From an optimization exercise on the open Yosys and OpenROAD flow, aimed at small area; shortcuts taken in it are not production practice. Where RTL was checked, it was by simulation tests only, not by an equivalence proof against the original. Some runs may be left out. An edit can pass the tests and still lose a function that they never use. Function not checked in runs 2 to 4 and 6 to 9: the RTL went through the layout flow alone. Power is estimated from default activity; no workload was simulated.

run_1/wire_density.png
Scale: 1 px per um. 29 x 29 tiles, from black (low) to pale yellow (high), scaled to the fullest tile. Values are wire area over tile area, all layers added.
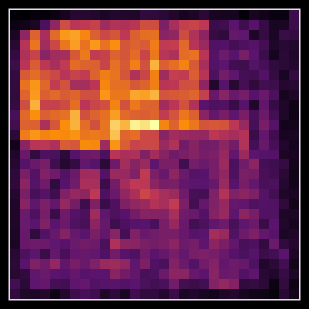
run_1/met4.png
Scale: 3 px per um. Cells faint in the background.
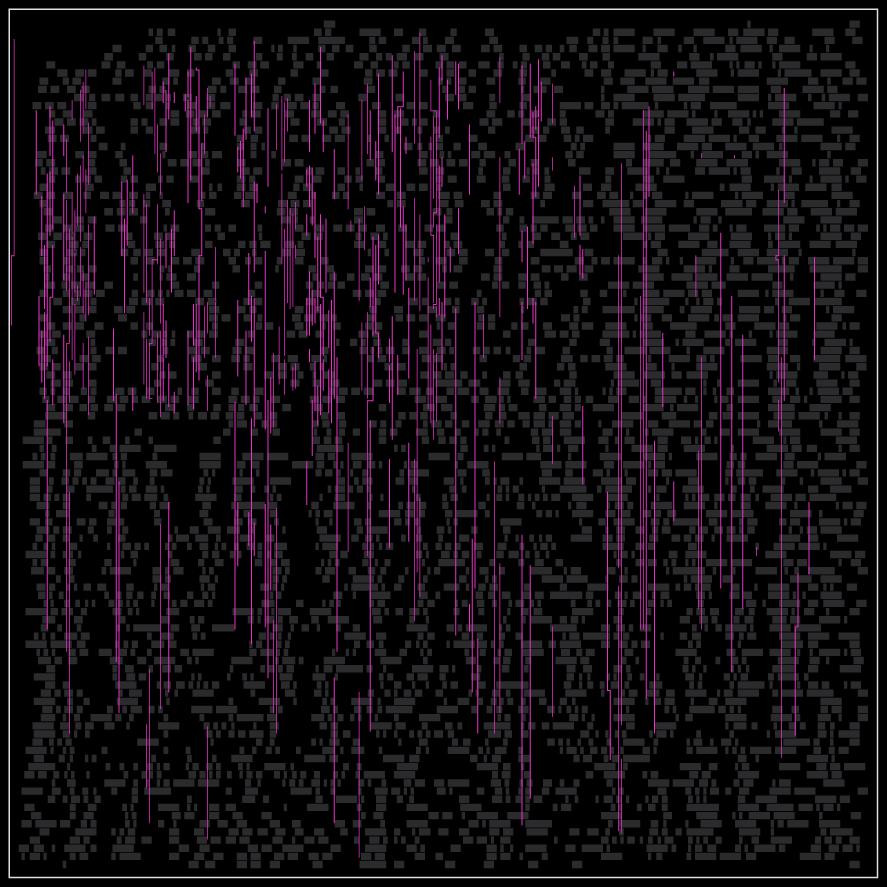
run_1/zoom.png
Window x 124 to 164, y 182 to 222 um. Cells in grey, sequential cells in the stronger grey; small squares are vias.
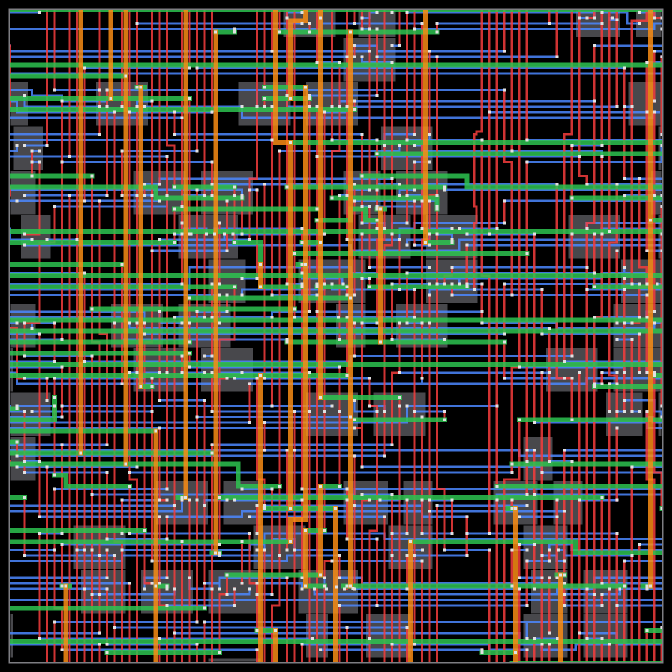
$ cat flow/run.sh
#!/bin/bash
# synth_recipe.tcl (not shown) runs the flow's synth.tcl, then flattens the netlist and writes it again
# the make line also repeats each setting of config.mk as NAME=value (left out here)
make -C /OpenROAD-flow-scripts/flow DESIGN_CONFIG=/design/flow/config.mk WORK_HOME=/design/flow/orfs CLKGATE_MAP_FILE= SYNTH_SCRIPT=/design/flow/synth_recipe.tcl finish
$ cat flow/config.mk
export PLATFORM = sky130hd
export DESIGN_NAME = axi_timer_averager
export DESIGN_NICKNAME = axi_timer_averager
export VERILOG_FILES = /design/flow/design.v
export SDC_FILE = /design/flow/constraint.sdc
export NUM_CORES = 4
export LEC_CHECK = 0
export CAP_MARGIN = 20
export CELL_PAD_IN_SITES_DETAIL_PLACEMENT = 1
export CELL_PAD_IN_SITES_GLOBAL_PLACEMENT = 2
export CORE_MARGIN = 2
export CORE_UTILIZATION = 35
export GPL_ROUTABILITY_DRIVEN = 1
export SLEW_MARGIN = 20
$ cat flow/constraint.sdc
create_clock -name core_clock -period 8.0 [get_ports {CLK}]
set_input_delay 1.6000 -clock core_clock [delete_from_list [all_inputs] [get_ports {CLK}]]
set_output_delay 1.6000 -clock core_clock [all_outputs]
set_load 0.01 [all_outputs]
$ cat flow/design.v
`timescale 1ns / 1ps
module axi_timer_averager_functional (
    input  logic        CLK            ,
    input  logic        RESET          ,
    input  logic        START_TIMER    ,
    input  logic        STOP_TIMER     ,
    input  logic        AVG_MSMT_ENABLE,
    input  logic [ 4:0] AVG_MSMT_LIMIT ,
    output logic [31:0] MSMT_VALUE     ,
    output logic        MSMT_VALID     ,
    output logic [63:0] AVG_MSMT_VALUE ,
    output logic [31:0] MSMT_COUNT     ,
    input  logic [ 3:0] LOAD_EN        ,
    input  logic [31:0] LOAD_DATA      ,
    input  logic [ 3:0] LOAD_STRB      
);
    function automatic logic [31:0] merge_bytes(input logic [31:0] old_value, input logic [31:0] new_value, input logic [3:0] strb);
        for (int b = 0; b < 4; b++)
            merge_bytes[b*8 +: 8] = strb[b] ? new_value[b*8 +: 8] : old_value[b*8 +: 8];
    endfunction
    logic d_start_timer;
    logic start_event  ;
    logic d_stop_timer;
    logic stop_event  ;
    localparam logic IDLE_ST = 1'b0;
    localparam logic MSMT_ST = 1'b1;
    logic [31:0] measurement_value;
    logic current_state;
    logic [31:0] avg_msmt_count;
    logic [31:0] avg_msmt_limit;
    logic [63:0] avg_msmt_value        ;
    logic [63:0] avg_msmt_value_shifted;
    logic        avg_msmt_value_valid  ;
    logic [31:0] avg_msmt_limit_rom [0:31];
    always_comb begin
        for (int i = 0; i < 32; i++)
            avg_msmt_limit_rom[i] = 32'h00000001 << i;
    end
    logic d_avg_msmt_enable;
    logic avg_msmt_event;
    always_ff @(posedge CLK) begin : MSMT_COUNT_processing  
        if (RESET)
            MSMT_COUNT <= 32'd1;
        else
            MSMT_COUNT <= avg_msmt_count + 1;
    end 
    always_comb begin 
        MSMT_VALUE = measurement_value;
    end 
    always_ff @(posedge CLK) begin 
        if (RESET)
            d_start_timer <= 1'b0;
        else
            d_start_timer <= START_TIMER ;
    end 
    always_ff @(posedge CLK) begin 
        if (RESET) begin 
            start_event <= 1'b0;
        end else if (!d_start_timer & START_TIMER) begin 
            start_event <= 1'b1;
        end else begin 
            start_event <= 1'b0;
        end 
    end 
    always_ff @(posedge CLK) begin 
        if (RESET)
            d_stop_timer <= 1'b0;
        else
            d_stop_timer <= STOP_TIMER;
    end 
    always_ff @(posedge CLK) begin 
        if (RESET) begin 
            stop_event <= 1'b0;
        end else if (!d_stop_timer & STOP_TIMER) begin 
            stop_event <= 1'b1;
        end else begin 
            stop_event <= 1'b0;
        end 
    end 
    always_ff @(posedge CLK) begin : current_state_processing 
        if (RESET) begin 
            current_state <= IDLE_ST;
        end else begin 
            case (current_state)
                IDLE_ST : 
                    if (start_event) begin 
                        current_state <= MSMT_ST;
                    end else begin 
                        current_state <= current_state;
                    end 
                MSMT_ST : 
                    if (stop_event) begin 
                        current_state <= IDLE_ST;
                    end else begin 
                        current_state <= current_state;
                    end 
                default : 
                    current_state <= current_state;
            endcase  
        end 
    end 
    always_ff @(posedge CLK) begin : measurement_value_processing 
        if (RESET) begin 
            measurement_value <= '0;
        end else if (LOAD_EN[3]) begin 
            measurement_value <= merge_bytes(measurement_value, LOAD_DATA, LOAD_STRB);
        end else begin 
            case (current_state)
                MSMT_ST : 
                    measurement_value <= measurement_value + 1;
                default : 
                    measurement_value <= '0;
            endcase  
        end 
    end 
    always_ff @(posedge CLK) begin : MSMT_VALID_processing 
        if (RESET) begin 
            MSMT_VALID <= 1'b0;
        end else begin 
            case (current_state) 
                MSMT_ST : 
                    if (stop_event) begin 
                        MSMT_VALID <= 1'b1;
                    end else begin 
                        MSMT_VALID <= 1'b0;
                    end 
                default : 
                    MSMT_VALID <= 1'b0;
            endcase  
        end 
    end 
    always_ff @(posedge CLK) begin : avg_msmt_count_processing 
        if (RESET) begin 
            avg_msmt_count <= '0;
        end else if (LOAD_EN[2]) begin 
            avg_msmt_count <= merge_bytes(avg_msmt_count, LOAD_DATA, LOAD_STRB);
        end else if ((avg_msmt_count == avg_msmt_limit) | !AVG_MSMT_ENABLE) begin 
            avg_msmt_count <= '0;
        end else begin 
            if (MSMT_VALID) begin 
                avg_msmt_count <= avg_msmt_count + 1;
            end else begin 
                avg_msmt_count <= avg_msmt_count;
            end 
        end 
    end 
    always_ff @(posedge CLK) begin : d_avg_msmt_enable_processing 
        if (RESET)
            d_avg_msmt_enable <= 1'b0;
        else
            d_avg_msmt_enable <= AVG_MSMT_ENABLE;
    end 
    always_ff @(posedge CLK) begin 
        if (RESET) begin 
            avg_msmt_event <= 1'b0;
        end else if (AVG_MSMT_ENABLE & !d_avg_msmt_enable) begin 
            avg_msmt_event <= 1'b1;
        end else begin 
            avg_msmt_event <= 1'b0;
        end 
    end 
    always_ff @(posedge CLK) begin : avg_msmt_limit_processing 
        if (RESET) begin 
            avg_msmt_limit <= '0;
        end else if (avg_msmt_event) begin 
            avg_msmt_limit <= avg_msmt_limit_rom[AVG_MSMT_LIMIT];
        end else begin 
            avg_msmt_limit <= avg_msmt_limit;
        end 
    end 
    always_ff @(posedge CLK) begin : avg_msmt_value_processing 
        if (RESET) begin 
            avg_msmt_value <= '0;
        end else if (LOAD_EN[0]) begin 
            avg_msmt_value[31:0] <= merge_bytes(avg_msmt_value[31:0], LOAD_DATA, LOAD_STRB);
        end else if (LOAD_EN[1]) begin 
            avg_msmt_value[63:32] <= merge_bytes(avg_msmt_value[63:32], LOAD_DATA, LOAD_STRB);
        end else if (avg_msmt_limit == avg_msmt_count) begin 
            avg_msmt_value <= '0;
        end else begin 
            if (AVG_MSMT_ENABLE) begin 
                if (MSMT_VALID) begin 
                        avg_msmt_value <= avg_msmt_value + measurement_value;
                end else begin 
                    avg_msmt_value <= avg_msmt_value;
                end 
            end else begin 
                avg_msmt_value <= '0;
            end 
        end 
    end 
    always_ff @(posedge CLK) begin : avg_msmt_value_shifted_processing 
        if (RESET) begin 
            avg_msmt_value_shifted <= '0;
        end else begin 
            case (AVG_MSMT_LIMIT) 
                5'h00   : avg_msmt_value_shifted <= avg_msmt_value[63:0];
                5'h01   : avg_msmt_value_shifted <= avg_msmt_value[63:1];
                5'h02   : avg_msmt_value_shifted <= avg_msmt_value[63:2];
                5'h03   : avg_msmt_value_shifted <= avg_msmt_value[63:3];
                5'h04   : avg_msmt_value_shifted <= avg_msmt_value[63:4];
                5'h05   : avg_msmt_value_shifted <= avg_msmt_value[63:5];
                5'h06   : avg_msmt_value_shifted <= avg_msmt_value[63:6];
                5'h07   : avg_msmt_value_shifted <= avg_msmt_value[63:7];
                5'h08   : avg_msmt_value_shifted <= avg_msmt_value[63:8];
                5'h09   : avg_msmt_value_shifted <= avg_msmt_value[63:9];
                5'h0a   : avg_msmt_value_shifted <= avg_msmt_value[63:10];
                5'h0b   : avg_msmt_value_shifted <= avg_msmt_value[63:11];
                5'h0c   : avg_msmt_value_shifted <= avg_msmt_value[63:12];
                5'h0d   : avg_msmt_value_shifted <= avg_msmt_value[63:13];
                5'h0e   : avg_msmt_value_shifted <= avg_msmt_value[63:14];
                5'h0f   : avg_msmt_value_shifted <= avg_msmt_value[63:15];
                5'h10   : avg_msmt_value_shifted <= avg_msmt_value[63:16];
                5'h11   : avg_msmt_value_shifted <= avg_msmt_value[63:17];
                5'h12   : avg_msmt_value_shifted <= avg_msmt_value[63:18];
                5'h13   : avg_msmt_value_shifted <= avg_msmt_value[63:19];
                5'h14   : avg_msmt_value_shifted <= avg_msmt_value[63:20];
                5'h15   : avg_msmt_value_shifted <= avg_msmt_value[63:21];
                5'h16   : avg_msmt_value_shifted <= avg_msmt_value[63:22];
                5'h17   : avg_msmt_value_shifted <= avg_msmt_value[63:23];
                5'h18   : avg_msmt_value_shifted <= avg_msmt_value[63:24];
                5'h19   : avg_msmt_value_shifted <= avg_msmt_value[63:25];
                5'h1a   : avg_msmt_value_shifted <= avg_msmt_value[63:26];
                5'h1b   : avg_msmt_value_shifted <= avg_msmt_value[63:27];
                5'h1c   : avg_msmt_value_shifted <= avg_msmt_value[63:28];
                5'h1d   : avg_msmt_value_shifted <= avg_msmt_value[63:29];
                5'h1e   : avg_msmt_value_shifted <= avg_msmt_value[63:30];
                5'h1f   : avg_msmt_value_shifted <= avg_msmt_value[63:31];
                default : avg_msmt_value_shifted <= avg_msmt_value[63:31];
            endcase  
        end 
    end 
    always_ff @(posedge CLK) begin : avg_msmt_value_valid_processing 
        if (RESET) begin 
            avg_msmt_value_valid <= 1'b0;
        end else if (avg_msmt_count == avg_msmt_limit) begin 
            avg_msmt_value_valid <= 1'b1;
        end else begin 
            avg_msmt_value_valid <= 1'b0;
        end 
    end
    always_ff @(posedge CLK) begin 
        if (RESET) begin 
            AVG_MSMT_VALUE <= '0;
        end else if (avg_msmt_value_valid) begin 
            AVG_MSMT_VALUE <= avg_msmt_value_shifted;
        end else begin 
            AVG_MSMT_VALUE <= AVG_MSMT_VALUE;
        end 
    end 
endmodule
`timescale 1 ns / 1 ps
module axi_timer_averager #(
    parameter integer DEFAULT_SAMPLES_SERIE = 2,
    parameter integer S_AXI_LITE_DATA_WIDTH = 32  ,
    parameter integer S_AXI_LITE_ADDR_WIDTH = 32
) (
    input  logic                                 CLK               ,
    input  logic                                 RESETN            ,
    input  logic [    S_AXI_LITE_ADDR_WIDTH-1:0] S_AXI_LITE_AWADDR ,
    input  logic [                          2:0] S_AXI_LITE_AWPROT ,
    input  logic                                 S_AXI_LITE_AWVALID,
    output logic                                 S_AXI_LITE_AWREADY,
    input  logic [    S_AXI_LITE_DATA_WIDTH-1:0] S_AXI_LITE_WDATA  ,
    input  logic [(S_AXI_LITE_DATA_WIDTH/8)-1:0] S_AXI_LITE_WSTRB  ,
    input  logic                                 S_AXI_LITE_WVALID ,
    output logic                                 S_AXI_LITE_WREADY ,
    output logic [                          1:0] S_AXI_LITE_BRESP  ,
    output logic                                 S_AXI_LITE_BVALID ,
    input  logic                                 S_AXI_LITE_BREADY ,
    input  logic [    S_AXI_LITE_ADDR_WIDTH-1:0] S_AXI_LITE_ARADDR ,
    input  logic [                          2:0] S_AXI_LITE_ARPROT ,
    input  logic                                 S_AXI_LITE_ARVALID,
    output logic                                 S_AXI_LITE_ARREADY,
    output logic [    S_AXI_LITE_DATA_WIDTH-1:0] S_AXI_LITE_RDATA  ,
    output logic [                          1:0] S_AXI_LITE_RRESP  ,
    output logic                                 S_AXI_LITE_RVALID ,
    input  logic                                 S_AXI_LITE_RREADY ,
    output logic [                         31:0] MSMT_VALUE        ,
    output logic                                 MSMT_VALID        ,
    input  logic                                 INTR
);
    logic [S_AXI_LITE_ADDR_WIDTH-1:0] axi_awaddr ;
    logic                             axi_awready;
    logic                             axi_wready ;
    logic [                      1:0] axi_bresp  ;
    logic                             axi_bvalid ;
    logic [S_AXI_LITE_ADDR_WIDTH-1:0] axi_araddr ;
    logic                             axi_arready;
    logic [S_AXI_LITE_DATA_WIDTH-1:0] axi_rdata  ;
    logic [                      1:0] axi_rresp  ;
    logic                             axi_rvalid ;
    localparam integer ADDR_LSB          = (S_AXI_LITE_DATA_WIDTH/32) + 1;
    localparam integer OPT_MEM_ADDR_BITS = 5                             ;
    logic                                                            slv_reg_rden                          ;
    logic                                                            slv_reg_wren                          ;
    logic [S_AXI_LITE_DATA_WIDTH-1:0]                                reg_data_out                          ;
    logic                                                            aw_en                                 ;
    logic        start_timer       ;
    logic        stop_timer        ;
    logic        avg_msmt_enable   ;
    logic [ 4:0] avg_msmt_limit    ;
    logic [31:0] msmt_count_reg    ;
    logic [63:0] avg_msmt_value_reg;
    logic [ 3:0] load_en           ;
    always_comb begin : S_AXI_LITE_processing 
        S_AXI_LITE_AWREADY = axi_awready;
        S_AXI_LITE_WREADY  = axi_wready;
        S_AXI_LITE_BRESP   = axi_bresp;
        S_AXI_LITE_BVALID  = axi_bvalid;
        S_AXI_LITE_ARREADY = axi_arready;
        S_AXI_LITE_RDATA   = axi_rdata;
        S_AXI_LITE_RRESP   = axi_rresp;
    end 
    always_ff @( posedge CLK ) begin : S_AXI_LITE_RVALID_proc
        if (~RESETN)
            S_AXI_LITE_RVALID <= 1'b0;
        else
            S_AXI_LITE_RVALID <= axi_rvalid;
    end 
    always_ff @( posedge CLK ) begin : axi_awready_proc
        if (~RESETN)
            axi_awready <= 1'b0;
        else    
            if (~axi_awready & S_AXI_LITE_AWVALID & S_AXI_LITE_WVALID & aw_en)
                axi_awready <= 1'b1;
            else 
                if (S_AXI_LITE_BREADY & axi_bvalid)
                    axi_awready <= 1'b0;
                else
                    axi_awready <= 1'b0;
    end       
    always_ff @( posedge CLK ) begin : aw_en_proc
        if (~RESETN)
            aw_en <= 1'b1;
        else
            if (~axi_awready & S_AXI_LITE_AWVALID & S_AXI_LITE_WVALID & aw_en)
                aw_en <= 1'b0;
            else 
                if (S_AXI_LITE_BREADY & axi_bvalid)
                    aw_en <= 1'b1;
    end       
    always_ff @( posedge CLK ) begin : axi_awaddr_proc
        if (~RESETN)
            axi_awaddr <= '0;
        else
            if (~axi_awready & S_AXI_LITE_AWVALID & S_AXI_LITE_WVALID & aw_en)
                axi_awaddr <= S_AXI_LITE_AWADDR;
    end       
    always_ff @( posedge CLK ) begin : axi_wready_proc
        if (~RESETN)
            axi_wready <= 1'b0;
        else    
            if (~axi_wready & S_AXI_LITE_WVALID & S_AXI_LITE_AWVALID & aw_en )
                axi_wready <= 1'b1;
            else
                axi_wready <= 1'b0;
    end       
    always_comb begin : slv_reg_wren_processing  
        slv_reg_wren = axi_wready & S_AXI_LITE_WVALID & axi_awready & S_AXI_LITE_AWVALID;
    end
    always_ff @( posedge CLK ) begin : axi_bvalid_proc
        if (~RESETN)
            axi_bvalid  <= 1'b0;
        else
            if (axi_awready & S_AXI_LITE_AWVALID & ~axi_bvalid & axi_wready & S_AXI_LITE_WVALID)
                axi_bvalid <= 1'b1;
            else
                if (S_AXI_LITE_BREADY & axi_bvalid)
                    axi_bvalid <= 1'b0; 
    end   
    always_ff @( posedge CLK ) begin : axi_bresp_proc
        if (~RESETN)
            axi_bresp   <= 2'b0;
        else
            if (axi_awready & S_AXI_LITE_AWVALID & ~axi_bvalid & axi_wready & S_AXI_LITE_WVALID)
                axi_bresp  <= 2'b0;  
    end   
    always_ff @( posedge CLK ) begin : axi_arready_proc
        if (~RESETN)
            axi_arready <= 1'b0;
        else    
            if (~axi_arready & S_AXI_LITE_ARVALID)
                axi_arready <= 1'b1;
            else
                axi_arready <= 1'b0;
    end       
    always_ff @( posedge CLK ) begin : axi_araddr_proc
        if (~RESETN)
            axi_araddr  <= 32'b0;
        else    
            if (~axi_arready & S_AXI_LITE_ARVALID)
                axi_araddr  <= S_AXI_LITE_ARADDR;
    end       
    always_ff @( posedge CLK ) begin : axi_rvalid_proc
        if (~RESETN)
            axi_rvalid <= 1'b0;
        else
            if (axi_arready & S_AXI_LITE_ARVALID & ~axi_rvalid)
                axi_rvalid <= 1'b1;
            else 
                if (axi_rvalid & S_AXI_LITE_RREADY)
                    axi_rvalid <= 1'b0;
    end    
    always_ff @( posedge CLK ) begin : axi_rresp_proc
        if (~RESETN)
            axi_rresp  <= '0;
        else
            if (axi_arready & S_AXI_LITE_ARVALID & ~axi_rvalid)
                axi_rresp  <= 2'b0;  
    end    
    always_ff @(posedge CLK) begin : slv_reg_rden_proc
        if (~RESETN)
            slv_reg_rden <= 1'b0;
        else
            slv_reg_rden <= axi_arready & S_AXI_LITE_ARVALID & ~axi_rvalid;
    end 
    always_ff @(posedge CLK) begin
        if (~RESETN)
            reg_data_out <= '0;
        else
        case ( axi_araddr[ADDR_LSB+OPT_MEM_ADDR_BITS:ADDR_LSB] )
            8'h00   : reg_data_out <= {31'b0, stop_timer};
            8'h01   : reg_data_out <= {16'b0, 3'b0, avg_msmt_limit, 7'b0, avg_msmt_enable};
            8'h02   : reg_data_out <= avg_msmt_value_reg[31:0];
            8'h03   : reg_data_out <= avg_msmt_value_reg[63:32];
            8'h04   : reg_data_out <= msmt_count_reg[31:0];
            default : reg_data_out <= '0;
        endcase
    end
    always_ff @(posedge CLK) begin
        if (~RESETN)
            axi_rdata <= '0;
        else if (slv_reg_rden)
            axi_rdata <= reg_data_out;      
    end    
    always_ff @(posedge CLK) begin : stop_timer_processing 
        if (~RESETN) begin 
            stop_timer <= 1'b0;
        end else begin 
            if (slv_reg_wren) begin 
                if (axi_awaddr[ADDR_LSB + OPT_MEM_ADDR_BITS : ADDR_LSB] == 0) begin 
                    if (S_AXI_LITE_WSTRB[0]) begin 
                        stop_timer <= S_AXI_LITE_WDATA[0];
                    end else begin 
                        stop_timer <= 1'b0;
                    end 
                end else begin 
                    stop_timer <= 1'b0;
                end 
            end else begin 
                stop_timer <= 1'b0;
            end 
        end 
    end 
    always_ff @(posedge CLK) begin : avg_msmt_enable_processing 
        if (~RESETN) begin 
            avg_msmt_enable <= 1'b0;
        end else begin 
            if (slv_reg_wren) begin 
                if (axi_awaddr[ADDR_LSB + OPT_MEM_ADDR_BITS : ADDR_LSB] == 1) begin 
                    if (S_AXI_LITE_WSTRB[0]) begin 
                        avg_msmt_enable <= S_AXI_LITE_WDATA[0];
                    end else begin 
                        avg_msmt_enable <= avg_msmt_enable;
                    end 
                end else begin 
                    avg_msmt_enable <= avg_msmt_enable;
                end 
            end else begin 
                avg_msmt_enable <= avg_msmt_enable;
            end 
        end 
    end 
    always_ff @(posedge CLK) begin : avg_msmt_limit_processing 
        if (~RESETN) begin 
            avg_msmt_limit <= DEFAULT_SAMPLES_SERIE;
        end else begin 
            if (slv_reg_wren) begin 
                if (axi_awaddr[ADDR_LSB + OPT_MEM_ADDR_BITS : ADDR_LSB] == 1) begin 
                    if (S_AXI_LITE_WSTRB[1]) begin 
                        avg_msmt_limit <= S_AXI_LITE_WDATA[12:8];
                    end else begin 
                        avg_msmt_limit <= avg_msmt_limit;
                    end 
                end else begin 
                    avg_msmt_limit <= avg_msmt_limit;
                end 
            end else begin 
                avg_msmt_limit <= avg_msmt_limit;
            end 
        end 
    end 
    always_ff @(posedge CLK) begin : start_timer_processing 
        if (~RESETN)
            start_timer <= 1'b0;
        else
            start_timer <= INTR;
    end 
    always_comb begin : load_en_processing 
        load_en[0] = slv_reg_wren & (axi_awaddr[ADDR_LSB + OPT_MEM_ADDR_BITS : ADDR_LSB] == 2);
        load_en[1] = slv_reg_wren & (axi_awaddr[ADDR_LSB + OPT_MEM_ADDR_BITS : ADDR_LSB] == 3);
        load_en[2] = slv_reg_wren & (axi_awaddr[ADDR_LSB + OPT_MEM_ADDR_BITS : ADDR_LSB] == 4);
        load_en[3] = slv_reg_wren & (axi_awaddr[ADDR_LSB + OPT_MEM_ADDR_BITS : ADDR_LSB] == 5);
    end
    axi_timer_averager_functional axi_timer_averager_functional_inst (
        .CLK            (CLK               ),
        .RESET          (~RESETN           ),
        .START_TIMER    (start_timer       ),
        .STOP_TIMER     (stop_timer        ),
        .AVG_MSMT_ENABLE(avg_msmt_enable   ),
        .AVG_MSMT_LIMIT (avg_msmt_limit    ),
        .MSMT_VALUE     (MSMT_VALUE        ),
        .MSMT_VALID     (MSMT_VALID        ),
        .AVG_MSMT_VALUE (avg_msmt_value_reg),
        .MSMT_COUNT     (msmt_count_reg    ),
        .LOAD_EN        (load_en           ),
        .LOAD_DATA      (S_AXI_LITE_WDATA  ),
        .LOAD_STRB      (S_AXI_LITE_WSTRB  )
    );
endmodule
==> results.txt, run 1 <==
- Global Route met1 Usage: 0.480
- Routed met1 length: ~64 mm
- Highest Clock Rate: about 220 MHz
- Post-detail-place hpwl: 96.7 mm
- CTS Buffer Depth: 3
- Min-Delay Path Class: reg2reg
- Outcome: no timing/DRC/antenna violations
- Pwr top: clock
- Final Slew Violations: 0
- Remaining DRCs: 0
- Crit Path Max Fanout: 36
- Worst path bufs/invs: 1
- Util after Layout: 0.397
- Initial core utilization: 0.353
- Clk Latency, worst-skew pair: between 600 and 700 ps
- Fin. Hold Viols: 0
- Top cells by count, synth: 425 x nor2_1, 421 x dfxtp_1, 393 x clkbuf_1
- Fin crit share: 0.558
- DRT iter0 DRCs: about 4.6k
- Avg Cell Area, Syn: approximately 7.9 um^2
- Peak supply drop: between 0.15 and 0.2 mV
- Global-route met3 utilization: 0.111
- Tot GR Track Use: 0.380
- Area of the core: 0.0804 mm^2
- Endpoint class of the critical path: register
- Crit-path leading delay family: simple AND/OR/NAND/NOR gates
- CTS buffer count: between 50 and 60
- Hold Path End: axi_timer_averager_functional_inst.start_event$_SDFF_PN0_
- Met2 WL: between 70 and 80 mm
- Seq cells post-synth: roughly 420
- Crit Path Class: in2reg
- Global-route wire length before repair: ~240 mm
- Post CTS Setup Buffer Count: 0
- Commonest non-fill, non-tap cell in the layout: dfxtp_1
- Number of flops mapped to enable cells by yosys: 0
- Layout area overhead: 12.3%
- Highest-count cells in the layout ignoring fill and taps: 416 x dfxtp_1, 391 x nor2_1, 257 x a22oi_1
- P_sw: ~1200 uW
- Critical-path cell list: clkdlybuf4s50_1 > nand4_1 > or3_1 > nor2_4 > nand2_1 > o21ai_1 > nand2_1 > o311ai_1 > a31oi_1
- Post-route ant nets: 0
- Die area: ~0.083 mm^2
- Fin Hold WS: approximately 400 ps
- Fin crit period: approximately 4500 ps
- Synth unique cells: 94
- FF-to-FF path depth: 7
- Busiest grt layer: met2
- Routed met3 length: approximately 19 mm
- Register area share after synthesis: 0.297
- Logic gate share of total power: 0.039
- Worst slack at placement: between 2000 and 3000 ps
- Num ports: between 150 and 200
- Sequential Power: 2110 uW
- Die height: between 200 and 300 um
- CTS Sinks: 421
- Switching share of total power: 0.245
- Combinational Power: 188 uW
- Max-cap violations: 0
- Clock slew at reported path FFs: 60 ps
- Top sig layer: met5
- Asr flop ratio synth: 0
- Critical path startpoint category: primary input
- Clk. pwr: 2490 uW
- Unrepaired setup endpoints after global routing: no
- Buffers on Ports: 125
- Synth warn: 3
- Internal power: ~3600 uW
- Worst reg2reg startpoint: avg_msmt_limit[1]$_SDFFE_PN1P_
- Largest stage delay, worst path: around 770 ps
- Synth area leaders: dfxtp_1 30%, a221oi_1 7.0%, a22oi_1 6.8%
- Hold Path Depth: 1
- CP required: 8500 ps
- Setup WS post-layout: between 3000 and 4000 ps
- Crit path top cell by count: nand2_1
- DP Area: roughly 0.03 mm^2
- DIE WIDTH: around 290 um
- Yosys top cell area share: 0.297
- Mapped Cells: about 3.6k
- Worst-Margin Slew: between 1000 and 1500 ps
- Final nets: 3,516
- Routed vias/inst: roughly 7.3
- Ratio of cells with drive above 1 in the final layout: 0.0830
- H-tree depth: 2
- Met2 usage: 0.583
- Clock power share: 0.520
- Hold path start: axi_timer_averager_functional_inst.d_start_timer$_SDFF_PN0_
- Global route overflow: 0
- Row count: ~100
- CTS tree: done
- Drt pass-1 iters: 9
- Most used DFF post-synth: dfxtp_1
- Initial antenna violation count: 16
- Crit path depth: 9
- Worst setup startpoint: S_AXI_LITE_WVALID
- Fill cells: about 9.4k
- Largest net degree at the start of global routing: 183
- Post-layout instance area: 0.0319 mm^2
- Final setup violation count: 0
- P_leak: approximately 0.011 uW
- Post-CTS sizing: 0
- Sequential share of power: 0.441
Back to the opening pictures, wire_density.png:
nearly empty tiles: 0.60%
densest ninth of the die: top middle
tiles over half the peak: 23%
mean over tiles: 0.34
Post-Route WL: 164 mm
vias: 32.9k
Routed wire per std cell: 36.7 um

Back to the opening pictures, met4.png:
wire length on this layer: 9,510 um
nets with wire on the layer: 132
main direction: vertical
longest straight run: 189 um
share of all routed wire: 5.8%

Back to the opening pictures, zoom.png:
legend:
  red:
    layer: met2
  orange:
    layer: met4
  blue:
    layer: met1
  green:
    layer: met3
most frequent: a22o_1 (15), a221oi_1 (14), a22oi_1 (8)
cells with their middle in the window: 58
sequential cells in the window: 0

-- run 1: area by class of cell --
cell class              count  area [um^2]  share of cell area
inverters                  29          116             0.00365
diodes                      2         5.00            0.000157
flip-flops and latches    421         8440               0.265
repair buffers            226         2020              0.0633
clock inverters            26          352              0.0110
multi-input cells        2638        18200               0.571
clock buffers              68         1430              0.0448
well taps                1060         1330              0.0416
-- run 1: stage by stage --
stage,total power [uW],instances
CTS,4840,4466
finish,4790,4470
detailed placement,2350,4372
global placement,2340,4372
global route,4950,4468
floorplan,2240,3582
-- run 1: worst reg2reg max path, cell delays in order, from the launching register on --
cell and delay [ps]:
dfxtp_1 390, nand2b_1 590, nor2_4 1090, buf_4 650, a221oi_1 200, nand4_1 170, nor3_1 60, a211oi_1 1070
-- run 1: cells by family (layout without fill, tap and decap cells) --
group,Yosys count,in the layout,share of synthesized area
AOI/OAI and AO/OA,1267,1267,0.346
muxes,163,163,0.0575
adders and majority gates,35,35,0.0157
other,1,6,0.000132
xor gates and xnor gates,91,91,0.0280
buffers and inverters,523,349,0.0720
DFF,421,421,0.297
and+or+nand+nor,1078,1078,0.184
--- run 2 (changed files replaced; the others as in run 1) ---
==> flow/design.v <==
`timescale 1ns / 1ps
module axi_timer_averager_functional (
    input  logic        CLK            ,
    input  logic        RESET          ,
    input  logic        START_TIMER    ,
    input  logic        STOP_TIMER     ,
    input  logic        AVG_MSMT_ENABLE,
    input  logic [ 4:0] AVG_MSMT_LIMIT ,
    output logic [31:0] MSMT_VALUE     ,
    output logic        MSMT_VALID     ,
    output logic [63:0] AVG_RAW        ,
    output logic [ 4:0] AVG_SHIFT      ,
    output logic        AVG_READY      ,
    output logic [31:0] MSMT_COUNT     ,
    input  logic [ 3:0] LOAD_EN        ,
    input  logic [31:0] LOAD_DATA      ,
    input  logic [ 3:0] LOAD_STRB
);
    function automatic logic [31:0] merge_bytes(input logic [31:0] old_value, input logic [31:0] new_value, input logic [3:0] strb);
        for (int b = 0; b < 4; b++)
            merge_bytes[b*8 +: 8] = strb[b] ? new_value[b*8 +: 8] : old_value[b*8 +: 8];
    endfunction
    function automatic logic [31:0] inc32(input logic [31:0] a);
        logic c;
        c = 1'b1;
        for (int i = 0; i < 32; i++) begin
            inc32[i] = a[i] ^ c;
            c = c & a[i];
        end
    endfunction
    function automatic logic [63:0] add64_32(input logic [63:0] a, input logic [31:0] b);
        logic c;
        c = 1'b0;
        for (int i = 0; i < 32; i++) begin
            add64_32[i] = a[i] ^ b[i] ^ c;
            c = (a[i] & b[i]) | (c & (a[i] ^ b[i]));
        end
        for (int i = 32; i < 64; i++) begin
            add64_32[i] = a[i] ^ c;
            c = c & a[i];
        end
    endfunction
    logic        d_start_timer;
    logic        start_event  ;
    logic        stop_event   ;
    logic        current_state;
    logic [31:0] measurement_value;
    logic [31:0] avg_msmt_count;
    logic [31:0] avg_msmt_count_inc;
    logic        d_avg_msmt_enable;
    logic        avg_msmt_event;
    logic        limit_zero;
    logic [ 4:0] limit_exp;
    logic        limit_hit;
    logic [63:0] avg_msmt_value;
    assign MSMT_VALUE         = measurement_value;
    assign avg_msmt_count_inc = inc32(avg_msmt_count);
    assign MSMT_COUNT         = avg_msmt_count_inc;
    assign limit_hit          = limit_zero ? (avg_msmt_count == 32'd0)
                                           : (avg_msmt_count == (32'd1 << limit_exp));
    always_ff @(posedge CLK) begin
        if (RESET) begin
            d_start_timer <= 1'b0;
            start_event   <= 1'b0;
            stop_event    <= 1'b0;
        end else begin
            d_start_timer <= START_TIMER;
            start_event   <= START_TIMER & ~d_start_timer;
            stop_event    <= STOP_TIMER;
        end
    end
    always_ff @(posedge CLK) begin
        if (RESET)
            current_state <= 1'b0;
        else if (current_state)
            current_state <= ~stop_event;
        else
            current_state <= start_event;
    end
    always_ff @(posedge CLK) begin
        if (RESET)
            MSMT_VALID <= 1'b0;
        else
            MSMT_VALID <= current_state & stop_event;
    end
    always_ff @(posedge CLK) begin
        if (LOAD_EN[3])
            measurement_value <= merge_bytes(measurement_value, LOAD_DATA, LOAD_STRB);
        else if (current_state)
            measurement_value <= inc32(measurement_value);
        else
            measurement_value <= '0;
    end
    always_ff @(posedge CLK) begin
        if (LOAD_EN[2])
            avg_msmt_count <= merge_bytes(avg_msmt_count, LOAD_DATA, LOAD_STRB);
        else if (limit_hit | ~AVG_MSMT_ENABLE)
            avg_msmt_count <= '0;
        else if (MSMT_VALID)
            avg_msmt_count <= avg_msmt_count_inc;
    end
    always_ff @(posedge CLK) begin
        if (RESET) begin
            d_avg_msmt_enable <= 1'b0;
            avg_msmt_event    <= 1'b0;
        end else begin
            d_avg_msmt_enable <= AVG_MSMT_ENABLE;
            avg_msmt_event    <= AVG_MSMT_ENABLE & ~d_avg_msmt_enable;
        end
    end
    always_ff @(posedge CLK) begin
        if (RESET)
            limit_zero <= 1'b1;
        else if (avg_msmt_event)
            limit_zero <= 1'b0;
    end
    always_ff @(posedge CLK) begin
        if (avg_msmt_event)
            limit_exp <= AVG_MSMT_LIMIT;
    end
    always_ff @(posedge CLK) begin
        if (LOAD_EN[0])
            avg_msmt_value[31:0] <= merge_bytes(avg_msmt_value[31:0], LOAD_DATA, LOAD_STRB);
        else if (LOAD_EN[1])
            avg_msmt_value[63:32] <= merge_bytes(avg_msmt_value[63:32], LOAD_DATA, LOAD_STRB);
        else if (limit_hit | ~AVG_MSMT_ENABLE)
            avg_msmt_value <= '0;
        else if (MSMT_VALID)
            avg_msmt_value <= add64_32(avg_msmt_value, measurement_value);
    end
    always_ff @(posedge CLK) begin
        if (limit_hit) begin
            AVG_RAW   <= avg_msmt_value;
            AVG_SHIFT <= AVG_MSMT_LIMIT;
        end
    end
    always_ff @(posedge CLK) begin
        if (RESET)
            AVG_READY <= 1'b0;
        else
            AVG_READY <= 1'b1;
    end
endmodule
`timescale 1 ns / 1 ps
module axi_timer_averager #(
    parameter integer DEFAULT_SAMPLES_SERIE = 2,
    parameter integer S_AXI_LITE_DATA_WIDTH = 32  ,
    parameter integer S_AXI_LITE_ADDR_WIDTH = 32
) (
    input  logic                                 CLK               ,
    input  logic                                 RESETN            ,
    input  logic [    S_AXI_LITE_ADDR_WIDTH-1:0] S_AXI_LITE_AWADDR ,
    input  logic [                          2:0] S_AXI_LITE_AWPROT ,
    input  logic                                 S_AXI_LITE_AWVALID,
    output logic                                 S_AXI_LITE_AWREADY,
    input  logic [    S_AXI_LITE_DATA_WIDTH-1:0] S_AXI_LITE_WDATA  ,
    input  logic [(S_AXI_LITE_DATA_WIDTH/8)-1:0] S_AXI_LITE_WSTRB  ,
    input  logic                                 S_AXI_LITE_WVALID ,
    output logic                                 S_AXI_LITE_WREADY ,
    output logic [                          1:0] S_AXI_LITE_BRESP  ,
    output logic                                 S_AXI_LITE_BVALID ,
    input  logic                                 S_AXI_LITE_BREADY ,
    input  logic [    S_AXI_LITE_ADDR_WIDTH-1:0] S_AXI_LITE_ARADDR ,
    input  logic [                          2:0] S_AXI_LITE_ARPROT ,
    input  logic                                 S_AXI_LITE_ARVALID,
    output logic                                 S_AXI_LITE_ARREADY,
    output logic [    S_AXI_LITE_DATA_WIDTH-1:0] S_AXI_LITE_RDATA  ,
    output logic [                          1:0] S_AXI_LITE_RRESP  ,
    output logic                                 S_AXI_LITE_RVALID ,
    input  logic                                 S_AXI_LITE_RREADY ,
    output logic [                         31:0] MSMT_VALUE        ,
    output logic                                 MSMT_VALID        ,
    input  logic                                 INTR
);
    logic        axi_awready;    
    logic        aw_en      ;
    logic [ 2:0] wr_sel     ;    
    logic        axi_bvalid ;
    logic        axi_arready;
    logic        axi_rvalid ;
    logic [31:0] axi_rdata  ;
    logic        aw_start   ;
    logic        ar_start   ;
    logic        slv_reg_wren;
    logic        start_timer    ;
    logic        stop_timer     ;
    logic        stop_timer_d   ;
    logic        avg_msmt_enable;
    logic        avg_msmt_enable_d;
    logic [ 4:0] avg_msmt_limit ;
    logic [ 4:0] avg_msmt_limit_d;
    logic [ 3:0] load_en        ;
    logic [63:0] avg_raw   ;
    logic [ 4:0] avg_shift ;
    logic        avg_ready ;
    logic [31:0] msmt_count;
    logic [31:0] avg_word  ;
    assign S_AXI_LITE_AWREADY = axi_awready;
    assign S_AXI_LITE_WREADY  = axi_awready;
    assign S_AXI_LITE_BRESP   = 2'b00;
    assign S_AXI_LITE_BVALID  = axi_bvalid;
    assign S_AXI_LITE_ARREADY = axi_arready;
    assign S_AXI_LITE_RDATA   = axi_rdata;
    assign S_AXI_LITE_RRESP   = 2'b00;
    assign aw_start     = ~axi_awready & S_AXI_LITE_AWVALID & S_AXI_LITE_WVALID & aw_en;
    assign slv_reg_wren = axi_awready & S_AXI_LITE_WVALID & S_AXI_LITE_AWVALID;
    always_ff @(posedge CLK) begin
        if (~RESETN)
            axi_awready <= 1'b0;
        else
            axi_awready <= aw_start;
    end
    always_ff @(posedge CLK) begin
        if (~RESETN)
            aw_en <= 1'b1;
        else if (aw_start)
            aw_en <= 1'b0;
        else if (S_AXI_LITE_BREADY & axi_bvalid)
            aw_en <= 1'b1;
    end
    always_ff @(posedge CLK) begin
        if (aw_start)
            wr_sel <= (S_AXI_LITE_AWADDR[7:2] < 6'd6) ? S_AXI_LITE_AWADDR[4:2] : 3'd7;
    end
    always_ff @(posedge CLK) begin
        if (~RESETN)
            axi_bvalid <= 1'b0;
        else if (slv_reg_wren & ~axi_bvalid)
            axi_bvalid <= 1'b1;
        else if (S_AXI_LITE_BREADY & axi_bvalid)
            axi_bvalid <= 1'b0;
    end
    assign stop_timer_d = slv_reg_wren & (wr_sel == 3'd0) & S_AXI_LITE_WSTRB[0] & S_AXI_LITE_WDATA[0];
    always_comb begin
        avg_msmt_enable_d = avg_msmt_enable;
        avg_msmt_limit_d  = avg_msmt_limit;
        if (slv_reg_wren & (wr_sel == 3'd1)) begin
            if (S_AXI_LITE_WSTRB[0]) avg_msmt_enable_d = S_AXI_LITE_WDATA[0];
            if (S_AXI_LITE_WSTRB[1]) avg_msmt_limit_d  = S_AXI_LITE_WDATA[12:8];
        end
    end
    always_ff @(posedge CLK) begin
        if (~RESETN) begin
            stop_timer      <= 1'b0;
            avg_msmt_enable <= 1'b0;
            avg_msmt_limit  <= 5'(DEFAULT_SAMPLES_SERIE);
            start_timer     <= 1'b0;
        end else begin
            stop_timer      <= stop_timer_d;
            avg_msmt_enable <= avg_msmt_enable_d;
            avg_msmt_limit  <= avg_msmt_limit_d;
            start_timer     <= INTR;
        end
    end
    assign load_en[0] = slv_reg_wren & (wr_sel == 3'd2);
    assign load_en[1] = slv_reg_wren & (wr_sel == 3'd3);
    assign load_en[2] = slv_reg_wren & (wr_sel == 3'd4);
    assign load_en[3] = slv_reg_wren & (wr_sel == 3'd5);
    assign ar_start = ~axi_arready & S_AXI_LITE_ARVALID;
    always_ff @(posedge CLK) begin
        if (~RESETN)
            axi_arready <= 1'b0;
        else
            axi_arready <= ar_start;
    end
    always_ff @(posedge CLK) begin
        if (~RESETN)
            axi_rvalid <= 1'b0;
        else if (axi_arready & S_AXI_LITE_ARVALID & ~axi_rvalid)
            axi_rvalid <= 1'b1;
        else if (axi_rvalid & S_AXI_LITE_RREADY)
            axi_rvalid <= 1'b0;
    end
    always_ff @(posedge CLK) begin
        if (~RESETN)
            S_AXI_LITE_RVALID <= 1'b0;
        else
            S_AXI_LITE_RVALID <= axi_rvalid;
    end
    assign avg_word = avg_ready ? 32'({avg_raw} >> {S_AXI_LITE_ARADDR[2], avg_shift}) : 32'd0;
    always_ff @(posedge CLK) begin
        if (ar_start) begin
            case (S_AXI_LITE_ARADDR[7:2])
                6'd0    : axi_rdata <= {31'b0, stop_timer_d};
                6'd1    : axi_rdata <= {19'b0, avg_msmt_limit_d, 7'b0, avg_msmt_enable_d};
                6'd2    : axi_rdata <= avg_word;
                6'd3    : axi_rdata <= avg_word;
                6'd4    : axi_rdata <= msmt_count;
                default : axi_rdata <= '0;
            endcase
        end
    end
    axi_timer_averager_functional axi_timer_averager_functional_inst (
        .CLK            (CLK               ),
        .RESET          (~RESETN           ),
        .START_TIMER    (start_timer       ),
        .STOP_TIMER     (stop_timer        ),
        .AVG_MSMT_ENABLE(avg_msmt_enable   ),
        .AVG_MSMT_LIMIT (avg_msmt_limit    ),
        .MSMT_VALUE     (MSMT_VALUE        ),
        .MSMT_VALID     (MSMT_VALID        ),
        .AVG_RAW        (avg_raw           ),
        .AVG_SHIFT      (avg_shift         ),
        .AVG_READY      (avg_ready         ),
        .MSMT_COUNT     (msmt_count        ),
        .LOAD_EN        (load_en           ),
        .LOAD_DATA      (S_AXI_LITE_WDATA  ),
        .LOAD_STRB      (S_AXI_LITE_WSTRB  )
    );
endmodule
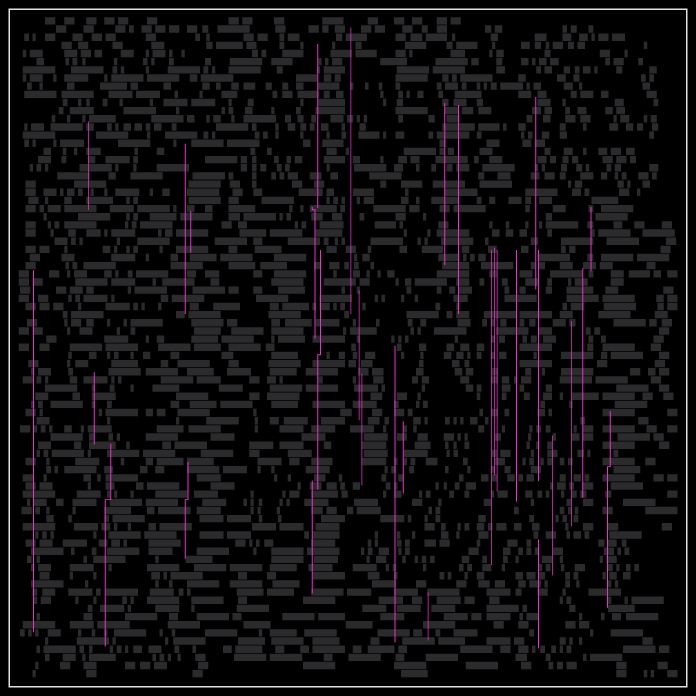
run_2/met4.png
Scale: 3 px per um. Cells faint in the background.
longest straight run: 120 um
share of all routed wire: 2.9%
wire length on this layer: 1,800 um
main direction: vertical
nets with wire on the layer: 21
vias: 13.4k
Post-Route WL: 62.6 mm

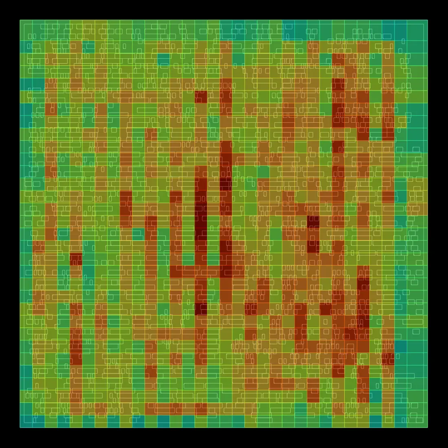
run_2/final_congestion.png
busiest grt layer: met2
Util after Layout: 0.426

==> run 2 against run 1 <==
Compared with the run above:
- first-iteration DRC count fell by 76%
- sequential share of layout area rose by 10 points
- largest power group is now registers
- maximum frequency fell by 72%
- the layout now fails its checks (setup timing)
==> results.txt, run 2 <==
- Total power: about 3200 uW
- CTS Buffer Depth: 3
- Die area: about 0.051 mm^2
- Clock-cell share: 0.0457
- Area of the core: about 0.05 mm^2
- Area of the multi-input gates: slightly above 0.009 mm^2
- Max-cap violations: 0
- CTS buffer count: 31
- Routed met1 length: ~30 mm
- Sequential Power: about 1600 uW
- CTS Sinks: 260
- Commonest non-fill, non-tap cell in the layout: nand2_1
- Yosys top cell area share: 0.415
- Row count: 81
- Unrepaired setup endpoints after global routing: yes
- Crit Path Class: reg2reg
- Global route overflow: 0
- Final nets: slightly below 2k
- Hold path start: axi_timer_averager_functional_inst.d_start_timer$_SDFF_PN0_
- Met2 WL: ~28 mm
- Most used DFF post-synth: edfxtp_1
- Hold Path Depth: 1
- Crit Path Max Fanout: 2
- Clk Latency, worst-skew pair: 600 ps
- Hold Path End: axi_timer_averager_functional_inst.start_event$_SDFF_PN0_
- Worst slack at placement: -8070 ps
- Routed vias/inst: 5.69
- Fin. Hold Viols: 0
- Internal power: approximately 2400 uW
- Global-route wire length before repair: 92.6 mm
- Endpoint class of the critical path: register
- Outcome: failed layout checks
- Clk_buf instances: 39
- Clock slew at reported path FFs: about 60 ps
- Avg Cell Area, Syn: about 11 um^2
- Post-route ant nets: 0
- Drt pass-1 iters: 7
- Synth area leaders: edfxtp_1 42%, mux4_2 8.0%, ha_1 6.8%
- P_leak: 0.00784 uW
- Routed wire per std cell: 26.7 um
- Register area share after synthesis: 0.442
- Post-detail-place hpwl: 48.5 mm
- Asr flop ratio synth: 0
- Highest Clock Rate: around 63 MHz
- Number of sequential cells: 260
- DP Area: around 0.020 mm^2
- Crit-path leading delay family: adder cells
- Largest net degree at the start of global routing: 74
- Violated checks: setup timing
- CTS tree: done
- Setup WS post-layout: -7840 ps
- Peak supply drop: 0.138 mV
- Initial core utilization: 0.352
- Buffers on Ports: around 130
- Final setup violation count: 44
- H-tree depth: 1
- TAP cells: roughly 620
- Fin crit period: 15,840 ps
- Synth unique cells: between 70 and 80
- Fill cells: roughly 5.3k
- Comb_multi_in: 1,123
- DRT iter0 DRCs: between 1k and 1.5k
- Critical path startpoint category: register
- Top sig layer: met4
- Seq cells post-synth: 260
- CP required: roughly 8400 ps
- Initial antenna violation count: 0
- Tot GR Track Use: 0.248
- Global Route met1 Usage: 0.367
- FF-to-FF path depth: between 60 and 70
- Inst Count DP: 2,289
- Routed met3 length: ~2.6 mm
- Worst path bufs/invs: 2
- Final Slew Violations: 0
- Highest-count cells in the layout ignoring fill and taps: 263 x nand2_1, 237 x edfxtp_1, 129 x o21ai_0
- Number of flops mapped to enable cells by yosys: 237
- Global-route met3 utilization: 0.0241
- Clock power share: 0.414
- Largest stage delay, worst path: 370 ps
- Leading cell kind: multi-input gates
- Logic inverters: 87
- Finished Layout Cells: approximately 2.3k
- Layout area overhead: 20.9%
- Post-layout instance area: roughly 0.021 mm^2
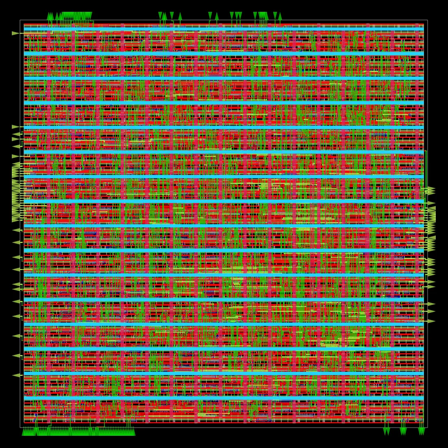
run_2/final_all.png
num ports: 188
die height: 225 um

## run 2: cell count changes after synthesis, sizes merged, moves of 72 or more
cell and delta:
nand4 -105, a22o -178, edfxtp +237, a222oi -72
nor2 -379, a21oi -91, mux2i -87, a22oi -241
dfxtp -398, a221oi -225, nor3 -83, nand2 +121
clkbuf -319
## run 2: timing repair
action,in CTS,in global routing
pin swaps,5,7
setup buffers,0,0
cloned,0,0
endpoints found under the setup margin,44,44
gates resized for setup,6,6
## run 2: kinds of logic (layout without fill, tap and decap cells)
kind of cell,after synthesis,count (layout),synth area share
fa+ha+maj,124,124,0.104
simple gates,495,495,0.139
mux,158,158,0.138
buf+inv,205,342,0.0481
xor+xnor,4,4,0.00204
compound gates,338,338,0.126
other cells,1,4,0.000219
flops,260,260,0.442
## run 2: how the worst max path moves through the flow
| stage | end | cells past startpoint |
|---|---|---|
| floorplan | register | 66 |
| global placement | register | 66 |
| detailed placement | register | 67 |
| CTS | register | 67 |
| global route | register | 67 |
| finish | register | 67 |
## run 2: worst reg2reg max path, delay by kind of cell, from the launching register on
kind	cells	cell delay (ps)
flip-flops	1	360
buffers and inverters	2	100
AO/OA/AOI/OAI	1	190
XOR/XNOR	1	70
adder cells (fa/ha/maj)	63	14900
## Run 3: what changed since run 2
--- a/flow/config.mk
+++ b/flow/config.mk
@@ -5,6 +5,7 @@
 export SDC_FILE = /design/flow/constraint.sdc
 export NUM_CORES = 4
 export LEC_CHECK = 0
+export ABC_AREA = 1
 export CAP_MARGIN = 20
 export CELL_PAD_IN_SITES_DETAIL_PLACEMENT = 1
 export CELL_PAD_IN_SITES_GLOBAL_PLACEMENT = 2
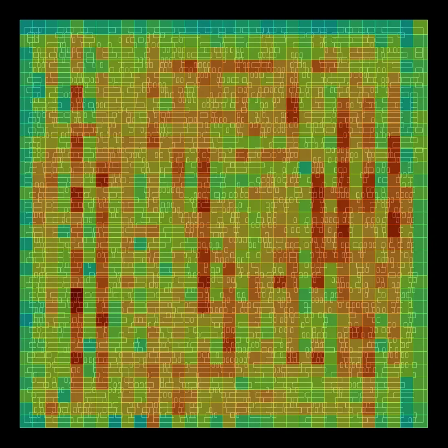
run_3/final_congestion.png
Global Route met1 Usage: 0.352
met2 usage: 0.396
Tot GR Track Use: 0.247
Routed wire per std cell: 22.5 um
global-route met3 utilization: 0.0286

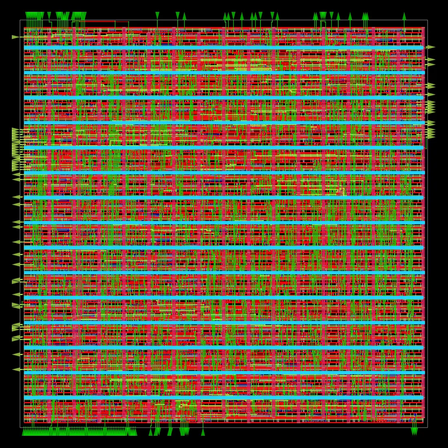
run_3/final_all.png
die height: 222 um
Finished Layout Cells: 2,713

==> run 3 against run 2 <==
Compared with the run above:
- worst hold slack improved by 3.0 ps
- flip-flop and latch count stayed put
- synthesized cell count increased by 24%
- critical path type unchanged
- via count rose by 6.0%
- setup slack got worse by 32 ps
- still fails the layout checks on setup timing
- sequential share of layout area grew 0.95 points
- largest cell class unchanged
- clock power increased by 6%
- combinational power is 4% higher
- total power rose by 2.6%
- die area down 3.1%
- first-iteration DRC count is 7.1% lower
- clock skew down 1.4 ps
==> results.txt, run 3 <==
- Num ports: roughly 190
- DRT iter0 DRCs: roughly 1.0k
- P_leak: approximately 0.0083 uW
- Compound-Gate Fraction of Synth Area: 0.111
- Synth area leaders: edfxtp_1 43%, nand2_1 13%, ha_1 7.0%
- H-tree depth: 1
- Global route overflow: 0
- Top sig layer: met4
- Buffers on Ports: approximately 130
- Final nets: around 2.3k
- Setup WS post-layout: -7870 ps
- Worst-Margin Slew: ~1100 ps
- Largest family of logic cells by synthesized area: simple AND/OR/NAND/NOR gates
- Logic gate share of total power: 0.111
- Register area share after synthesis: 0.456
- Remaining DRCs: 0
- Final Slew Violations: 0
- Seq cells post-synth: 260
- Fin crit share: 1.98
- Max-cap violations: 0
- Mux contribution to synthesized area: 0.0121
- Sequential share of power: 0.459
- Top cells by count, synth: 556 x nand2_1, 237 x edfxtp_1, 224 x inv_1
- CTS Sinks: 260
- Highest-count cells in the layout ignoring fill and taps: 556 x nand2_1, 237 x edfxtp_1, 187 x inv_1
- Drt pass-1 iters: 16
- Asr flop ratio synth: 0
- Busiest grt layer: met2
- Area of the multi-input gates: 0.00820 mm^2
- Routed met3 length: 2.93 mm
- Crit Path Max Fanout: 2
- Global-route wire length before repair: between 90 and 100 mm
- Most used DFF post-synth: edfxtp_1
- Final setup violation count: 44
- Combinational Power: ~370 uW
- Fin crit period: roughly 16,000 ps
- Post-CTS sizing: 11
- Hold Path Depth: 1
- Pwr top: registers
- P_sw: 845 uW
- XOR/XNOR Fraction of Synth Area: 0.00106
- Largest net degree at the start of global routing: 70
- Crit-path leading delay family: adder cells
- Min-Delay Path Class: reg2reg
- Post-Synth Adder-Cell Area: 0.107
- Commonest non-fill, non-tap cell in the layout: nand2_1
- Synth warn: 2
- Synth unique cells: ~40
- Worst path bufs/invs: 2
- DIE WIDTH: roughly 220 um
- Diodes inserted: 0
- Violated checks: setup timing
- Post-route ant nets: 0
- Unrepaired setup endpoints after global routing: yes
- Clock slew at reported path FFs: ~60 ps
- Critical path startpoint category: register
- Internal power: 2490 uW
- Yosys top cell area share: 0.429
- Fill cells: about 5.5k
- Initial antenna violation count: 2
- Switching share of total power: 0.254
- Fin. Hold Viols: 0
- Sequential Power: 1530 uW
- Largest stage delay, worst path: around 370 ps
- Outcome: failed layout checks
- Highest Clock Rate: ~63 MHz
- Clk Latency, worst-skew pair: 570 ps
- Post-detail-place hpwl: approximately 47 mm
- Routed met1 length: approximately 29 mm
- CTS buffer count: 31
- FF-to-FF path depth: between 60 and 70
- Area of the core: around 0.047 mm^2
- Ratio of cells with drive above 1 in the final layout: 0.125
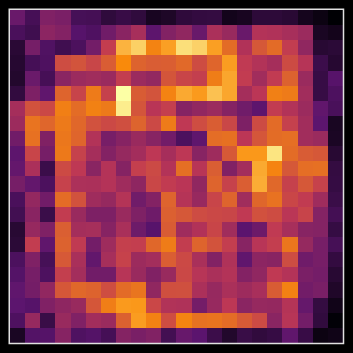
run_3/wire_density.png
Scale: 1.5 px per um. 22 x 22 tiles, from black (low) to pale yellow (high), scaled to the fullest tile. Values are wire area over tile area, all layers added.
vias: 14.2k
Post-Route WL: 61.0 mm

## run 3: stage by stage
| step | area, um^2 | util | std cells | total power [uW] | setup WS [ps] |
|---|---|---|---|---|---|
| final | 20200 | 0.433 | 2713 | 3330 | -7870 |
| after CTS | 20200 | 0.432 | 2713 | 3370 | -7940 |
| after floorplan | 17100 | - | 1970 | 1750 | -7470 |
| after detailed placement | 19100 | 0.409 | 2656 | 1930 | -8000 |
| after global routing | 20200 | 0.433 | 2713 | 3460 | -8230 |
| after global placement | 19100 | 0.409 | 2656 | 1930 | -7800 |
## run 3: final timing paths
kind,to,slack [ps]
hold / removal,axi_timer_averager_functional_inst.avg_msmt_event$_SDFF_PN0_,390
setup reg to reg,register,-7870
hold reg to reg,axi_timer_averager_functional_inst.avg_msmt_event$_SDFF_PN0_,390
setup / recovery,register,-7870
## run 3: cell type report
| type | count | share of cell area |
|---|---|---|
| clock buffers | 43 | 0.0421 |
| clock inverters | 14 | 0.00842 |
| inverters | 231 | 0.0429 |
| multi-input cells | 1362 | 0.406 |
| flip-flops and latches | 260 | 0.375 |
| well taps | 607 | 0.0376 |
| repair buffers | 196 | 0.0883 |
## Run 4: what changed since run 3
--- a/flow/design.v
+++ b/flow/design.v
@@ -29,15 +29,27 @@
         end
     endfunction
     function automatic logic [63:0] add64_32(input logic [63:0] a, input logic [31:0] b);
-        logic c;
-        c = 1'b0;
-        for (int i = 0; i < 32; i++) begin
-            add64_32[i] = a[i] ^ b[i] ^ c;
-            c = (a[i] & b[i]) | (c & (a[i] ^ b[i]));
+        logic [31:0] s0;
+        logic [ 4:0] cb;
+        logic        c, q;
+        cb[0] = 1'b0;
+        for (int k = 0; k < 4; k++) begin
+            c = 1'b0;
+            for (int i = 8*k; i < 8*k + 8; i++) begin
+                s0[i] = a[i] ^ b[i] ^ c;
+                c = (a[i] & b[i]) | (c & (a[i] ^ b[i]));
+            end
+            q = cb[k];
+            for (int i = 8*k; i < 8*k + 8; i++) begin
+                add64_32[i] = s0[i] ^ q;
+                q = q & s0[i];
+            end
+            cb[k+1] = c | q;
         end
+        q = 1'b1;
         for (int i = 32; i < 64; i++) begin
-            add64_32[i] = a[i] ^ c;
-            c = c & a[i];
+            add64_32[i] = a[i] ^ (cb[4] & q);
+            q = q & a[i];
         end
     endfunction
     logic        d_start_timer;
--- a/flow/config.mk
+++ b/flow/config.mk
@@ -5,7 +5,6 @@
 export SDC_FILE = /design/flow/constraint.sdc
 export NUM_CORES = 4
 export LEC_CHECK = 0
-export ABC_AREA = 1
 export CAP_MARGIN = 20
 export CELL_PAD_IN_SITES_DETAIL_PLACEMENT = 1
 export CELL_PAD_IN_SITES_GLOBAL_PLACEMENT = 2
==> run 4 against run 3 <==
Compared with the run above:
- now clean on timing, DRC and antenna
- flip-flop and latch count stayed put
- setup slack improved by 8000 ps
- cell count down 10%
- global-route usage is 0.14 points higher
- worst hold slack lost 2.3 ps
- critical path depth fell by 24
- core utilization shrank 0.85 points
- register-to-register slack better by 8000 ps
- count of clock-buffer cells in the layout is the same
- largest power group unchanged
==> results.txt, run 4 <==
- Global-route met3 utilization: 0.0309
- Clk_skew: 17.0 ps
- Commonest non-fill, non-tap cell in the layout: edfxtp_1
- Fin. Hold Viols: 0
- Comb_multi_in: approximately 1.2k
- Synth unique cells: a little over 80
- Logic inverters: 97
- Leading cell kind: multi-input gates
- Crit Path Class: reg2reg
- Number of flops mapped to enable cells by yosys: 237
- Max-cap violations: 0
- Fin crit share: 0.979
- Fin crit period: roughly 7800 ps
- Synth area leaders: edfxtp_1 40%, mux4_2 7.7%, ha_1 6.3%
- Peak supply drop: around 0.10 mV
- Initial antenna violation count: 0
- Area of the multi-input gates: just under 0.01 mm^2
- Register area share after synthesis: 0.426
- Top sig layer: met4
- Remaining DRCs: 0
- FF-to-FF setup slack: roughly 170 ps
- Worst slack at placement: -505 ps
- Initial core utilization: 0.355
- CP required: between 8000 and 9000 ps
- Buffering overhead: 0.0786
- CTS tree: done
- CP max stage cell: edfxtp_1
- Post-CTS sizing: 55
- FF-to-FF path depth: 43
- Crit-path leading delay family: adder cells
- Area of the core: 0.0502 mm^2
- Routed met1 length: roughly 30 mm
- Number of sequential cells: between 200 and 300
- Clk Latency, worst-skew pair: approximately 560 ps
- Non-clk bufs: between 150 and 200
- Total power: between 3000 and 4000 uW
- Avg Cell Area, Syn: ~11 um^2
- Min-Delay Path Class: reg2reg
- Worst path bufs/invs: 4
- Vias in the first global route: between 10k and 15k
- Final Slew Violations: 0
- Largest stage delay, worst path: around 360 ps
- Clock slew at reported path FFs: approximately 60 ps
- Fin Hold WS: 383 ps
- Worst Path Arrival: 8140 ps
- Seq cells post-synth: 260
- Setup WS post-layout: 168 ps
- Hold path start: axi_timer_averager_functional_inst.d_start_timer$_SDFF_PN0_
- Fill cells: about 5.4k
- Drt pass-1 iters: 5
- Top cells by count, synth: 237 x edfxtp_1, 233 x nand2_1, 136 x o21ai_0
- P_leak: 0.00794 uW
- H-tree depth: 2
- Yosys top cell area share: 0.400
- Finished Layout Cells: between 2k and 2.5k
- Post-route ant nets: 0
- Unrepaired setup endpoints after global routing: yes
- CTS Sinks: 260
- Root Driver: clkbuf_16
- Global-route wire length before repair: a little under 100 mm
- Most used DFF post-synth: edfxtp_1
- Critical path startpoint category: register
- Largest net degree at the start of global routing: between 70 and 80
- Clock-cell share: 0.0510
- Outcome: no timing/DRC/antenna violations
- Crit path top cell by count: ha_4
- Global route overflow: 0
- Routed met3 length: 2.92 mm
- Mapped Cells: between 1.5k and 2k
- Sequential cell area: ~0.0076 mm^2
- Final nets: approximately 2k
- Highest-count cells in the layout ignoring fill and taps: 237 x edfxtp_1, 232 x nand2_1, 136 x o21ai_0
- Endpoint class of the critical path: register
- CTS buffer count: 35
- Row count: 82
- Buffers on Ports: approximately 130
- Hold Path End: axi_timer_averager_functional_inst.start_event$_SDFF_PN0_
- Seq/total area: 0.356
- Fraction of area in multi-input gates: 0.458
- CTS Buffer Depth: 3
- Highest Clock Rate: roughly 130 MHz
- Post-layout instance area: 0.0213 mm^2
- Post-detail-place hpwl: 49.4 mm
- Clk_buf instances: 43
- Busiest grt layer: met2
- Met2 WL: approximately 30 mm
- Hold Path Depth: 1
- Crit Path Max Fanout: 5
- DRT iter0 DRCs: ~1.3k
- Worst-Margin Slew: approximately 1100 ps
- TAP cells: about 670
- Synth warn: 2
- Final setup violation count: 0
- Global Route met1 Usage: 0.347
- Routed vias/inst: approximately 5.7
- DP Area: slightly below 0.02 mm^2
- Layout area overhead: 19.7%
- Met2 usage: 0.398
- Post CTS Setup Buffer Count: 0
- Inst Count DP: approximately 2.4k
- Num ports: around 190
- Diodes inserted: 0
- Ratio of cells with drive above 1 in the final layout: 0.161
==> run 4: cell count changes after synthesis, moves of 16 or more <==
cell / before / now
nand2_1: 556 / 233
inv_1: 224 / 94
nand3_1: 154 / 46
o22ai_1: 101 / 8
mux4_2: 0 / 61
mux2_2: 0 / 43
mux2i_1: 20 / 59
o21ai_0: 164 / 136
nand4_1: 26 / 53
a32o_1: 0 / 26
nand2b_1: 0 / 22
xnor2_1: 2 / 23
nor2_1: 96 / 78
o221ai_1: 0 / 16
==> run 4: cell families after synthesis <==
family / synth area share
AND/OR/NAND/NOR: 0.153
AO/OA/AOI/OAI: 0.115
flip-flops: 0.426
buffers and inverters: 0.0552
multiplexers: 0.138
adder cells (fa/ha/maj): 0.0948
XOR/XNOR: 0.0172
other: 0.000211
==> run 4: how the worst max path moves through the flow <==
stage,start,to,slack (ps),depth (start not counted)
after floorplan,register,register,-2,42
after global placement,register,register,-480,43
after detailed placement,register,register,-500,43
after CTS,register,register,7,42
after global routing,register,register,-110,43
final,register,register,170,43
==> run 4: where the power goes <==
part           internal (uW)  switching, uW  total, uW
combinational            139            212        351
clock                    891            634       1530
sequential              1510           34.8       1540
total                   2540            881       3420
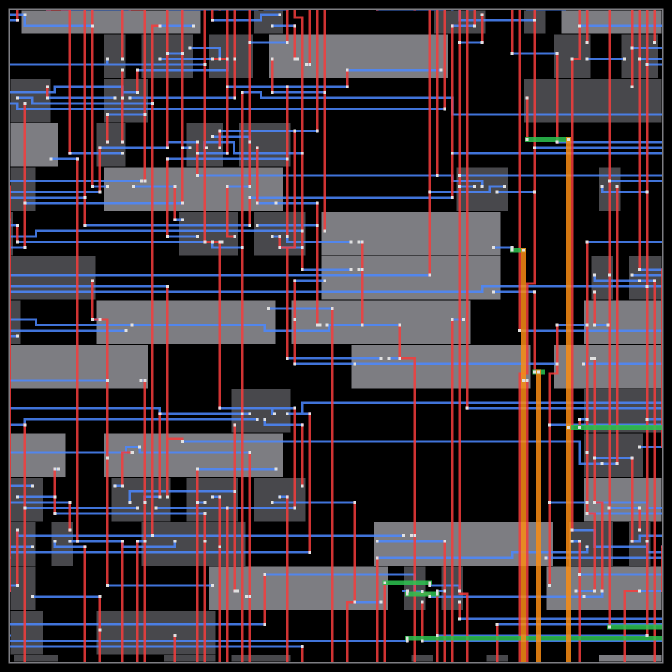
run_4/zoom.png
Window x 95 to 135, y 141 to 181 um. Cells in grey, sequential cells in the stronger grey; small squares are vias.
legend:
  orange:
    layer: met4
  red:
    layer: met2
  blue:
    layer: met1
  green:
    layer: met3
netlist names of flops here include: axi_timer_averager_functional_inst.AVG_RAW (7), axi_timer_averager_functional_inst.avg_msmt_value (5), avg_msmt_limit (2)
most frequent: edfxtp_1 (14), nand2_1 (6), xnor2_1 (5)
cells with their middle in the window: 54
sequential cells in the window: 17

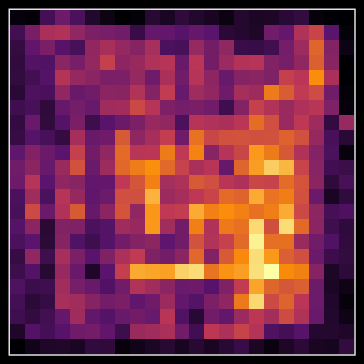
run_4/wire_density.png
Scale: 1.5 px per um. 23 x 23 tiles, from black (low) to pale yellow (high), scaled to the fullest tile. Values are wire area over tile area, all layers added.
fullest tile: 0.53
densest ninth of the die: middle
nearly empty tiles: 3.0%
emptiest ninth of the die: bottom left
Routed wire per std cell: 26.9 um
Post-Route WL: 65.7 mm
vias: 14.0k
Tot GR Track Use: 0.248

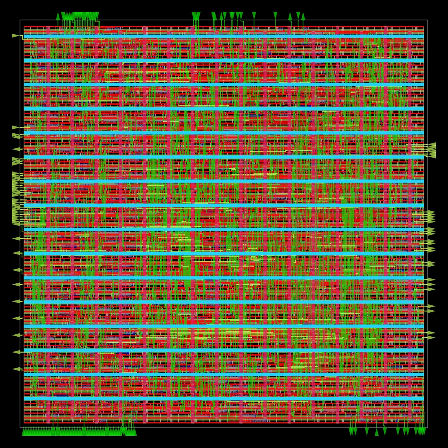
run_4/final_all.png
die area: 0.0527 mm^2
DIE WIDTH: 229 um
Util after Layout: 0.425
die height: 229 um

## Run 5: what changed since run 4
--- a/flow/design.v
+++ b/flow/design.v
@@ -20,38 +20,6 @@
         for (int b = 0; b < 4; b++)
             merge_bytes[b*8 +: 8] = strb[b] ? new_value[b*8 +: 8] : old_value[b*8 +: 8];
     endfunction
-    function automatic logic [31:0] inc32(input logic [31:0] a);
-        logic c;
-        c = 1'b1;
-        for (int i = 0; i < 32; i++) begin
-            inc32[i] = a[i] ^ c;
-            c = c & a[i];
-        end
-    endfunction
-    function automatic logic [63:0] add64_32(input logic [63:0] a, input logic [31:0] b);
-        logic [31:0] s0;
-        logic [ 4:0] cb;
-        logic        c, q;
-        cb[0] = 1'b0;
-        for (int k = 0; k < 4; k++) begin
-            c = 1'b0;
-            for (int i = 8*k; i < 8*k + 8; i++) begin
-                s0[i] = a[i] ^ b[i] ^ c;
-                c = (a[i] & b[i]) | (c & (a[i] ^ b[i]));
-            end
-            q = cb[k];
-            for (int i = 8*k; i < 8*k + 8; i++) begin
-                add64_32[i] = s0[i] ^ q;
-                q = q & s0[i];
-            end
-            cb[k+1] = c | q;
-        end
-        q = 1'b1;
-        for (int i = 32; i < 64; i++) begin
-            add64_32[i] = a[i] ^ (cb[4] & q);
-            q = q & a[i];
-        end
-    endfunction
     logic        d_start_timer;
     logic        start_event  ;
     logic        stop_event   ;
@@ -66,7 +34,7 @@
     logic        limit_hit;
     logic [63:0] avg_msmt_value;
     assign MSMT_VALUE         = measurement_value;
-    assign avg_msmt_count_inc = inc32(avg_msmt_count);
+    assign avg_msmt_count_inc = avg_msmt_count + 32'd1;
     assign MSMT_COUNT         = avg_msmt_count_inc;
     assign limit_hit          = limit_zero ? (avg_msmt_count == 32'd0)
                                            : (avg_msmt_count == (32'd1 << limit_exp));
@@ -99,7 +67,7 @@
         if (LOAD_EN[3])
             measurement_value <= merge_bytes(measurement_value, LOAD_DATA, LOAD_STRB);
         else if (current_state)
-            measurement_value <= inc32(measurement_value);
+            measurement_value <= measurement_value + 32'd1;
         else
             measurement_value <= '0;
     end
@@ -138,7 +106,7 @@
         else if (limit_hit | ~AVG_MSMT_ENABLE)
             avg_msmt_value <= '0;
         else if (MSMT_VALID)
-            avg_msmt_value <= add64_32(avg_msmt_value, measurement_value);
+            avg_msmt_value <= avg_msmt_value + {32'd0, measurement_value};
     end
     always_ff @(posedge CLK) begin
         if (limit_hit) begin
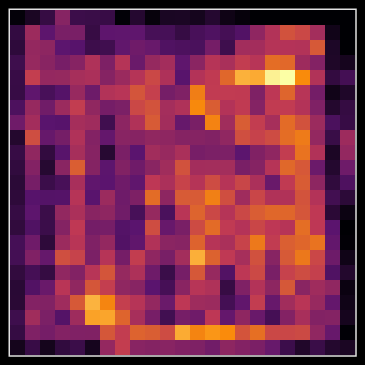
run_5/wire_density.png
Scale: 1.5 px per um. 23 x 23 tiles, from black (low) to pale yellow (high), scaled to the fullest tile. Values are wire area over tile area, all layers added.
vias: 14.5k
Tot GR Track Use: 0.245
Post-Route WL: 65.4 mm
Routed wire per std cell: 26.0 um

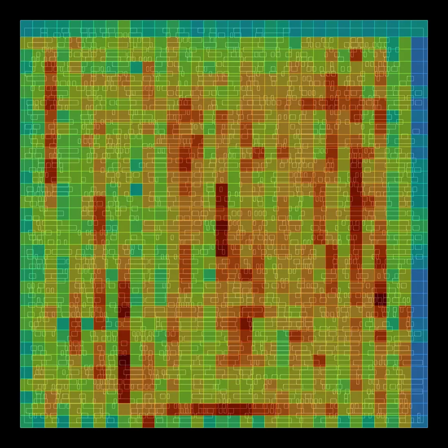
run_5/final_congestion.png
Global Route met1 Usage: 0.333
global-route met3 utilization: 0.0472

==> run 5 against run 4 <==
Compared with the run above:
- critical path type unchanged
- still clean
- sequential power barely moved
- worst hold slack barely moved
- synthesized cell count rose by 6.5%
- sequential share of layout area rose by 1.2 points
- core utilization fell by 1.5 points
==> results.txt, run 5 <==
- Post-layout instance area: 0.0206 mm^2
- Post-Route Setup TNS: 0 ps
- Fin Hold WS: 384 ps
- CTS Sinks: 260
- Vias in the first global route: 14.9k
- Top cells by count, synth: 251 x nand2_1, 237 x edfxtp_1, 139 x o21ai_0
- Final nets: between 1.5k and 2k
- Sequential Power: approximately 1500 uW
- Hold path start: axi_timer_averager_functional_inst.d_start_timer$_SDFF_PN0_
- Min-Delay Path Class: reg2reg
- Post-detail-place hpwl: roughly 50 mm
- Pwr top: registers
- Number of flops mapped to enable cells by yosys: between 200 and 250
- Crit Path Class: reg2reg
- Largest net degree at the start of global routing: just over 70
- Fin crit period: a little over 5000 ps
- Final setup violation count: 0
- Hold-fix buffers, CTS: 0
- Area leader, netlist: edfxtp_1
- Max-cap violations: 0
- Post CTS Setup Buffer Count: 0
- Clock-cell share: 0.0529
- Logic inverters: between 40 and 50
- Global-route wire length before repair: approximately 100 mm
- Area of the multi-input gates: about 0.0096 mm^2
- Clock slew at reported path FFs: 60 ps
- CP max stage cell: edfxtp_1
- Hold Path Depth: 1
- Drt pass-1 iters: 5
- FF-to-FF setup slack: approximately 2900 ps
- Root Driver: clkbuf_16
- Worst path bufs/invs: 2
- Die height: 230 um
- Largest stage delay, worst path: 910 ps
- Highest-count cells in the layout ignoring fill and taps: 251 x nand2_1, 237 x edfxtp_1, 139 x o21ai_0
- DRT iter0 DRCs: between 900 and 1k
- Clk. pwr: 1520 uW
- Register area share after synthesis: 0.423
- Yosys top cell area share: 0.398
- Avg Cell Area, Syn: between 10 and 15 um^2
- Synth area leaders: edfxtp_1 40%, mux4_2 7.6%, nand2_1 5.3%
- DP Area: around 0.02 mm^2
- Critical-path cell list: or3b_1 > o21a_1 > o32ai_1 > o21ai_0 > nand4b_1 > o41ai_4 > buf_4 > or2_2 > buf_4 > nor2_2 > a22o_1
- Pwr Density: between 150 and 200 mW/mm^2
- Clk_skew: roughly 24 ps
- Clk_buf instances: between 50 and 60
- Row count: 82
- Final Slew Violations: 0
- Routed vias/inst: 5.76
- Worst Path Arrival: 5420 ps
- Top Registers: axi_timer_averager_functional_inst.AVG_RAW (64), axi_timer_averager_functional_inst.avg_msmt_value (64)
- CTS buffer count: 34
- Area of the core: 0.0503 mm^2
- Switching share of total power: 0.248
- DIE WIDTH: 230 um
- Fill cells: 5,559
- Post-CTS sizing: 0
- Seq/total area: 0.368
- Worst relative slew slack: 0.329
- Fin crit share: 0.639
- Total power: around 3400 uW
- Commonest non-fill, non-tap cell in the layout: nand2_1
- Peak supply drop: 0.120 mV
- P_leak: slightly above 0.007 uW
- Finished Layout Cells: approximately 2.5k
- Crit path top cell by count: buf_4
- Clock power share: 0.446
- Hold Path End: axi_timer_averager_functional_inst.start_event$_SDFF_PN0_
- Fraction of area in multi-input gates: 0.464
- Ratio of cells with drive above 1 in the final layout: 0.109
- Mapped Area: 0.0179 mm^2
- Internal power: around 2600 uW
- Synth warn: 2
- Outcome: no timing/DRC/antenna violations
- Setup WS post-layout: approximately 2900 ps
- Worst-Margin Slew: just under 1000 ps
- Worst reg2reg startpoint: axi_timer_averager_functional_inst.limit_exp[4]$_DFFE_PP_
- Buffers on Ports: ~130
- Sequential cell area: 0.00758 mm^2
- Inst Count DP: ~2.5k
- Mux contribution to synthesized area: 0.150
- Diodes inserted: 0
- Remaining DRCs: 0
- Most used DFF post-synth: edfxtp_1
- Highest Clock Rate: ~200 MHz
- Crit-path leading delay family: simple AND/OR/NAND/NOR gates
- Num ports: between 150 and 200
- Non-clk bufs: approximately 140
- Compound-Gate Fraction of Synth Area: 0.146
- Synth unique cells: 83
- Die area: 0.0529 mm^2
- Seq cells post-synth: 260
- Post-Synth Adder-Cell Area: 0.0256
- Top-count cell post-synth: nand2_1
- FF-to-FF path depth: 11
- Layout area overhead: 15.2%
- CTS tree: done
- TAP cells: approximately 670
- Simple-gate share of the synthesized area: 0.152
- Mapped Cells: approximately 1.8k
- Global route overflow: 0
- Fin. Hold Viols: 0
- Util after Layout: 0.410
- GPL Wtd Cong: between 0.8 and 0.9
- Combinational Power: between 300 and 400 uW
- XOR/XNOR Fraction of Synth Area: 0.0587
- Post-route ant nets: 0
- Endpoint class of the critical path: register
- Comb_multi_in: 1,334
- Largest family of logic cells by synthesized area: simple AND/OR/NAND/NOR gates
- Number of sequential cells: 260
- CTS Buffer Depth: 3
- Initial antenna violation count: 0
- Clk Latency, worst-skew pair: 550 ps
- Leading cell kind: multi-input gates
- Sequential share of power: 0.453
- CP required: between 8000 and 9000 ps
- Logic gate share of total power: 0.101
- P_sw: roughly 840 uW
- Unrepaired setup endpoints after global routing: no
- Worst slack at placement: roughly 2900 ps
- Crit Path Max Fanout: between 70 and 80
- Buffering overhead: 0.0658
- Asr flop ratio synth: 0
- Critical path startpoint category: register
- Initial core utilization: 0.356
- H-tree depth: 2
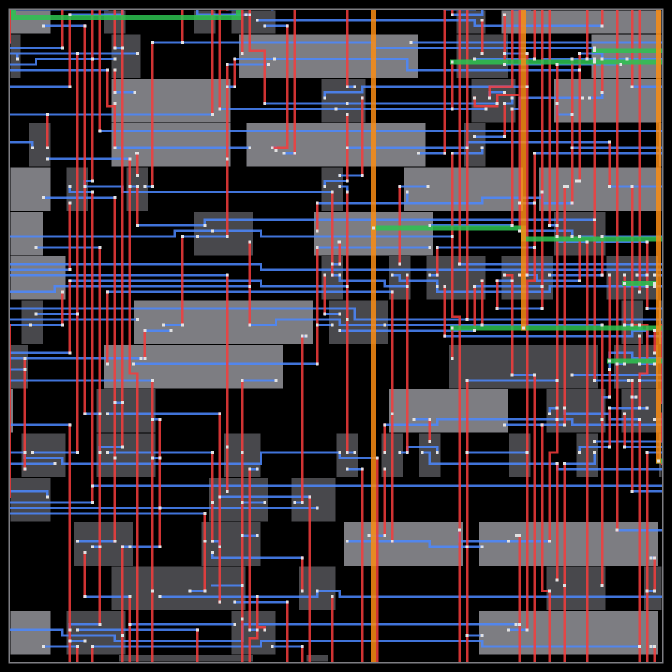
run_5/zoom.png
Window x 95 to 135, y 141 to 181 um. Cells in grey, sequential cells in the stronger grey; small squares are vias.

[run 5: cell types whose count changed in the layout (fill, tap and decap cells not counted), moves of 21 or more]
cell	delta
inv_1	-46
nor3_1	+27
nand4_1	-30
o31ai_1	+53
ha_4	-24
ha_1	-30
xnor2_1	+54
a32o_1	-25
o22ai_1	+21
buf_4	-30
nor2_1	+30
xor2_1	+33
[run 5: how the worst max path moves through the flow]
stage	cells past startpoint	startpoint	end	slack, ps
3_5_place_dp	11	axi_timer_averager_functional_inst.limit_exp[4]$_DFFE_PP_	register	2920
5_1_grt	11	axi_timer_averager_functional_inst.limit_exp[2]$_DFFE_PP_	register	2580
4_1_cts	11	axi_timer_averager_functional_inst.limit_exp[4]$_DFFE_PP_	register	2920
6_report	11	axi_timer_averager_functional_inst.limit_exp[4]$_DFFE_PP_	register	2890
3_3_place_gp	11	axi_timer_averager_functional_inst.limit_exp[2]$_DFFE_PP_	register	2890
2_1_floorplan	11	axi_timer_averager_functional_inst.limit_exp[0]$_DFFE_PP_	register	850
[run 5: metal layers]
layer  share of wire  track usage  vias up
li1                -            -     6744
met1            0.46        0.333     7301
met2            0.46        0.393      339
met3           0.050       0.0472       87
met4           0.031       0.0782        0
met5               0            0        -
## Run 6: what changed since run 5
--- a/flow/design.v
+++ b/flow/design.v
@@ -20,6 +20,15 @@
         for (int b = 0; b < 4; b++)
             merge_bytes[b*8 +: 8] = strb[b] ? new_value[b*8 +: 8] : old_value[b*8 +: 8];
     endfunction
+    function automatic logic [31:0] inc32(input logic [31:0] a, input logic c);
+        for (int i = 0; i < 32; i++) begin
+            inc32[i] = a[i] ^ c;
+            c = c & a[i];
+        end
+    endfunction
+    function automatic logic [32:0] add32(input logic [31:0] a, input logic [31:0] b);
+        add32 = {1'b0, a} + {1'b0, b};
+    endfunction
     logic        d_start_timer;
     logic        start_event  ;
     logic        stop_event   ;
@@ -32,12 +41,18 @@
     logic        limit_zero;
     logic [ 4:0] limit_exp;
     logic        limit_hit;
-    logic [63:0] avg_msmt_value;
+    logic        avg_clear;
+    logic [31:0] acc_lo;
+    logic [31:0] acc_hi;
+    logic        acc_carry;
+    logic [31:0] acc_hi_sum;
+    logic [32:0] acc_lo_sum;
     assign MSMT_VALUE         = measurement_value;
-    assign avg_msmt_count_inc = avg_msmt_count + 32'd1;
+    assign avg_msmt_count_inc = inc32(avg_msmt_count, 1'b1);
     assign MSMT_COUNT         = avg_msmt_count_inc;
     assign limit_hit          = limit_zero ? (avg_msmt_count == 32'd0)
                                            : (avg_msmt_count == (32'd1 << limit_exp));
+    assign avg_clear          = limit_hit | ~AVG_MSMT_ENABLE;
     always_ff @(posedge CLK) begin
         if (RESET) begin
             d_start_timer <= 1'b0;
@@ -67,14 +82,14 @@
         if (LOAD_EN[3])
             measurement_value <= merge_bytes(measurement_value, LOAD_DATA, LOAD_STRB);
         else if (current_state)
-            measurement_value <= measurement_value + 32'd1;
+            measurement_value <= inc32(measurement_value, 1'b1);
         else
             measurement_value <= '0;
     end
     always_ff @(posedge CLK) begin
         if (LOAD_EN[2])
             avg_msmt_count <= merge_bytes(avg_msmt_count, LOAD_DATA, LOAD_STRB);
-        else if (limit_hit | ~AVG_MSMT_ENABLE)
+        else if (avg_clear)
             avg_msmt_count <= '0;
         else if (MSMT_VALID)
             avg_msmt_count <= avg_msmt_count_inc;
@@ -98,19 +113,32 @@
         if (avg_msmt_event)
             limit_exp <= AVG_MSMT_LIMIT;
     end
+    assign acc_hi_sum = inc32(acc_hi, acc_carry);
+    assign acc_lo_sum = add32(acc_lo, measurement_value);
     always_ff @(posedge CLK) begin
         if (LOAD_EN[0])
-            avg_msmt_value[31:0] <= merge_bytes(avg_msmt_value[31:0], LOAD_DATA, LOAD_STRB);
+            acc_lo <= merge_bytes(acc_lo, LOAD_DATA, LOAD_STRB);
         else if (LOAD_EN[1])
-            avg_msmt_value[63:32] <= merge_bytes(avg_msmt_value[63:32], LOAD_DATA, LOAD_STRB);
-        else if (limit_hit | ~AVG_MSMT_ENABLE)
-            avg_msmt_value <= '0;
+            acc_lo <= acc_lo;
+        else if (avg_clear)
+            acc_lo <= '0;
         else if (MSMT_VALID)
-            avg_msmt_value <= avg_msmt_value + {32'd0, measurement_value};
+            acc_lo <= acc_lo_sum[31:0];
+    end
+    always_ff @(posedge CLK) begin
+        if (LOAD_EN[1])
+            acc_hi <= merge_bytes(acc_hi_sum, LOAD_DATA, LOAD_STRB);
+        else if (~LOAD_EN[0] & avg_clear)
+            acc_hi <= '0;
+        else
+            acc_hi <= acc_hi_sum;
+    end
+    always_ff @(posedge CLK) begin
+        acc_carry <= ~LOAD_EN[0] & ~LOAD_EN[1] & ~avg_clear & MSMT_VALID & acc_lo_sum[32];
     end
     always_ff @(posedge CLK) begin
         if (limit_hit) begin
-            AVG_RAW   <= avg_msmt_value;
+            AVG_RAW   <= {acc_hi_sum, acc_lo};
             AVG_SHIFT <= AVG_MSMT_LIMIT;
         end
     end
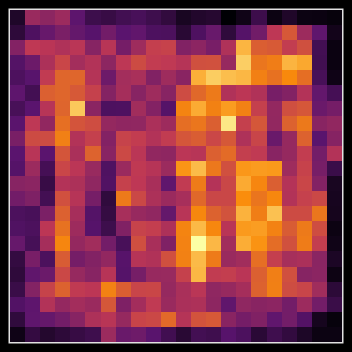
run_6/wire_density.png
Scale: 1.5 px per um. 22 x 22 tiles, from black (low) to pale yellow (high), scaled to the fullest tile. Values are wire area over tile area, all layers added.
nearly empty tiles: 0.60%
mean over tiles: 0.20
tiles over half the peak: 37%
fullest tile: 0.45
Routed wire per std cell: 27.4 um
Post-Route WL: 61.4 mm
vias: 13.0k
Tot GR Track Use: 0.249

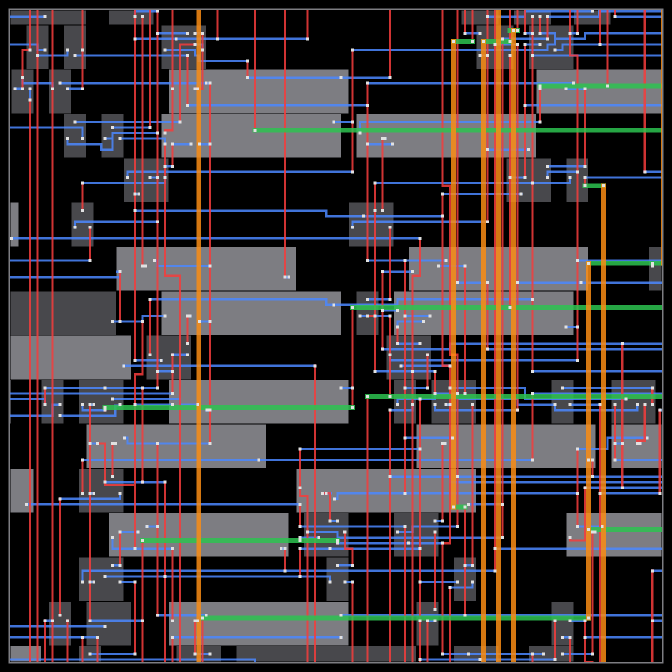
run_6/zoom.png
Window x 91 to 131, y 135 to 175 um. Cells in grey, sequential cells in the stronger grey; small squares are vias.
legend:
  orange:
    layer: met4
  blue:
    layer: met1
  red:
    layer: met2
  green:
    layer: met3
sequential cells in the window: 16
netlist names of flops here include: axi_timer_averager_functional_inst.avg_msmt_count (15), axi_timer_averager_functional_inst.AVG_RAW (1)
most frequent: edfxtp_1 (16), nand2_1 (13), o31ai_1 (13)
cells with their middle in the window: 50

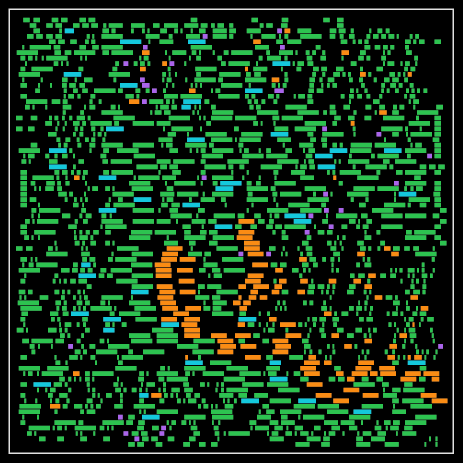
run_6/drive_strength.png
Scale: 2 px per um.
legend:
  cyan:
    size: drive 6 and up
    cells: 46
  green:
    size: drive 1 or less
    cells: 1,433
  orange:
    size: drive 2
    cells: 125
  purple:
    size: drive 3 to 4
    cells: 31
Non-clk bufs: 152
Setup WS post-layout: 1410 ps
Layout area overhead: 17.8%
post-layout instance area: 0.0195 mm^2

==> run 6 against run 5 <==
Compared with the run above:
- flip-flop and latch count increased by 1
- die area down 7.5%
- wire length shrank 6.0%
- synthesized area fell by 7.7%
- count of clock-buffer cells in the layout shrank 1
- largest power group is now clock
- core utilization up 0.80 points
- largest cell class unchanged
- highest routed layer unchanged
==> results.txt, run 6 <==
- Outcome: no timing/DRC/antenna violations
- H-tree depth: 2
- Pwr Density: between 150 and 200 mW/mm^2
- Register area share after synthesis: 0.440
- Crit-path leading delay family: adder cells
- Final setup violation count: 0
- Logic gate share of total power: 0.115
- Largest Register: axi_timer_averager_functional_inst.AVG_RAW
- Hold-fix buffers, CTS: 0
- Crit Path Max Fanout: 2
- Final Slew Violations: 0
- Largest stage delay, worst path: 300 ps
- Mapped Area: around 0.017 mm^2
- Critical path startpoint category: register
- Fin crit period: 6590 ps
- Worst-Margin Slew: 1030 ps
- Diodes inserted: 0
- CTS tree: done
- Util after Layout: 0.418
- Buffers on Ports: about 130
- Fin crit share: 0.824
- GPL Wtd Cong: ~0.88
- Unrepaired setup endpoints after global routing: no
- P_leak: 0.00766 uW
- Yosys top cell area share: 0.373
- Worst Path Arrival: approximately 7000 ps
- Sequential Power: between 1500 and 2000 uW
- Synth unique cells: 79
- Post-route ant nets: 0
- Inst Count DP: around 2.2k
- Area leader, netlist: edfxtp_1
- Top cells by count, synth: 205 x edfxtp_1, 203 x nand2_1, 104 x nor2_1
- Final nets: 1,787
- Internal power: 2660 uW
- Crit path top cell by count: ha_1
- Worst path bufs/invs: 0
- Initial core utilization: 0.355
- Peak supply drop: between 0.1 and 0.15 mV
- Row count: 79
- Vias in the first global route: 13.3k
- Total power: 3570 uW
- Global-route wire length before repair: 90.7 mm
- Post-CTS sizing: 0
- Max-cap violations: 0
- Pwr top: clock
- Die area: 0.0490 mm^2
- Highest Clock Rate: roughly 150 MHz
- Clk. pwr: ~1600 uW
- Worst setup startpoint: axi_timer_averager_functional_inst.acc_carry$_DFF_P_
- CTS Buffer Depth: 3
- Hold Path End: axi_timer_averager_functional_inst.avg_msmt_event$_SDFF_PN0_
- CTS buffer count: 34
- Avg Cell Area, Syn: roughly 11 um^2
- Global route overflow: 0
- Asr flop ratio synth: 0
- CTS Sinks: roughly 260
- Post-detail-place hpwl: 46.2 mm
- Routed vias/inst: 5.82
- Commonest non-fill, non-tap cell in the layout: edfxtp_1
- FF-to-FF path depth: 34
- Min-Delay Path Class: reg2reg
- Sequential share of power: 0.433
- Worst relative slew slack: 0.316
- DRT iter0 DRCs: roughly 960
- Synth area leaders: edfxtp_1 37%, mux4_2 8.5%, dfxtp_1 6.8%
- Fin. Hold Viols: 0
- Number of flops mapped to enable cells by yosys: 205
- Switching share of total power: 0.255
- DP Area: around 0.018 mm^2
- Worst r2r dst: axi_timer_averager_functional_inst.acc_hi[31]$_DFF_P_
- Finished Layout Cells: 2,242
- Last element of the critical path: axi_timer_averager_functional_inst.acc_hi[31]$_DFF_P_
- Top-count cell post-synth: edfxtp_1
- Remaining DRCs: 0
- Drt pass-1 iters: 5
- FF-to-FF setup slack: 1410 ps
- CP required: 8460 ps
- Ratio of cells with drive above 1 in the final layout: 0.124
- Area of the core: roughly 0.047 mm^2
- Synth warn: 2
- Endpoint class of the critical path: register
- Worst slack at placement: ~1400 ps
- Die height: 221 um
- Most used DFF post-synth: edfxtp_1
- Initial antenna violation count: 2
- Post-Route Setup TNS: 0 ps
- DIE WIDTH: 221 um
- Clk Latency, worst-skew pair: ~550 ps
- Root Driver: clkbuf_16
- Crit path depth: 34
- Hold Path Depth: 1
- Highest-count cells in the layout ignoring fill and taps: 205 x edfxtp_1, 203 x nand2_1, 125 x clkdlybuf4s50_1
- Largest net degree at the start of global routing: 70
- Crit Path Class: reg2reg
- Max reg flops: 64
- Num ports: roughly 190
- Combinational Power: ~400 uW
- P_sw: around 910 uW
- Post CTS Setup Buffer Count: 0
- Clock power share: 0.452
- Clk_skew: between 20 and 30 ps
- Mapped Cells: approximately 1.5k
- Seq cells post-synth: about 260
- Worst reg2reg startpoint: axi_timer_averager_functional_inst.acc_carry$_DFF_P_
- CP max stage cell: dfxtp_1
- Fin Hold WS: approximately 380 ps
- Clock slew at reported path FFs: approximately 60 ps
==> run 6: changes by cell type after synthesis, moves of 17 or more <==
cell      delta
edfxtp_1    -32
nor3_1      -17
mux2i_1     +30
nand3_1     -24
nand2_1     -48
inv_1       -31
ha_1        +28
xor2_1      -34
nand3b_1    +38
o21ai_0     -50
dfxtp_1     +33
and3_1      -19
xnor2_1     -56
==> run 6: final cells by class <==
| type | instances | area, um^2 |
|---|---|---|
| flip-flops and latches | 261 | 7280 |
| clock inverters | 12 | 163 |
| fillers | 5043 | 27100 |
| well taps | 607 | 759 |
| clock buffers | 50 | 1010 |
| inverters | 18 | 67.6 |
| multi-input cells | 1142 | 8730 |
| repair buffers | 152 | 1450 |
==> run 6: cell families after synthesis <==
group                      after synthesis  synth area share
AOI/OAI and AO/OA                      330             0.133
xor gates and xnor gates                30            0.0159
adders and majority gates               64            0.0489
other                                    1          0.000227
muxes                                  208             0.176
and+or+nand+nor                        506             0.152
DFF                                    261             0.440
buffers and inverters                  124            0.0335
==> run 6: per-layer routing <==
metal	GRT usage	share of wire
met5	0	0
met4	0.0866	0.031
met3	0.0336	0.041
met2	0.389	0.45
met1	0.355	0.48
## Run 7: what changed since run 6
--- a/flow/design.v
+++ b/flow/design.v
@@ -20,7 +20,9 @@
         for (int b = 0; b < 4; b++)
             merge_bytes[b*8 +: 8] = strb[b] ? new_value[b*8 +: 8] : old_value[b*8 +: 8];
     endfunction
-    function automatic logic [31:0] inc32(input logic [31:0] a, input logic c);
+    function automatic logic [31:0] inc32(input logic [31:0] a, input logic cin);
+        logic c;
+        c = cin;
         for (int i = 0; i < 32; i++) begin
             inc32[i] = a[i] ^ c;
             c = c & a[i];
==> run 7 against run 6 <==
Compared with the run above:
- synthesized area grew 3.5%
- setup slack lost 280 ps
- combinational power shrank 16%
- cell area grew 2.4%
- die area grew 3.4%
==> results.txt, run 7 <==
- Clk Latency, worst-skew pair: 560 ps
- Pwr top: registers
- Compound-Gate Fraction of Synth Area: 0.144
- Seq/total area: 0.365
- CTS buffer count: 34
- Top-count cell post-synth: nand2_1
- Tot GR Track Use: 0.236
- Largest stage delay, worst path: ~520 ps
- Worst r2r dst: axi_rdata[31]$_DFFE_PP_
- Sequential cell area: between 0.007 and 0.008 mm^2
- P_sw: ~850 uW
- Fin Hold WS: just under 400 ps
- Switching share of total power: 0.252
- Initial antenna violation count: 0
- Comb_multi_in: about 1.2k
- Crit-path leading delay family: adder cells
- Clk. pwr: 1490 uW
- Avg Cell Area, Syn: between 10 and 15 um^2
- Global-route wire length before repair: roughly 90 mm
- Critical path startpoint category: register
- Post-detail-place hpwl: 46.2 mm
- Vias in the first global route: between 10k and 15k
- Met2 WL: 28.3 mm
- Crit Path Max Fanout: 3
- Worst path bufs/invs: 0
- Largest net degree at the start of global routing: 70
- Hold-fix buffers, CTS: 0
- Post-Route Setup TNS: 0 ps
- Vias: 13.0k
- Fill cells: just over 5k
- Clock slew at reported path FFs: roughly 60 ps
- Synth area leaders: edfxtp_1 36%, mux4_2 9.1%, ha_1 9.1%
- Post-CTS sizing: 0
- Logic gate share of total power: 0.103
- Endpoint class of the critical path: register
- Commonest non-fill, non-tap cell in the layout: nand2_1
- Combinational Power: around 350 uW
- FF-to-FF setup slack: 1130 ps
- Top sig layer: met4
- Crit path depth: 32
- Simple-gate share of the synthesized area: 0.129
- Worst slack at placement: ~1100 ps
- CP required: 8270 ps
- Seq cells post-synth: ~260
- Root Driver: clkbuf_16
- DRT iter0 DRCs: 801
- Buffering overhead: 0.0726
- Sequential share of power: 0.453
- FF-to-FF path depth: 32
- Worst-Margin Slew: 985 ps
- Fin crit share: 0.858
- Number of flops mapped to enable cells by yosys: between 200 and 250
- Clk_buf instances: 46
- Routed wire per std cell: 26.2 um
- Number of sequential cells: approximately 260
- GPL Wtd Cong: around 0.84
- Buffers on Ports: ~130
- Num ports: 188
- Global route overflow: 0
- XOR/XNOR Fraction of Synth Area: 0.0164
- Util after Layout: 0.416
- Final setup violation count: 0
- Post-Route WL: ~59 mm
- Yosys top cell area share: 0.360
- Clk_skew: approximately 30 ps
- Crit path top cell by count: ha_1
- Last element of the critical path: axi_rdata[31]$_DFFE_PP_
- Highest-count cells in the layout ignoring fill and taps: 234 x nand2_1, 205 x edfxtp_1, 125 x clkdlybuf4s50_1
- Routed vias/inst: 5.73
- Initial core utilization: 0.357
- Register area share after synthesis: 0.426
- Synth unique cells: 73
- Internal power: ~2500 uW
- Top cells by count, synth: 234 x nand2_1, 205 x edfxtp_1, 124 x ha_1
- Diodes inserted: 0
- Most used DFF post-synth: edfxtp_1
- Highest Clock Rate: 146 MHz
- CTS tree: done
- Leading cell kind: multi-input gates
- Peak supply drop: approximately 0.12 mV
- Final nets: roughly 1.9k
- Routed met1 length: approximately 28 mm
- Mapped Cells: between 1.5k and 2k
- Final Slew Violations: 0
- P_leak: roughly 0.0080 uW
- Ratio of cells with drive above 1 in the final layout: 0.128
- Fin crit period: between 6000 and 7000 ps
- CTS Buffer Depth: 3
- Sequential Power: roughly 1500 uW
- Global Route met1 Usage: 0.321
- Area leader, netlist: edfxtp_1
- Mux contribution to synthesized area: 0.161
- Post-Synth Adder-Cell Area: 0.0919
- Clock-cell share: 0.0534
- Synth warn: 2
- Drt pass-1 iters: 5
- TAP cells: ~620
- Remaining DRCs: 0
- Post-route ant nets: 0
- Busiest grt layer: met2
- Routed met3 length: around 1.8 mm
- Worst relative slew slack: 0.344
- Area of the core: between 0.04 and 0.05 mm^2
- Max-cap violations: 0
- Mapped Area: about 0.017 mm^2
- Fraction of area in multi-input gates: 0.467
- Global-route met3 utilization: 0.0292
- Unrepaired setup endpoints after global routing: no
- Post CTS Setup Buffer Count: 0
- Min-Delay Path Class: reg2reg
- Asr flop ratio synth: 0
- Total power: roughly 3400 uW
- Logic inverters: 17
- Largest family of logic cells by synthesized area: multiplexers
- Max reg flops: between 60 and 70
- DP Area: about 0.019 mm^2
- Fin. Hold Viols: 0
- H-tree depth: 2
- Pwr Density: ~170 mW/mm^2
- Largest Register: axi_timer_averager_functional_inst.AVG_RAW
- CTS Sinks: 261
- CP max stage cell: edfxtp_1
- Area of the multi-input gates: 0.00931 mm^2
- Met2 usage: 0.394
- Crit Path Class: reg2reg
- Clock power share: 0.445
- Inst Count DP: 2,213
- Outcome: no timing/DRC/antenna violations
- Worst Path Arrival: 7130 ps
-- run 7: cell types whose count changed after synthesis, moves of 10 or more --
cell | previous run | this run
a32o_1 | 1 | 32
clkbuf_1 | 59 | 69
nand3_1 | 17 | 43
ha_1 | 63 | 124
nand2_1 | 203 | 234
nand3b_1 | 42 | 6
a22o_1 | 8 | 27
o31ai_1 | 55 | 25
mux2i_1 | 103 | 62
nor2_1 | 104 | 70
-- run 7: how the worst min path moves through the flow --
stage / start / to / cells past startpoint
floorplan: register / axi_timer_averager_functional_inst.avg_msmt_event$_SDFF_PN0_ / 1
detailed placement: register / axi_timer_averager_functional_inst.avg_msmt_event$_SDFF_PN0_ / 1
global placement: register / axi_timer_averager_functional_inst.avg_msmt_event$_SDFF_PN0_ / 1
global route: axi_timer_averager_functional_inst.d_start_timer$_SDFF_PN0_ / axi_timer_averager_functional_inst.start_event$_SDFF_PN0_ / 1
CTS: register / axi_timer_averager_functional_inst.avg_msmt_event$_SDFF_PN0_ / 1
finish: register / axi_timer_averager_functional_inst.avg_msmt_event$_SDFF_PN0_ / 1
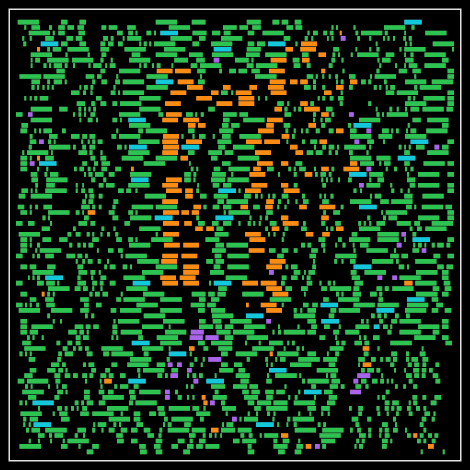
run_7/drive_strength.png
Scale: 2 px per um.
legend:
  orange:
    size: drive 2
    cells: 138
  cyan:
    size: drive 6 and up
    cells: 39
  green:
    size: drive 1 or less
    cells: 1,447
  purple:
    size: drive 3 to 4
    cells: 35
Setup WS post-layout: 1130 ps
Layout area overhead: 16.6%
Non-clk bufs: 151
post-layout instance area: 0.0199 mm^2

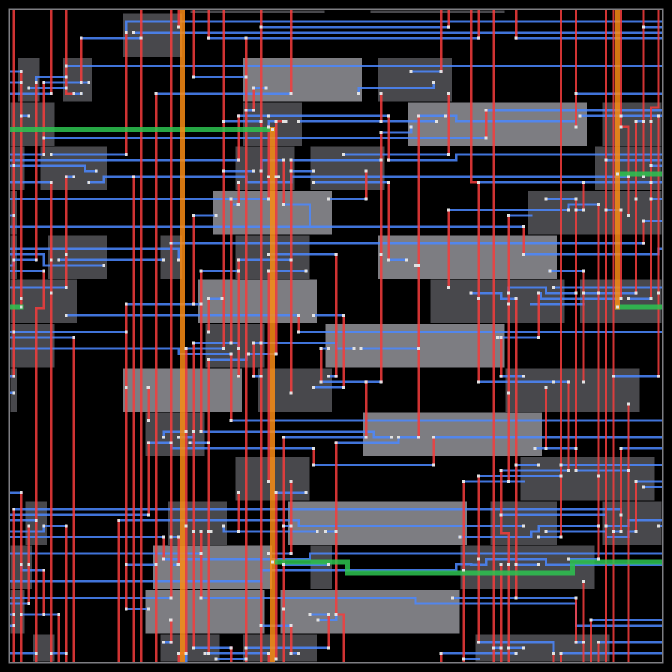
run_7/zoom.png
Window x 92 to 132, y 137 to 177 um. Cells in grey, sequential cells in the stronger grey; small squares are vias.

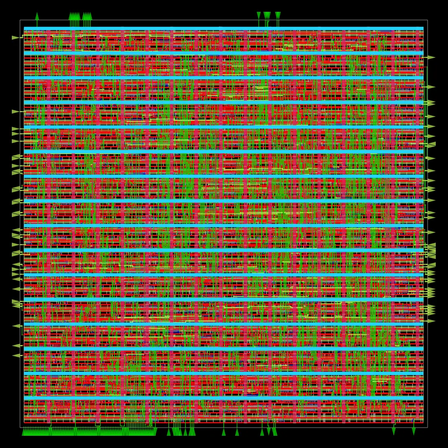
run_7/final_all.png
die area: 0.0506 mm^2
die height: 225 um
row count: 80
Finished Layout Cells: 2,274
DIE WIDTH: 225 um

run_7/final_congestion.png
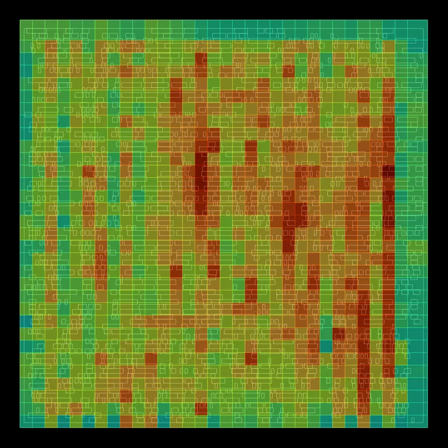

## Run 8: what changed since run 7
--- a/flow/design.v
+++ b/flow/design.v
@@ -29,7 +29,26 @@
         end
     endfunction
     function automatic logic [32:0] add32(input logic [31:0] a, input logic [31:0] b);
-        add32 = {1'b0, a} + {1'b0, b};
+        logic [31:0] s0;
+        logic [ 4:0] cb;
+        logic        c, q, p;
+        cb[0] = 1'b0;
+        for (int k = 0; k < 4; k++) begin
+            c = 1'b0;
+            p = 1'b1;
+            for (int i = 8*k; i < 8*k + 8; i++) begin
+                s0[i] = a[i] ^ b[i] ^ c;
+                c = (a[i] & b[i]) | (c & (a[i] ^ b[i]));
+                p = p & s0[i];
+            end
+            q = cb[k];
+            for (int i = 8*k; i < 8*k + 8; i++) begin
+                add32[i] = s0[i] ^ q;
+                q = q & s0[i];
+            end
+            cb[k+1] = c | (cb[k] & p);
+        end
+        add32[32] = cb[4];
     endfunction
     logic        d_start_timer;
     logic        start_event  ;
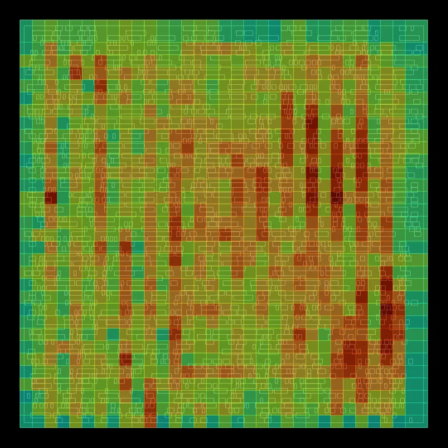
run_8/final_congestion.png
Global Route met1 Usage: 0.333
global-route met3 utilization: 0.0245
Tot GR Track Use: 0.237
Routed wire per std cell: 25.5 um
met2 usage: 0.384

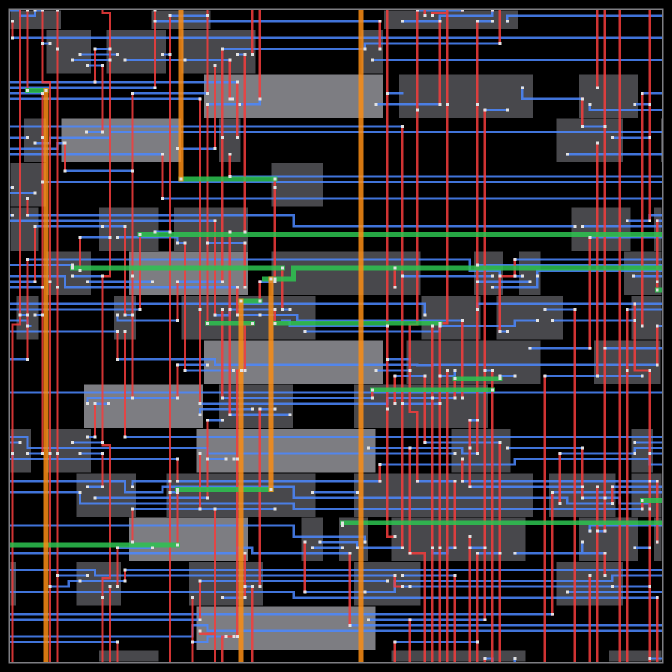
run_8/zoom.png
Window x 93 to 133, y 138 to 178 um. Cells in grey, sequential cells in the stronger grey; small squares are vias.
legend:
  blue:
    layer: met1
  red:
    layer: met2
  orange:
    layer: met4
  green:
    layer: met3
sequential cells in the window: 8
most frequent: mux2_2 (8), mux2i_1 (8)
netlist names of flops here include: axi_timer_averager_functional_inst.AVG_RAW (4), axi_timer_averager_functional_inst.acc_hi (4)
cells with their middle in the window: 52

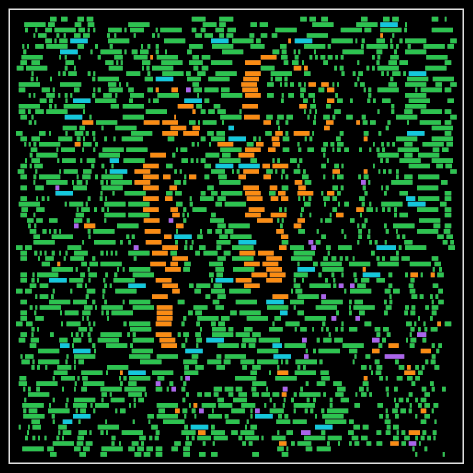
run_8/drive_strength.png
Scale: 2 px per um.
Layout area overhead: 16.3%
Non-clk bufs: 147
Setup WS post-layout: 871 ps

==> run 8 against run 7 <==
Compared with the run above:
- still clean
- clock skew fell by 20 ps
- flip-flop and latch count did not move
- via count fell by 0.94%
- cell area rose by 0.91%
- critical path depth rose by 2
- die area rose by 1.1%
- total power fell by 3.4%
- combinational power fell by 12%
- wire length fell by 0.16%
- clock power fell by 5%
- maximum frequency fell by 3.7%
- setup slack got worse by 260 ps
- critical endpoint is now axi_timer_averager_functional_inst.acc_hi[31]$_DFF_P_
- largest cell class unchanged
- largest power group unchanged
==> results.txt, run 8 <==
- Ratio of cells with drive above 1 in the final layout: 0.128
- Pwr Density: approximately 160 mW/mm^2
- Worst r2r dst: axi_timer_averager_functional_inst.acc_hi[31]$_DFF_P_
- Diodes inserted: 0
- Worst reg2reg startpoint: axi_timer_averager_functional_inst.acc_carry$_DFF_P_
- Crit path top cell by count: ha_1
- Top cells by count, synth: 205 x edfxtp_1, 194 x nand2_1, 117 x ha_1
- Worst path bufs/invs: 0
- Critical path startpoint category: register
- Min-Delay Path Class: reg2reg
- Area of the core: between 0.04 and 0.05 mm^2
- Highest-count cells in the layout ignoring fill and taps: 205 x edfxtp_1, 193 x nand2_1, 125 x clkdlybuf4s50_1
- Crit-path leading delay family: adder cells
- CP max stage cell: dfxtp_1
- Global-route wire length before repair: roughly 89 mm
- Peak supply drop: 0.157 mV
- CTS Sinks: about 260
- Post-Route WL: between 50 and 60 mm
- Die area: 0.0512 mm^2
- Crit path depth: 34
- Row count: 81
- FF-to-FF path depth: 34
- Area leader, netlist: edfxtp_1
- Max-cap violations: 0
- Initial core utilization: 0.354
- Worst relative slew slack: 0.295
- XOR/XNOR Fraction of Synth Area: 0.00355
- Final Slew Violations: 0
- Unrepaired setup endpoints after global routing: no
- Worst-Margin Slew: about 1100 ps
- Mapped Cells: 1,568
- Mapped Area: roughly 0.017 mm^2
- Clock slew at reported path FFs: 60 ps
- Fill cells: between 5k and 6k
- Seq cells post-synth: between 200 and 300
- Number of flops mapped to enable cells by yosys: between 200 and 250
- Post-Synth Adder-Cell Area: 0.117
- Simple-gate share of the synthesized area: 0.128
- Hold-fix buffers, CTS: 0
- Synth warn: 2
- Post-detail-place hpwl: 45.8 mm
- Last element of the critical path: axi_timer_averager_functional_inst.acc_hi[31]$_DFF_P_
- Fin. Hold Viols: 0
- Yosys top cell area share: 0.356
- Compound-Gate Fraction of Synth Area: 0.115
- Remaining DRCs: 0
- CP required: ~8500 ps
- P_leak: between 0.007 and 0.008 uW
- Clk_skew: ~11 ps
- Mux contribution to synthesized area: 0.166
- Hold Path Depth: 1
- GPL Wtd Cong: 0.854
- Final setup violation count: 0
- Routed vias/inst: 5.55
- Top-count cell post-synth: edfxtp_1
- Outcome: no timing/DRC/antenna violations
- DIE WIDTH: between 200 and 250 um
- Crit Path Max Fanout: 2
- Hold Path End: axi_timer_averager_functional_inst.avg_msmt_event$_SDFF_PN0_
- Initial antenna violation count: 1
- Max reg flops: 64
- Post-CTS sizing: 0
- Post CTS Setup Buffer Count: 0
- Worst Path Arrival: 7620 ps
- Highest Clock Rate: 140 MHz
- Avg Cell Area, Syn: roughly 11 um^2
- Drt pass-1 iters: 4
- Endpoint class of the critical path: register
- CTS buffer count: 31
- Largest family of logic cells by synthesized area: multiplexers
- Global route overflow: 0
- Num ports: around 190
- Buffers on Ports: about 130
- Commonest non-fill, non-tap cell in the layout: edfxtp_1
- Crit Path Class: reg2reg
- Finished Layout Cells: about 2.3k
- Area of the multi-input gates: about 0.0092 mm^2
- Most used DFF post-synth: edfxtp_1
- Vias in the first global route: ~14k
- FF-to-FF setup slack: 870 ps
- DRT iter0 DRCs: just under 900
- Vias: 12.9k
- H-tree depth: 1
- CTS tree: done
- Worst slack at placement: 863 ps
- Clk Latency, worst-skew pair: just under 600 ps
- Asr flop ratio synth: 0
- Synth area leaders: edfxtp_1 36%, mux4_2 8.7%, ha_1 8.5%
- Largest stage delay, worst path: around 300 ps
- Inst Count DP: ~2.3k
- Fin crit period: slightly above 7000 ps
- Largest net degree at the start of global routing: 70
- CTS Buffer Depth: 3
- Post-route ant nets: 0
- Largest Register: axi_timer_averager_functional_inst.AVG_RAW
- Die height: around 230 um
- Worst setup startpoint: axi_timer_averager_functional_inst.acc_carry$_DFF_P_
- Final nets: ~1.9k
- Post-Route Setup TNS: 0 ps
- Register area share after synthesis: 0.421
- Synth unique cells: between 70 and 80
- Fin crit share: 0.891
- Root Driver: clkbuf_16
- Sequential cell area: slightly above 0.007 mm^2
==> run 8: cell type report <==
type / count / share of cell area
Clock buffer: 46 / 0.0460
Timing Repair Buffer: 147 / 0.0715
Sequential cell: 261 / 0.362
Tap cell: 664 / 0.0413
Multi-Input combinational cell: 1106 / 0.458
Inverter: 90 / 0.0168
Clock inverter: 12 / 0.00454
==> run 8: per-layer routing <==
metal / track usage / share of wire / routed length [um]
met3: 0.0245 / 0.034 / 2020
met4: 0.0751 / 0.031 / 1850
met1: 0.333 / 0.47 / 28200
met2: 0.384 / 0.46 / 27300
met5: 0 / 0.00022 / 13
==> run 8: power breakdown <==
group / leakage, uW / internal (uW) / switching [uW]
registers: 0.00286 / 1490 / 28.3
logic: 0.00453 / 130 / 174
clock network: 0.000504 / 829 / 596
total: 0.00790 / 2450 / 798
==> run 8: per-stage QoR <==
| stage | total power (uW) | util | instance area [um^2] | hold slack [ps] |
|---|---|---|---|---|
| detailed placement | 1850 | 0.391 | 19100 | 382 |
| floorplan | 1700 | - | 17300 | 367 |
| CTS | 3280 | 0.411 | 20100 | 384 |
| global route | 3360 | 0.412 | 20100 | 407 |
| finish | 3250 | 0.412 | 20100 | 383 |
| global placement | 1850 | 0.390 | 19100 | 374 |
## Run 9: what changed since run 8
--- a/flow/design.v
+++ b/flow/design.v
@@ -20,9 +20,7 @@
         for (int b = 0; b < 4; b++)
             merge_bytes[b*8 +: 8] = strb[b] ? new_value[b*8 +: 8] : old_value[b*8 +: 8];
     endfunction
-    function automatic logic [31:0] inc32(input logic [31:0] a, input logic cin);
-        logic c;
-        c = cin;
+    function automatic logic [31:0] inc32(input logic [31:0] a, input logic c);
         for (int i = 0; i < 32; i++) begin
             inc32[i] = a[i] ^ c;
             c = c & a[i];
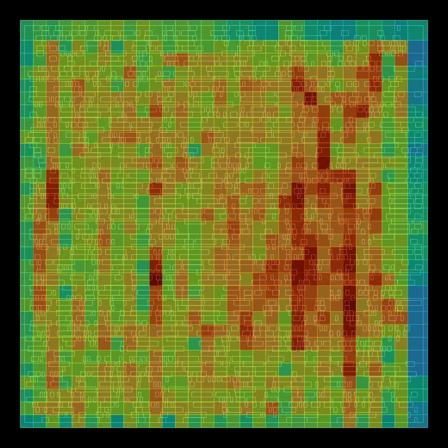
run_9/final_congestion.png
Util after Layout: 0.418
global-route met3 utilization: 0.0360
Routed wire per std cell: 26.7 um
Global Route met1 Usage: 0.368
Tot GR Track Use: 0.255

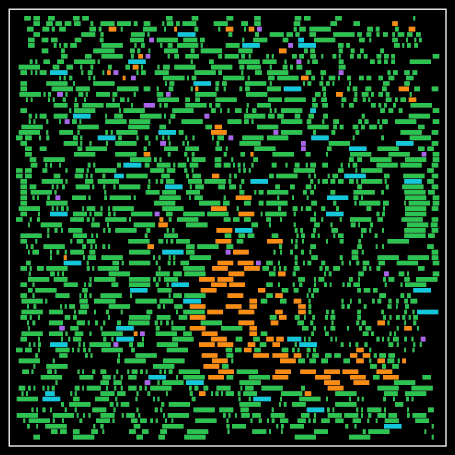
run_9/drive_strength.png
Scale: 2 px per um.
Setup WS post-layout: 959 ps
Layout area overhead: 18.2%
post-layout instance area: 0.0189 mm^2

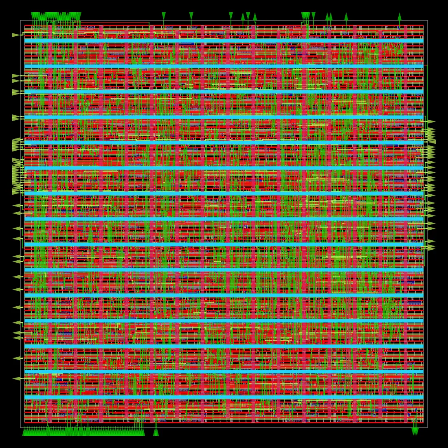
run_9/final_all.png
DIE WIDTH: 218 um
Finished Layout Cells: 2,221
Post-Route WL: 59.3 mm
die height: 218 um
die area: 0.0474 mm^2

==> run 9 against run 8 <==
Compared with the run above:
- first-iteration DRC count fell by 3.3%
- register-to-register slack improved by 90 ps
- global-route usage rose by 1.8 points
- largest cell class unchanged
- still clean on timing, DRC and antenna
- via count fell by 3.5%
- count of clock-buffer cells in the layout fell by 5
- total power rose by 8.4%
==> results.txt, run 9 <==
- Crit path top cell by count: ha_1
- Ratio of cells with drive above 1 in the final layout: 0.109
- Post-Route Setup TNS: 0 ps
- Asr flop ratio synth: 0
- Min-Delay Path Class: reg2reg
- Clk_buf instances: a little over 40
- Critical path startpoint category: register
- Hold-fix buffers, CTS: 0
- Vias: 12.5k
- Fin. Hold Viols: 0
- Outcome: no timing/DRC/antenna violations
- CTS buffer count: 34
- Compound-Gate Fraction of Synth Area: 0.120
- Initial antenna violation count: 1
- Synth area leaders: edfxtp_1 39%, mux4_2 7.1%, dfxtp_1 7.0%
- Worst Path Arrival: about 7500 ps
- Final nets: roughly 1.8k
- Last element of the critical path: axi_timer_averager_functional_inst.acc_hi[31]$_DFF_P_
- CTS Buffer Depth: 3
- P_leak: 0.00711 uW
- Synth warn: 2
- Number of sequential cells: ~260
- Comb_multi_in: approximately 1.1k
- Crit-path leading delay family: adder cells
- Global route overflow: 0
- H-tree depth: 2
- Fin crit period: roughly 7000 ps
- XOR/XNOR Fraction of Synth Area: 0.00219
- Root Driver: clkbuf_16
- Worst path bufs/invs: 0
- CP required: approximately 8500 ps
- Fin Hold WS: roughly 380 ps
- CTS Sinks: between 200 and 300
- Max-cap violations: 0
- Post-CTS sizing: 0
- Final setup violation count: 0
- Crit Path Class: reg2reg
- Worst r2r dst: axi_timer_averager_functional_inst.acc_hi[31]$_DFF_P_
- Pwr Density: around 190 mW/mm^2
- Leading cell kind: multi-input gates
- Buffering overhead: 0.0750
- Commonest non-fill, non-tap cell in the layout: nand2_1
- Hold Path Depth: 1
- Largest Register: axi_timer_averager_functional_inst.AVG_RAW
- Post-Synth Adder-Cell Area: 0.0790
- Num ports: approximately 190
- CP max stage cell: dfxtp_1
- Top-count cell post-synth: nand2_1
- Post-route ant nets: 0
- Area of the multi-input gates: 0.00793 mm^2
- Global-route wire length before repair: about 88 mm
- Peak supply drop: roughly 0.12 mV
- Top cells by count, synth: 295 x nand2_1, 205 x edfxtp_1, 90 x inv_1
- Endpoint class of the critical path: register
- CTS tree: done
- Diodes inserted: 0
- FF-to-FF path depth: 34
- Worst reg2reg startpoint: axi_timer_averager_functional_inst.acc_carry$_DFF_P_
- Largest net degree at the start of global routing: 69
- Avg Cell Area, Syn: approximately 11 um^2
- Fill cells: about 5k
- Sequential cell area: 0.00728 mm^2
- Buffers on Ports: 125
- Crit path depth: 34
- Fin crit share: 0.880
- Logic inverters: a little over 90
- Mapped Area: 0.0160 mm^2
- Area leader, netlist: edfxtp_1
- Non-clk bufs: ~150
- DRT iter0 DRCs: around 850
- Remaining DRCs: 0
- Largest family of logic cells by synthesized area: simple AND/OR/NAND/NOR gates
- Routed vias/inst: roughly 5.6
- Register area share after synthesis: 0.456
- Clk_skew: 24.8 ps
- Clk Latency, worst-skew pair: ~560 ps
- Hold Path End: axi_timer_averager_functional_inst.avg_msmt_event$_SDFF_PN0_
- Seq cells post-synth: 261
- Final Slew Violations: 0
- Simple-gate share of the synthesized area: 0.151
- Largest stage delay, worst path: just over 300 ps
- Total power: between 3000 and 4000 uW
- Row count: 78
- Worst relative slew slack: 0.281
- GPL Wtd Cong: 0.887
- Clock-cell share: 0.0616
- Fraction of area in multi-input gates: 0.420
- Yosys top cell area share: 0.385
- Vias in the first global route: roughly 13k
- Post-detail-place hpwl: between 40 and 50 mm
- Initial core utilization: 0.353
- Most used DFF post-synth: edfxtp_1
- Inst Count DP: between 2k and 2.5k
- Max reg flops: 64
- Seq/total area: 0.386
- Highest Clock Rate: 142 MHz
- FF-to-FF setup slack: around 960 ps
- Unrepaired setup endpoints after global routing: no
- Synth unique cells: 74
==> run 9: cell count changes after synthesis, moves of 9 or more <==
cell	previous run	this run
mux4_2	67	50
o31ai_1	3	46
nand2_1	194	295
o21ai_1	43	22
a22oi_1	15	2
nand3_1	68	36
o21ai_0	105	82
nand3b_1	6	15
mux2i_1	85	76
mux2_2	45	33
a211oi_1	34	3
ha_1	117	56
o22ai_1	3	17
o221ai_1	7	23
==> run 9: power by group <==
group          leakage (uW)  internal, uW  switching (uW)
Combinational       0.00369           151             221
Sequential          0.00285          1500            38.2
Clock              0.000567           961             645
==> run 9: cells by family after synthesis <==
kind of cell / after synthesis
muxes: 159
buffers and inverters: 199
DFF: 261
and+or+nand+nor: 518
AOI/OAI and AO/OA: 291
other: 1
xor gates and xnor gates: 4
adders and majority gates: 84
==> run 9: metal layers <==
layer | track usage | up-vias | share of wire
met5 | 0 | - | 0
met2 | 0.396 | 320 | 0.45
li1 | - | 5764 | -
met3 | 0.0360 | 79 | 0.046
met1 | 0.368 | 6306 | 0.47
met4 | 0.0785 | 0 | 0.031

==> screenshots <==
Drive-strength map.
Scale: 2 px per um.
Plate I
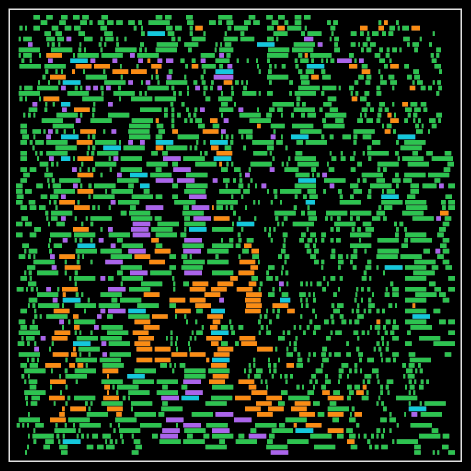
Plate II
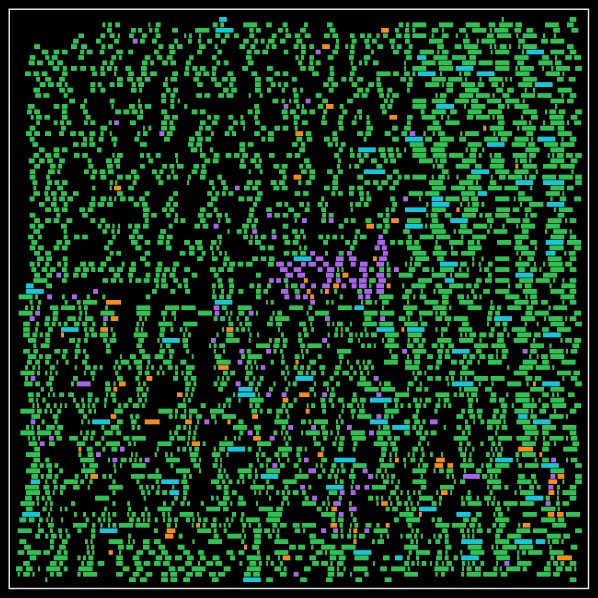
Plate III
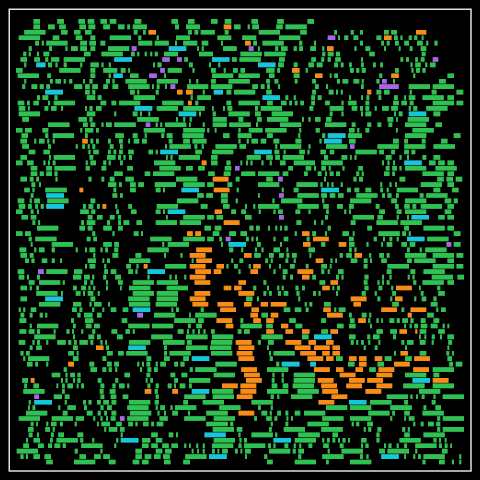
Plate IV
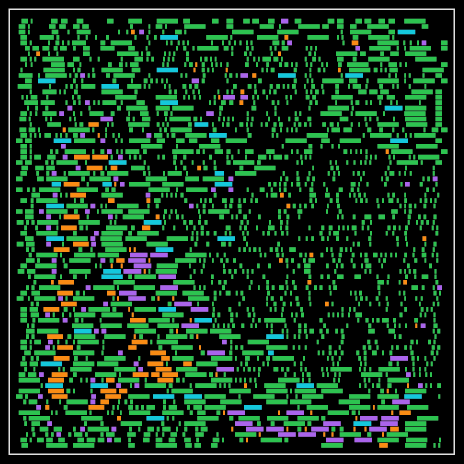
run 3: Plate IV
run 2: Plate I
run 5: Plate III
run 1: Plate II
The one with the largest die is Plate II.
The one with the most cells is Plate II.


==> notes/layouts.md <==
Pictures saved along the way, in no particular order.

Track usage over the die.
image #1
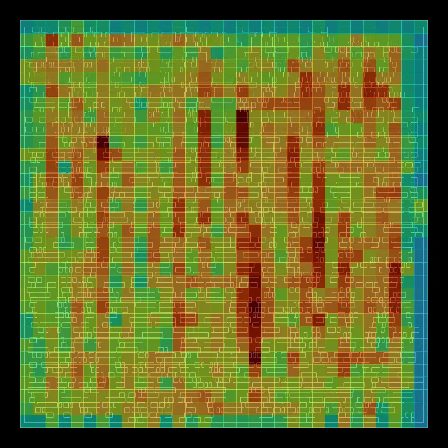
image #2
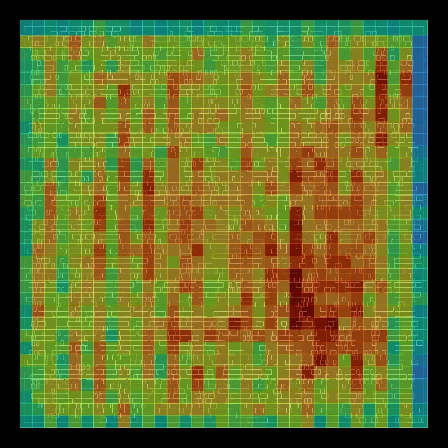
image #3
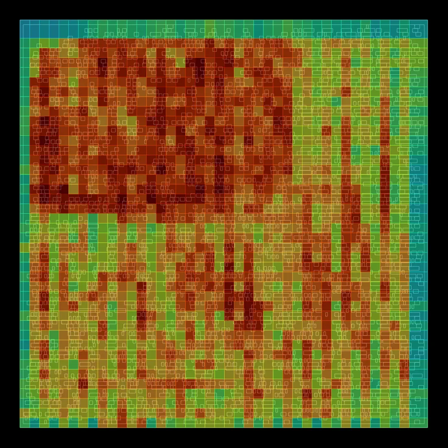
| from | picture |
|---|---|
| run 6 | image #1 |
| run 4 | image #2 |
| run 1 | image #3 |
Of these, most wire per cell: image #3
Of these, highest track usage: image #3

static timing again, ports no longer ideal:
No port has a modelled driver above. Below, the same layouts with a new extraction and two added sets of constraints. Step 1 sets driving cells, clkbuf_16 on the clock port and buf_2 on the other inputs (assumed; they add their load-dependent delay and slew). Step 2, shift: input delay + t, output delay - t, t = (earliest + latest rising clock arrival at the registers) / 2. This alone moves slack from input paths to output paths. Slacks: ideal / step 1 / step 2; pairs: ideal / step 1.
run	t, ns	slack for setup (ns)	clock arrival spread, ns	worst register clock-pin slew, ns	pins driven straight from the clock port
run 1	0.692	3.539 / 3.563 / 2.874	0.045 / 0.045	0.07 / 0.07	1
run 2	0.653	-7.839 / -7.839 / -7.839	0.011 / 0.011	0.06 / 0.06	1
run 3	0.627	-7.871 / -7.871 / -7.871	0.010 / 0.010	0.06 / 0.06	1
run 4	0.613	0.168 / 0.168 / 0.168	0.017 / 0.017	0.06 / 0.06	1
run 5	0.601	2.890 / 2.890 / 2.890	0.024 / 0.024	0.06 / 0.06	1
run 6	0.597	1.410 / 1.410 / 1.410	0.029 / 0.029	0.06 / 0.06	1
run 7	0.605	1.133 / 1.133 / 1.133	0.030 / 0.031	0.06 / 0.06	1
run 8	0.640	0.871 / 0.871 / 0.871	0.012 / 0.012	0.06 / 0.06	1
run 9	0.603	0.959 / 0.959 / 0.959	0.025 / 0.025	0.06 / 0.06	1
For run 1, which loses most, drivers alone change the setup slack by +0.024 ns; drivers and shift together by -0.665 ns.
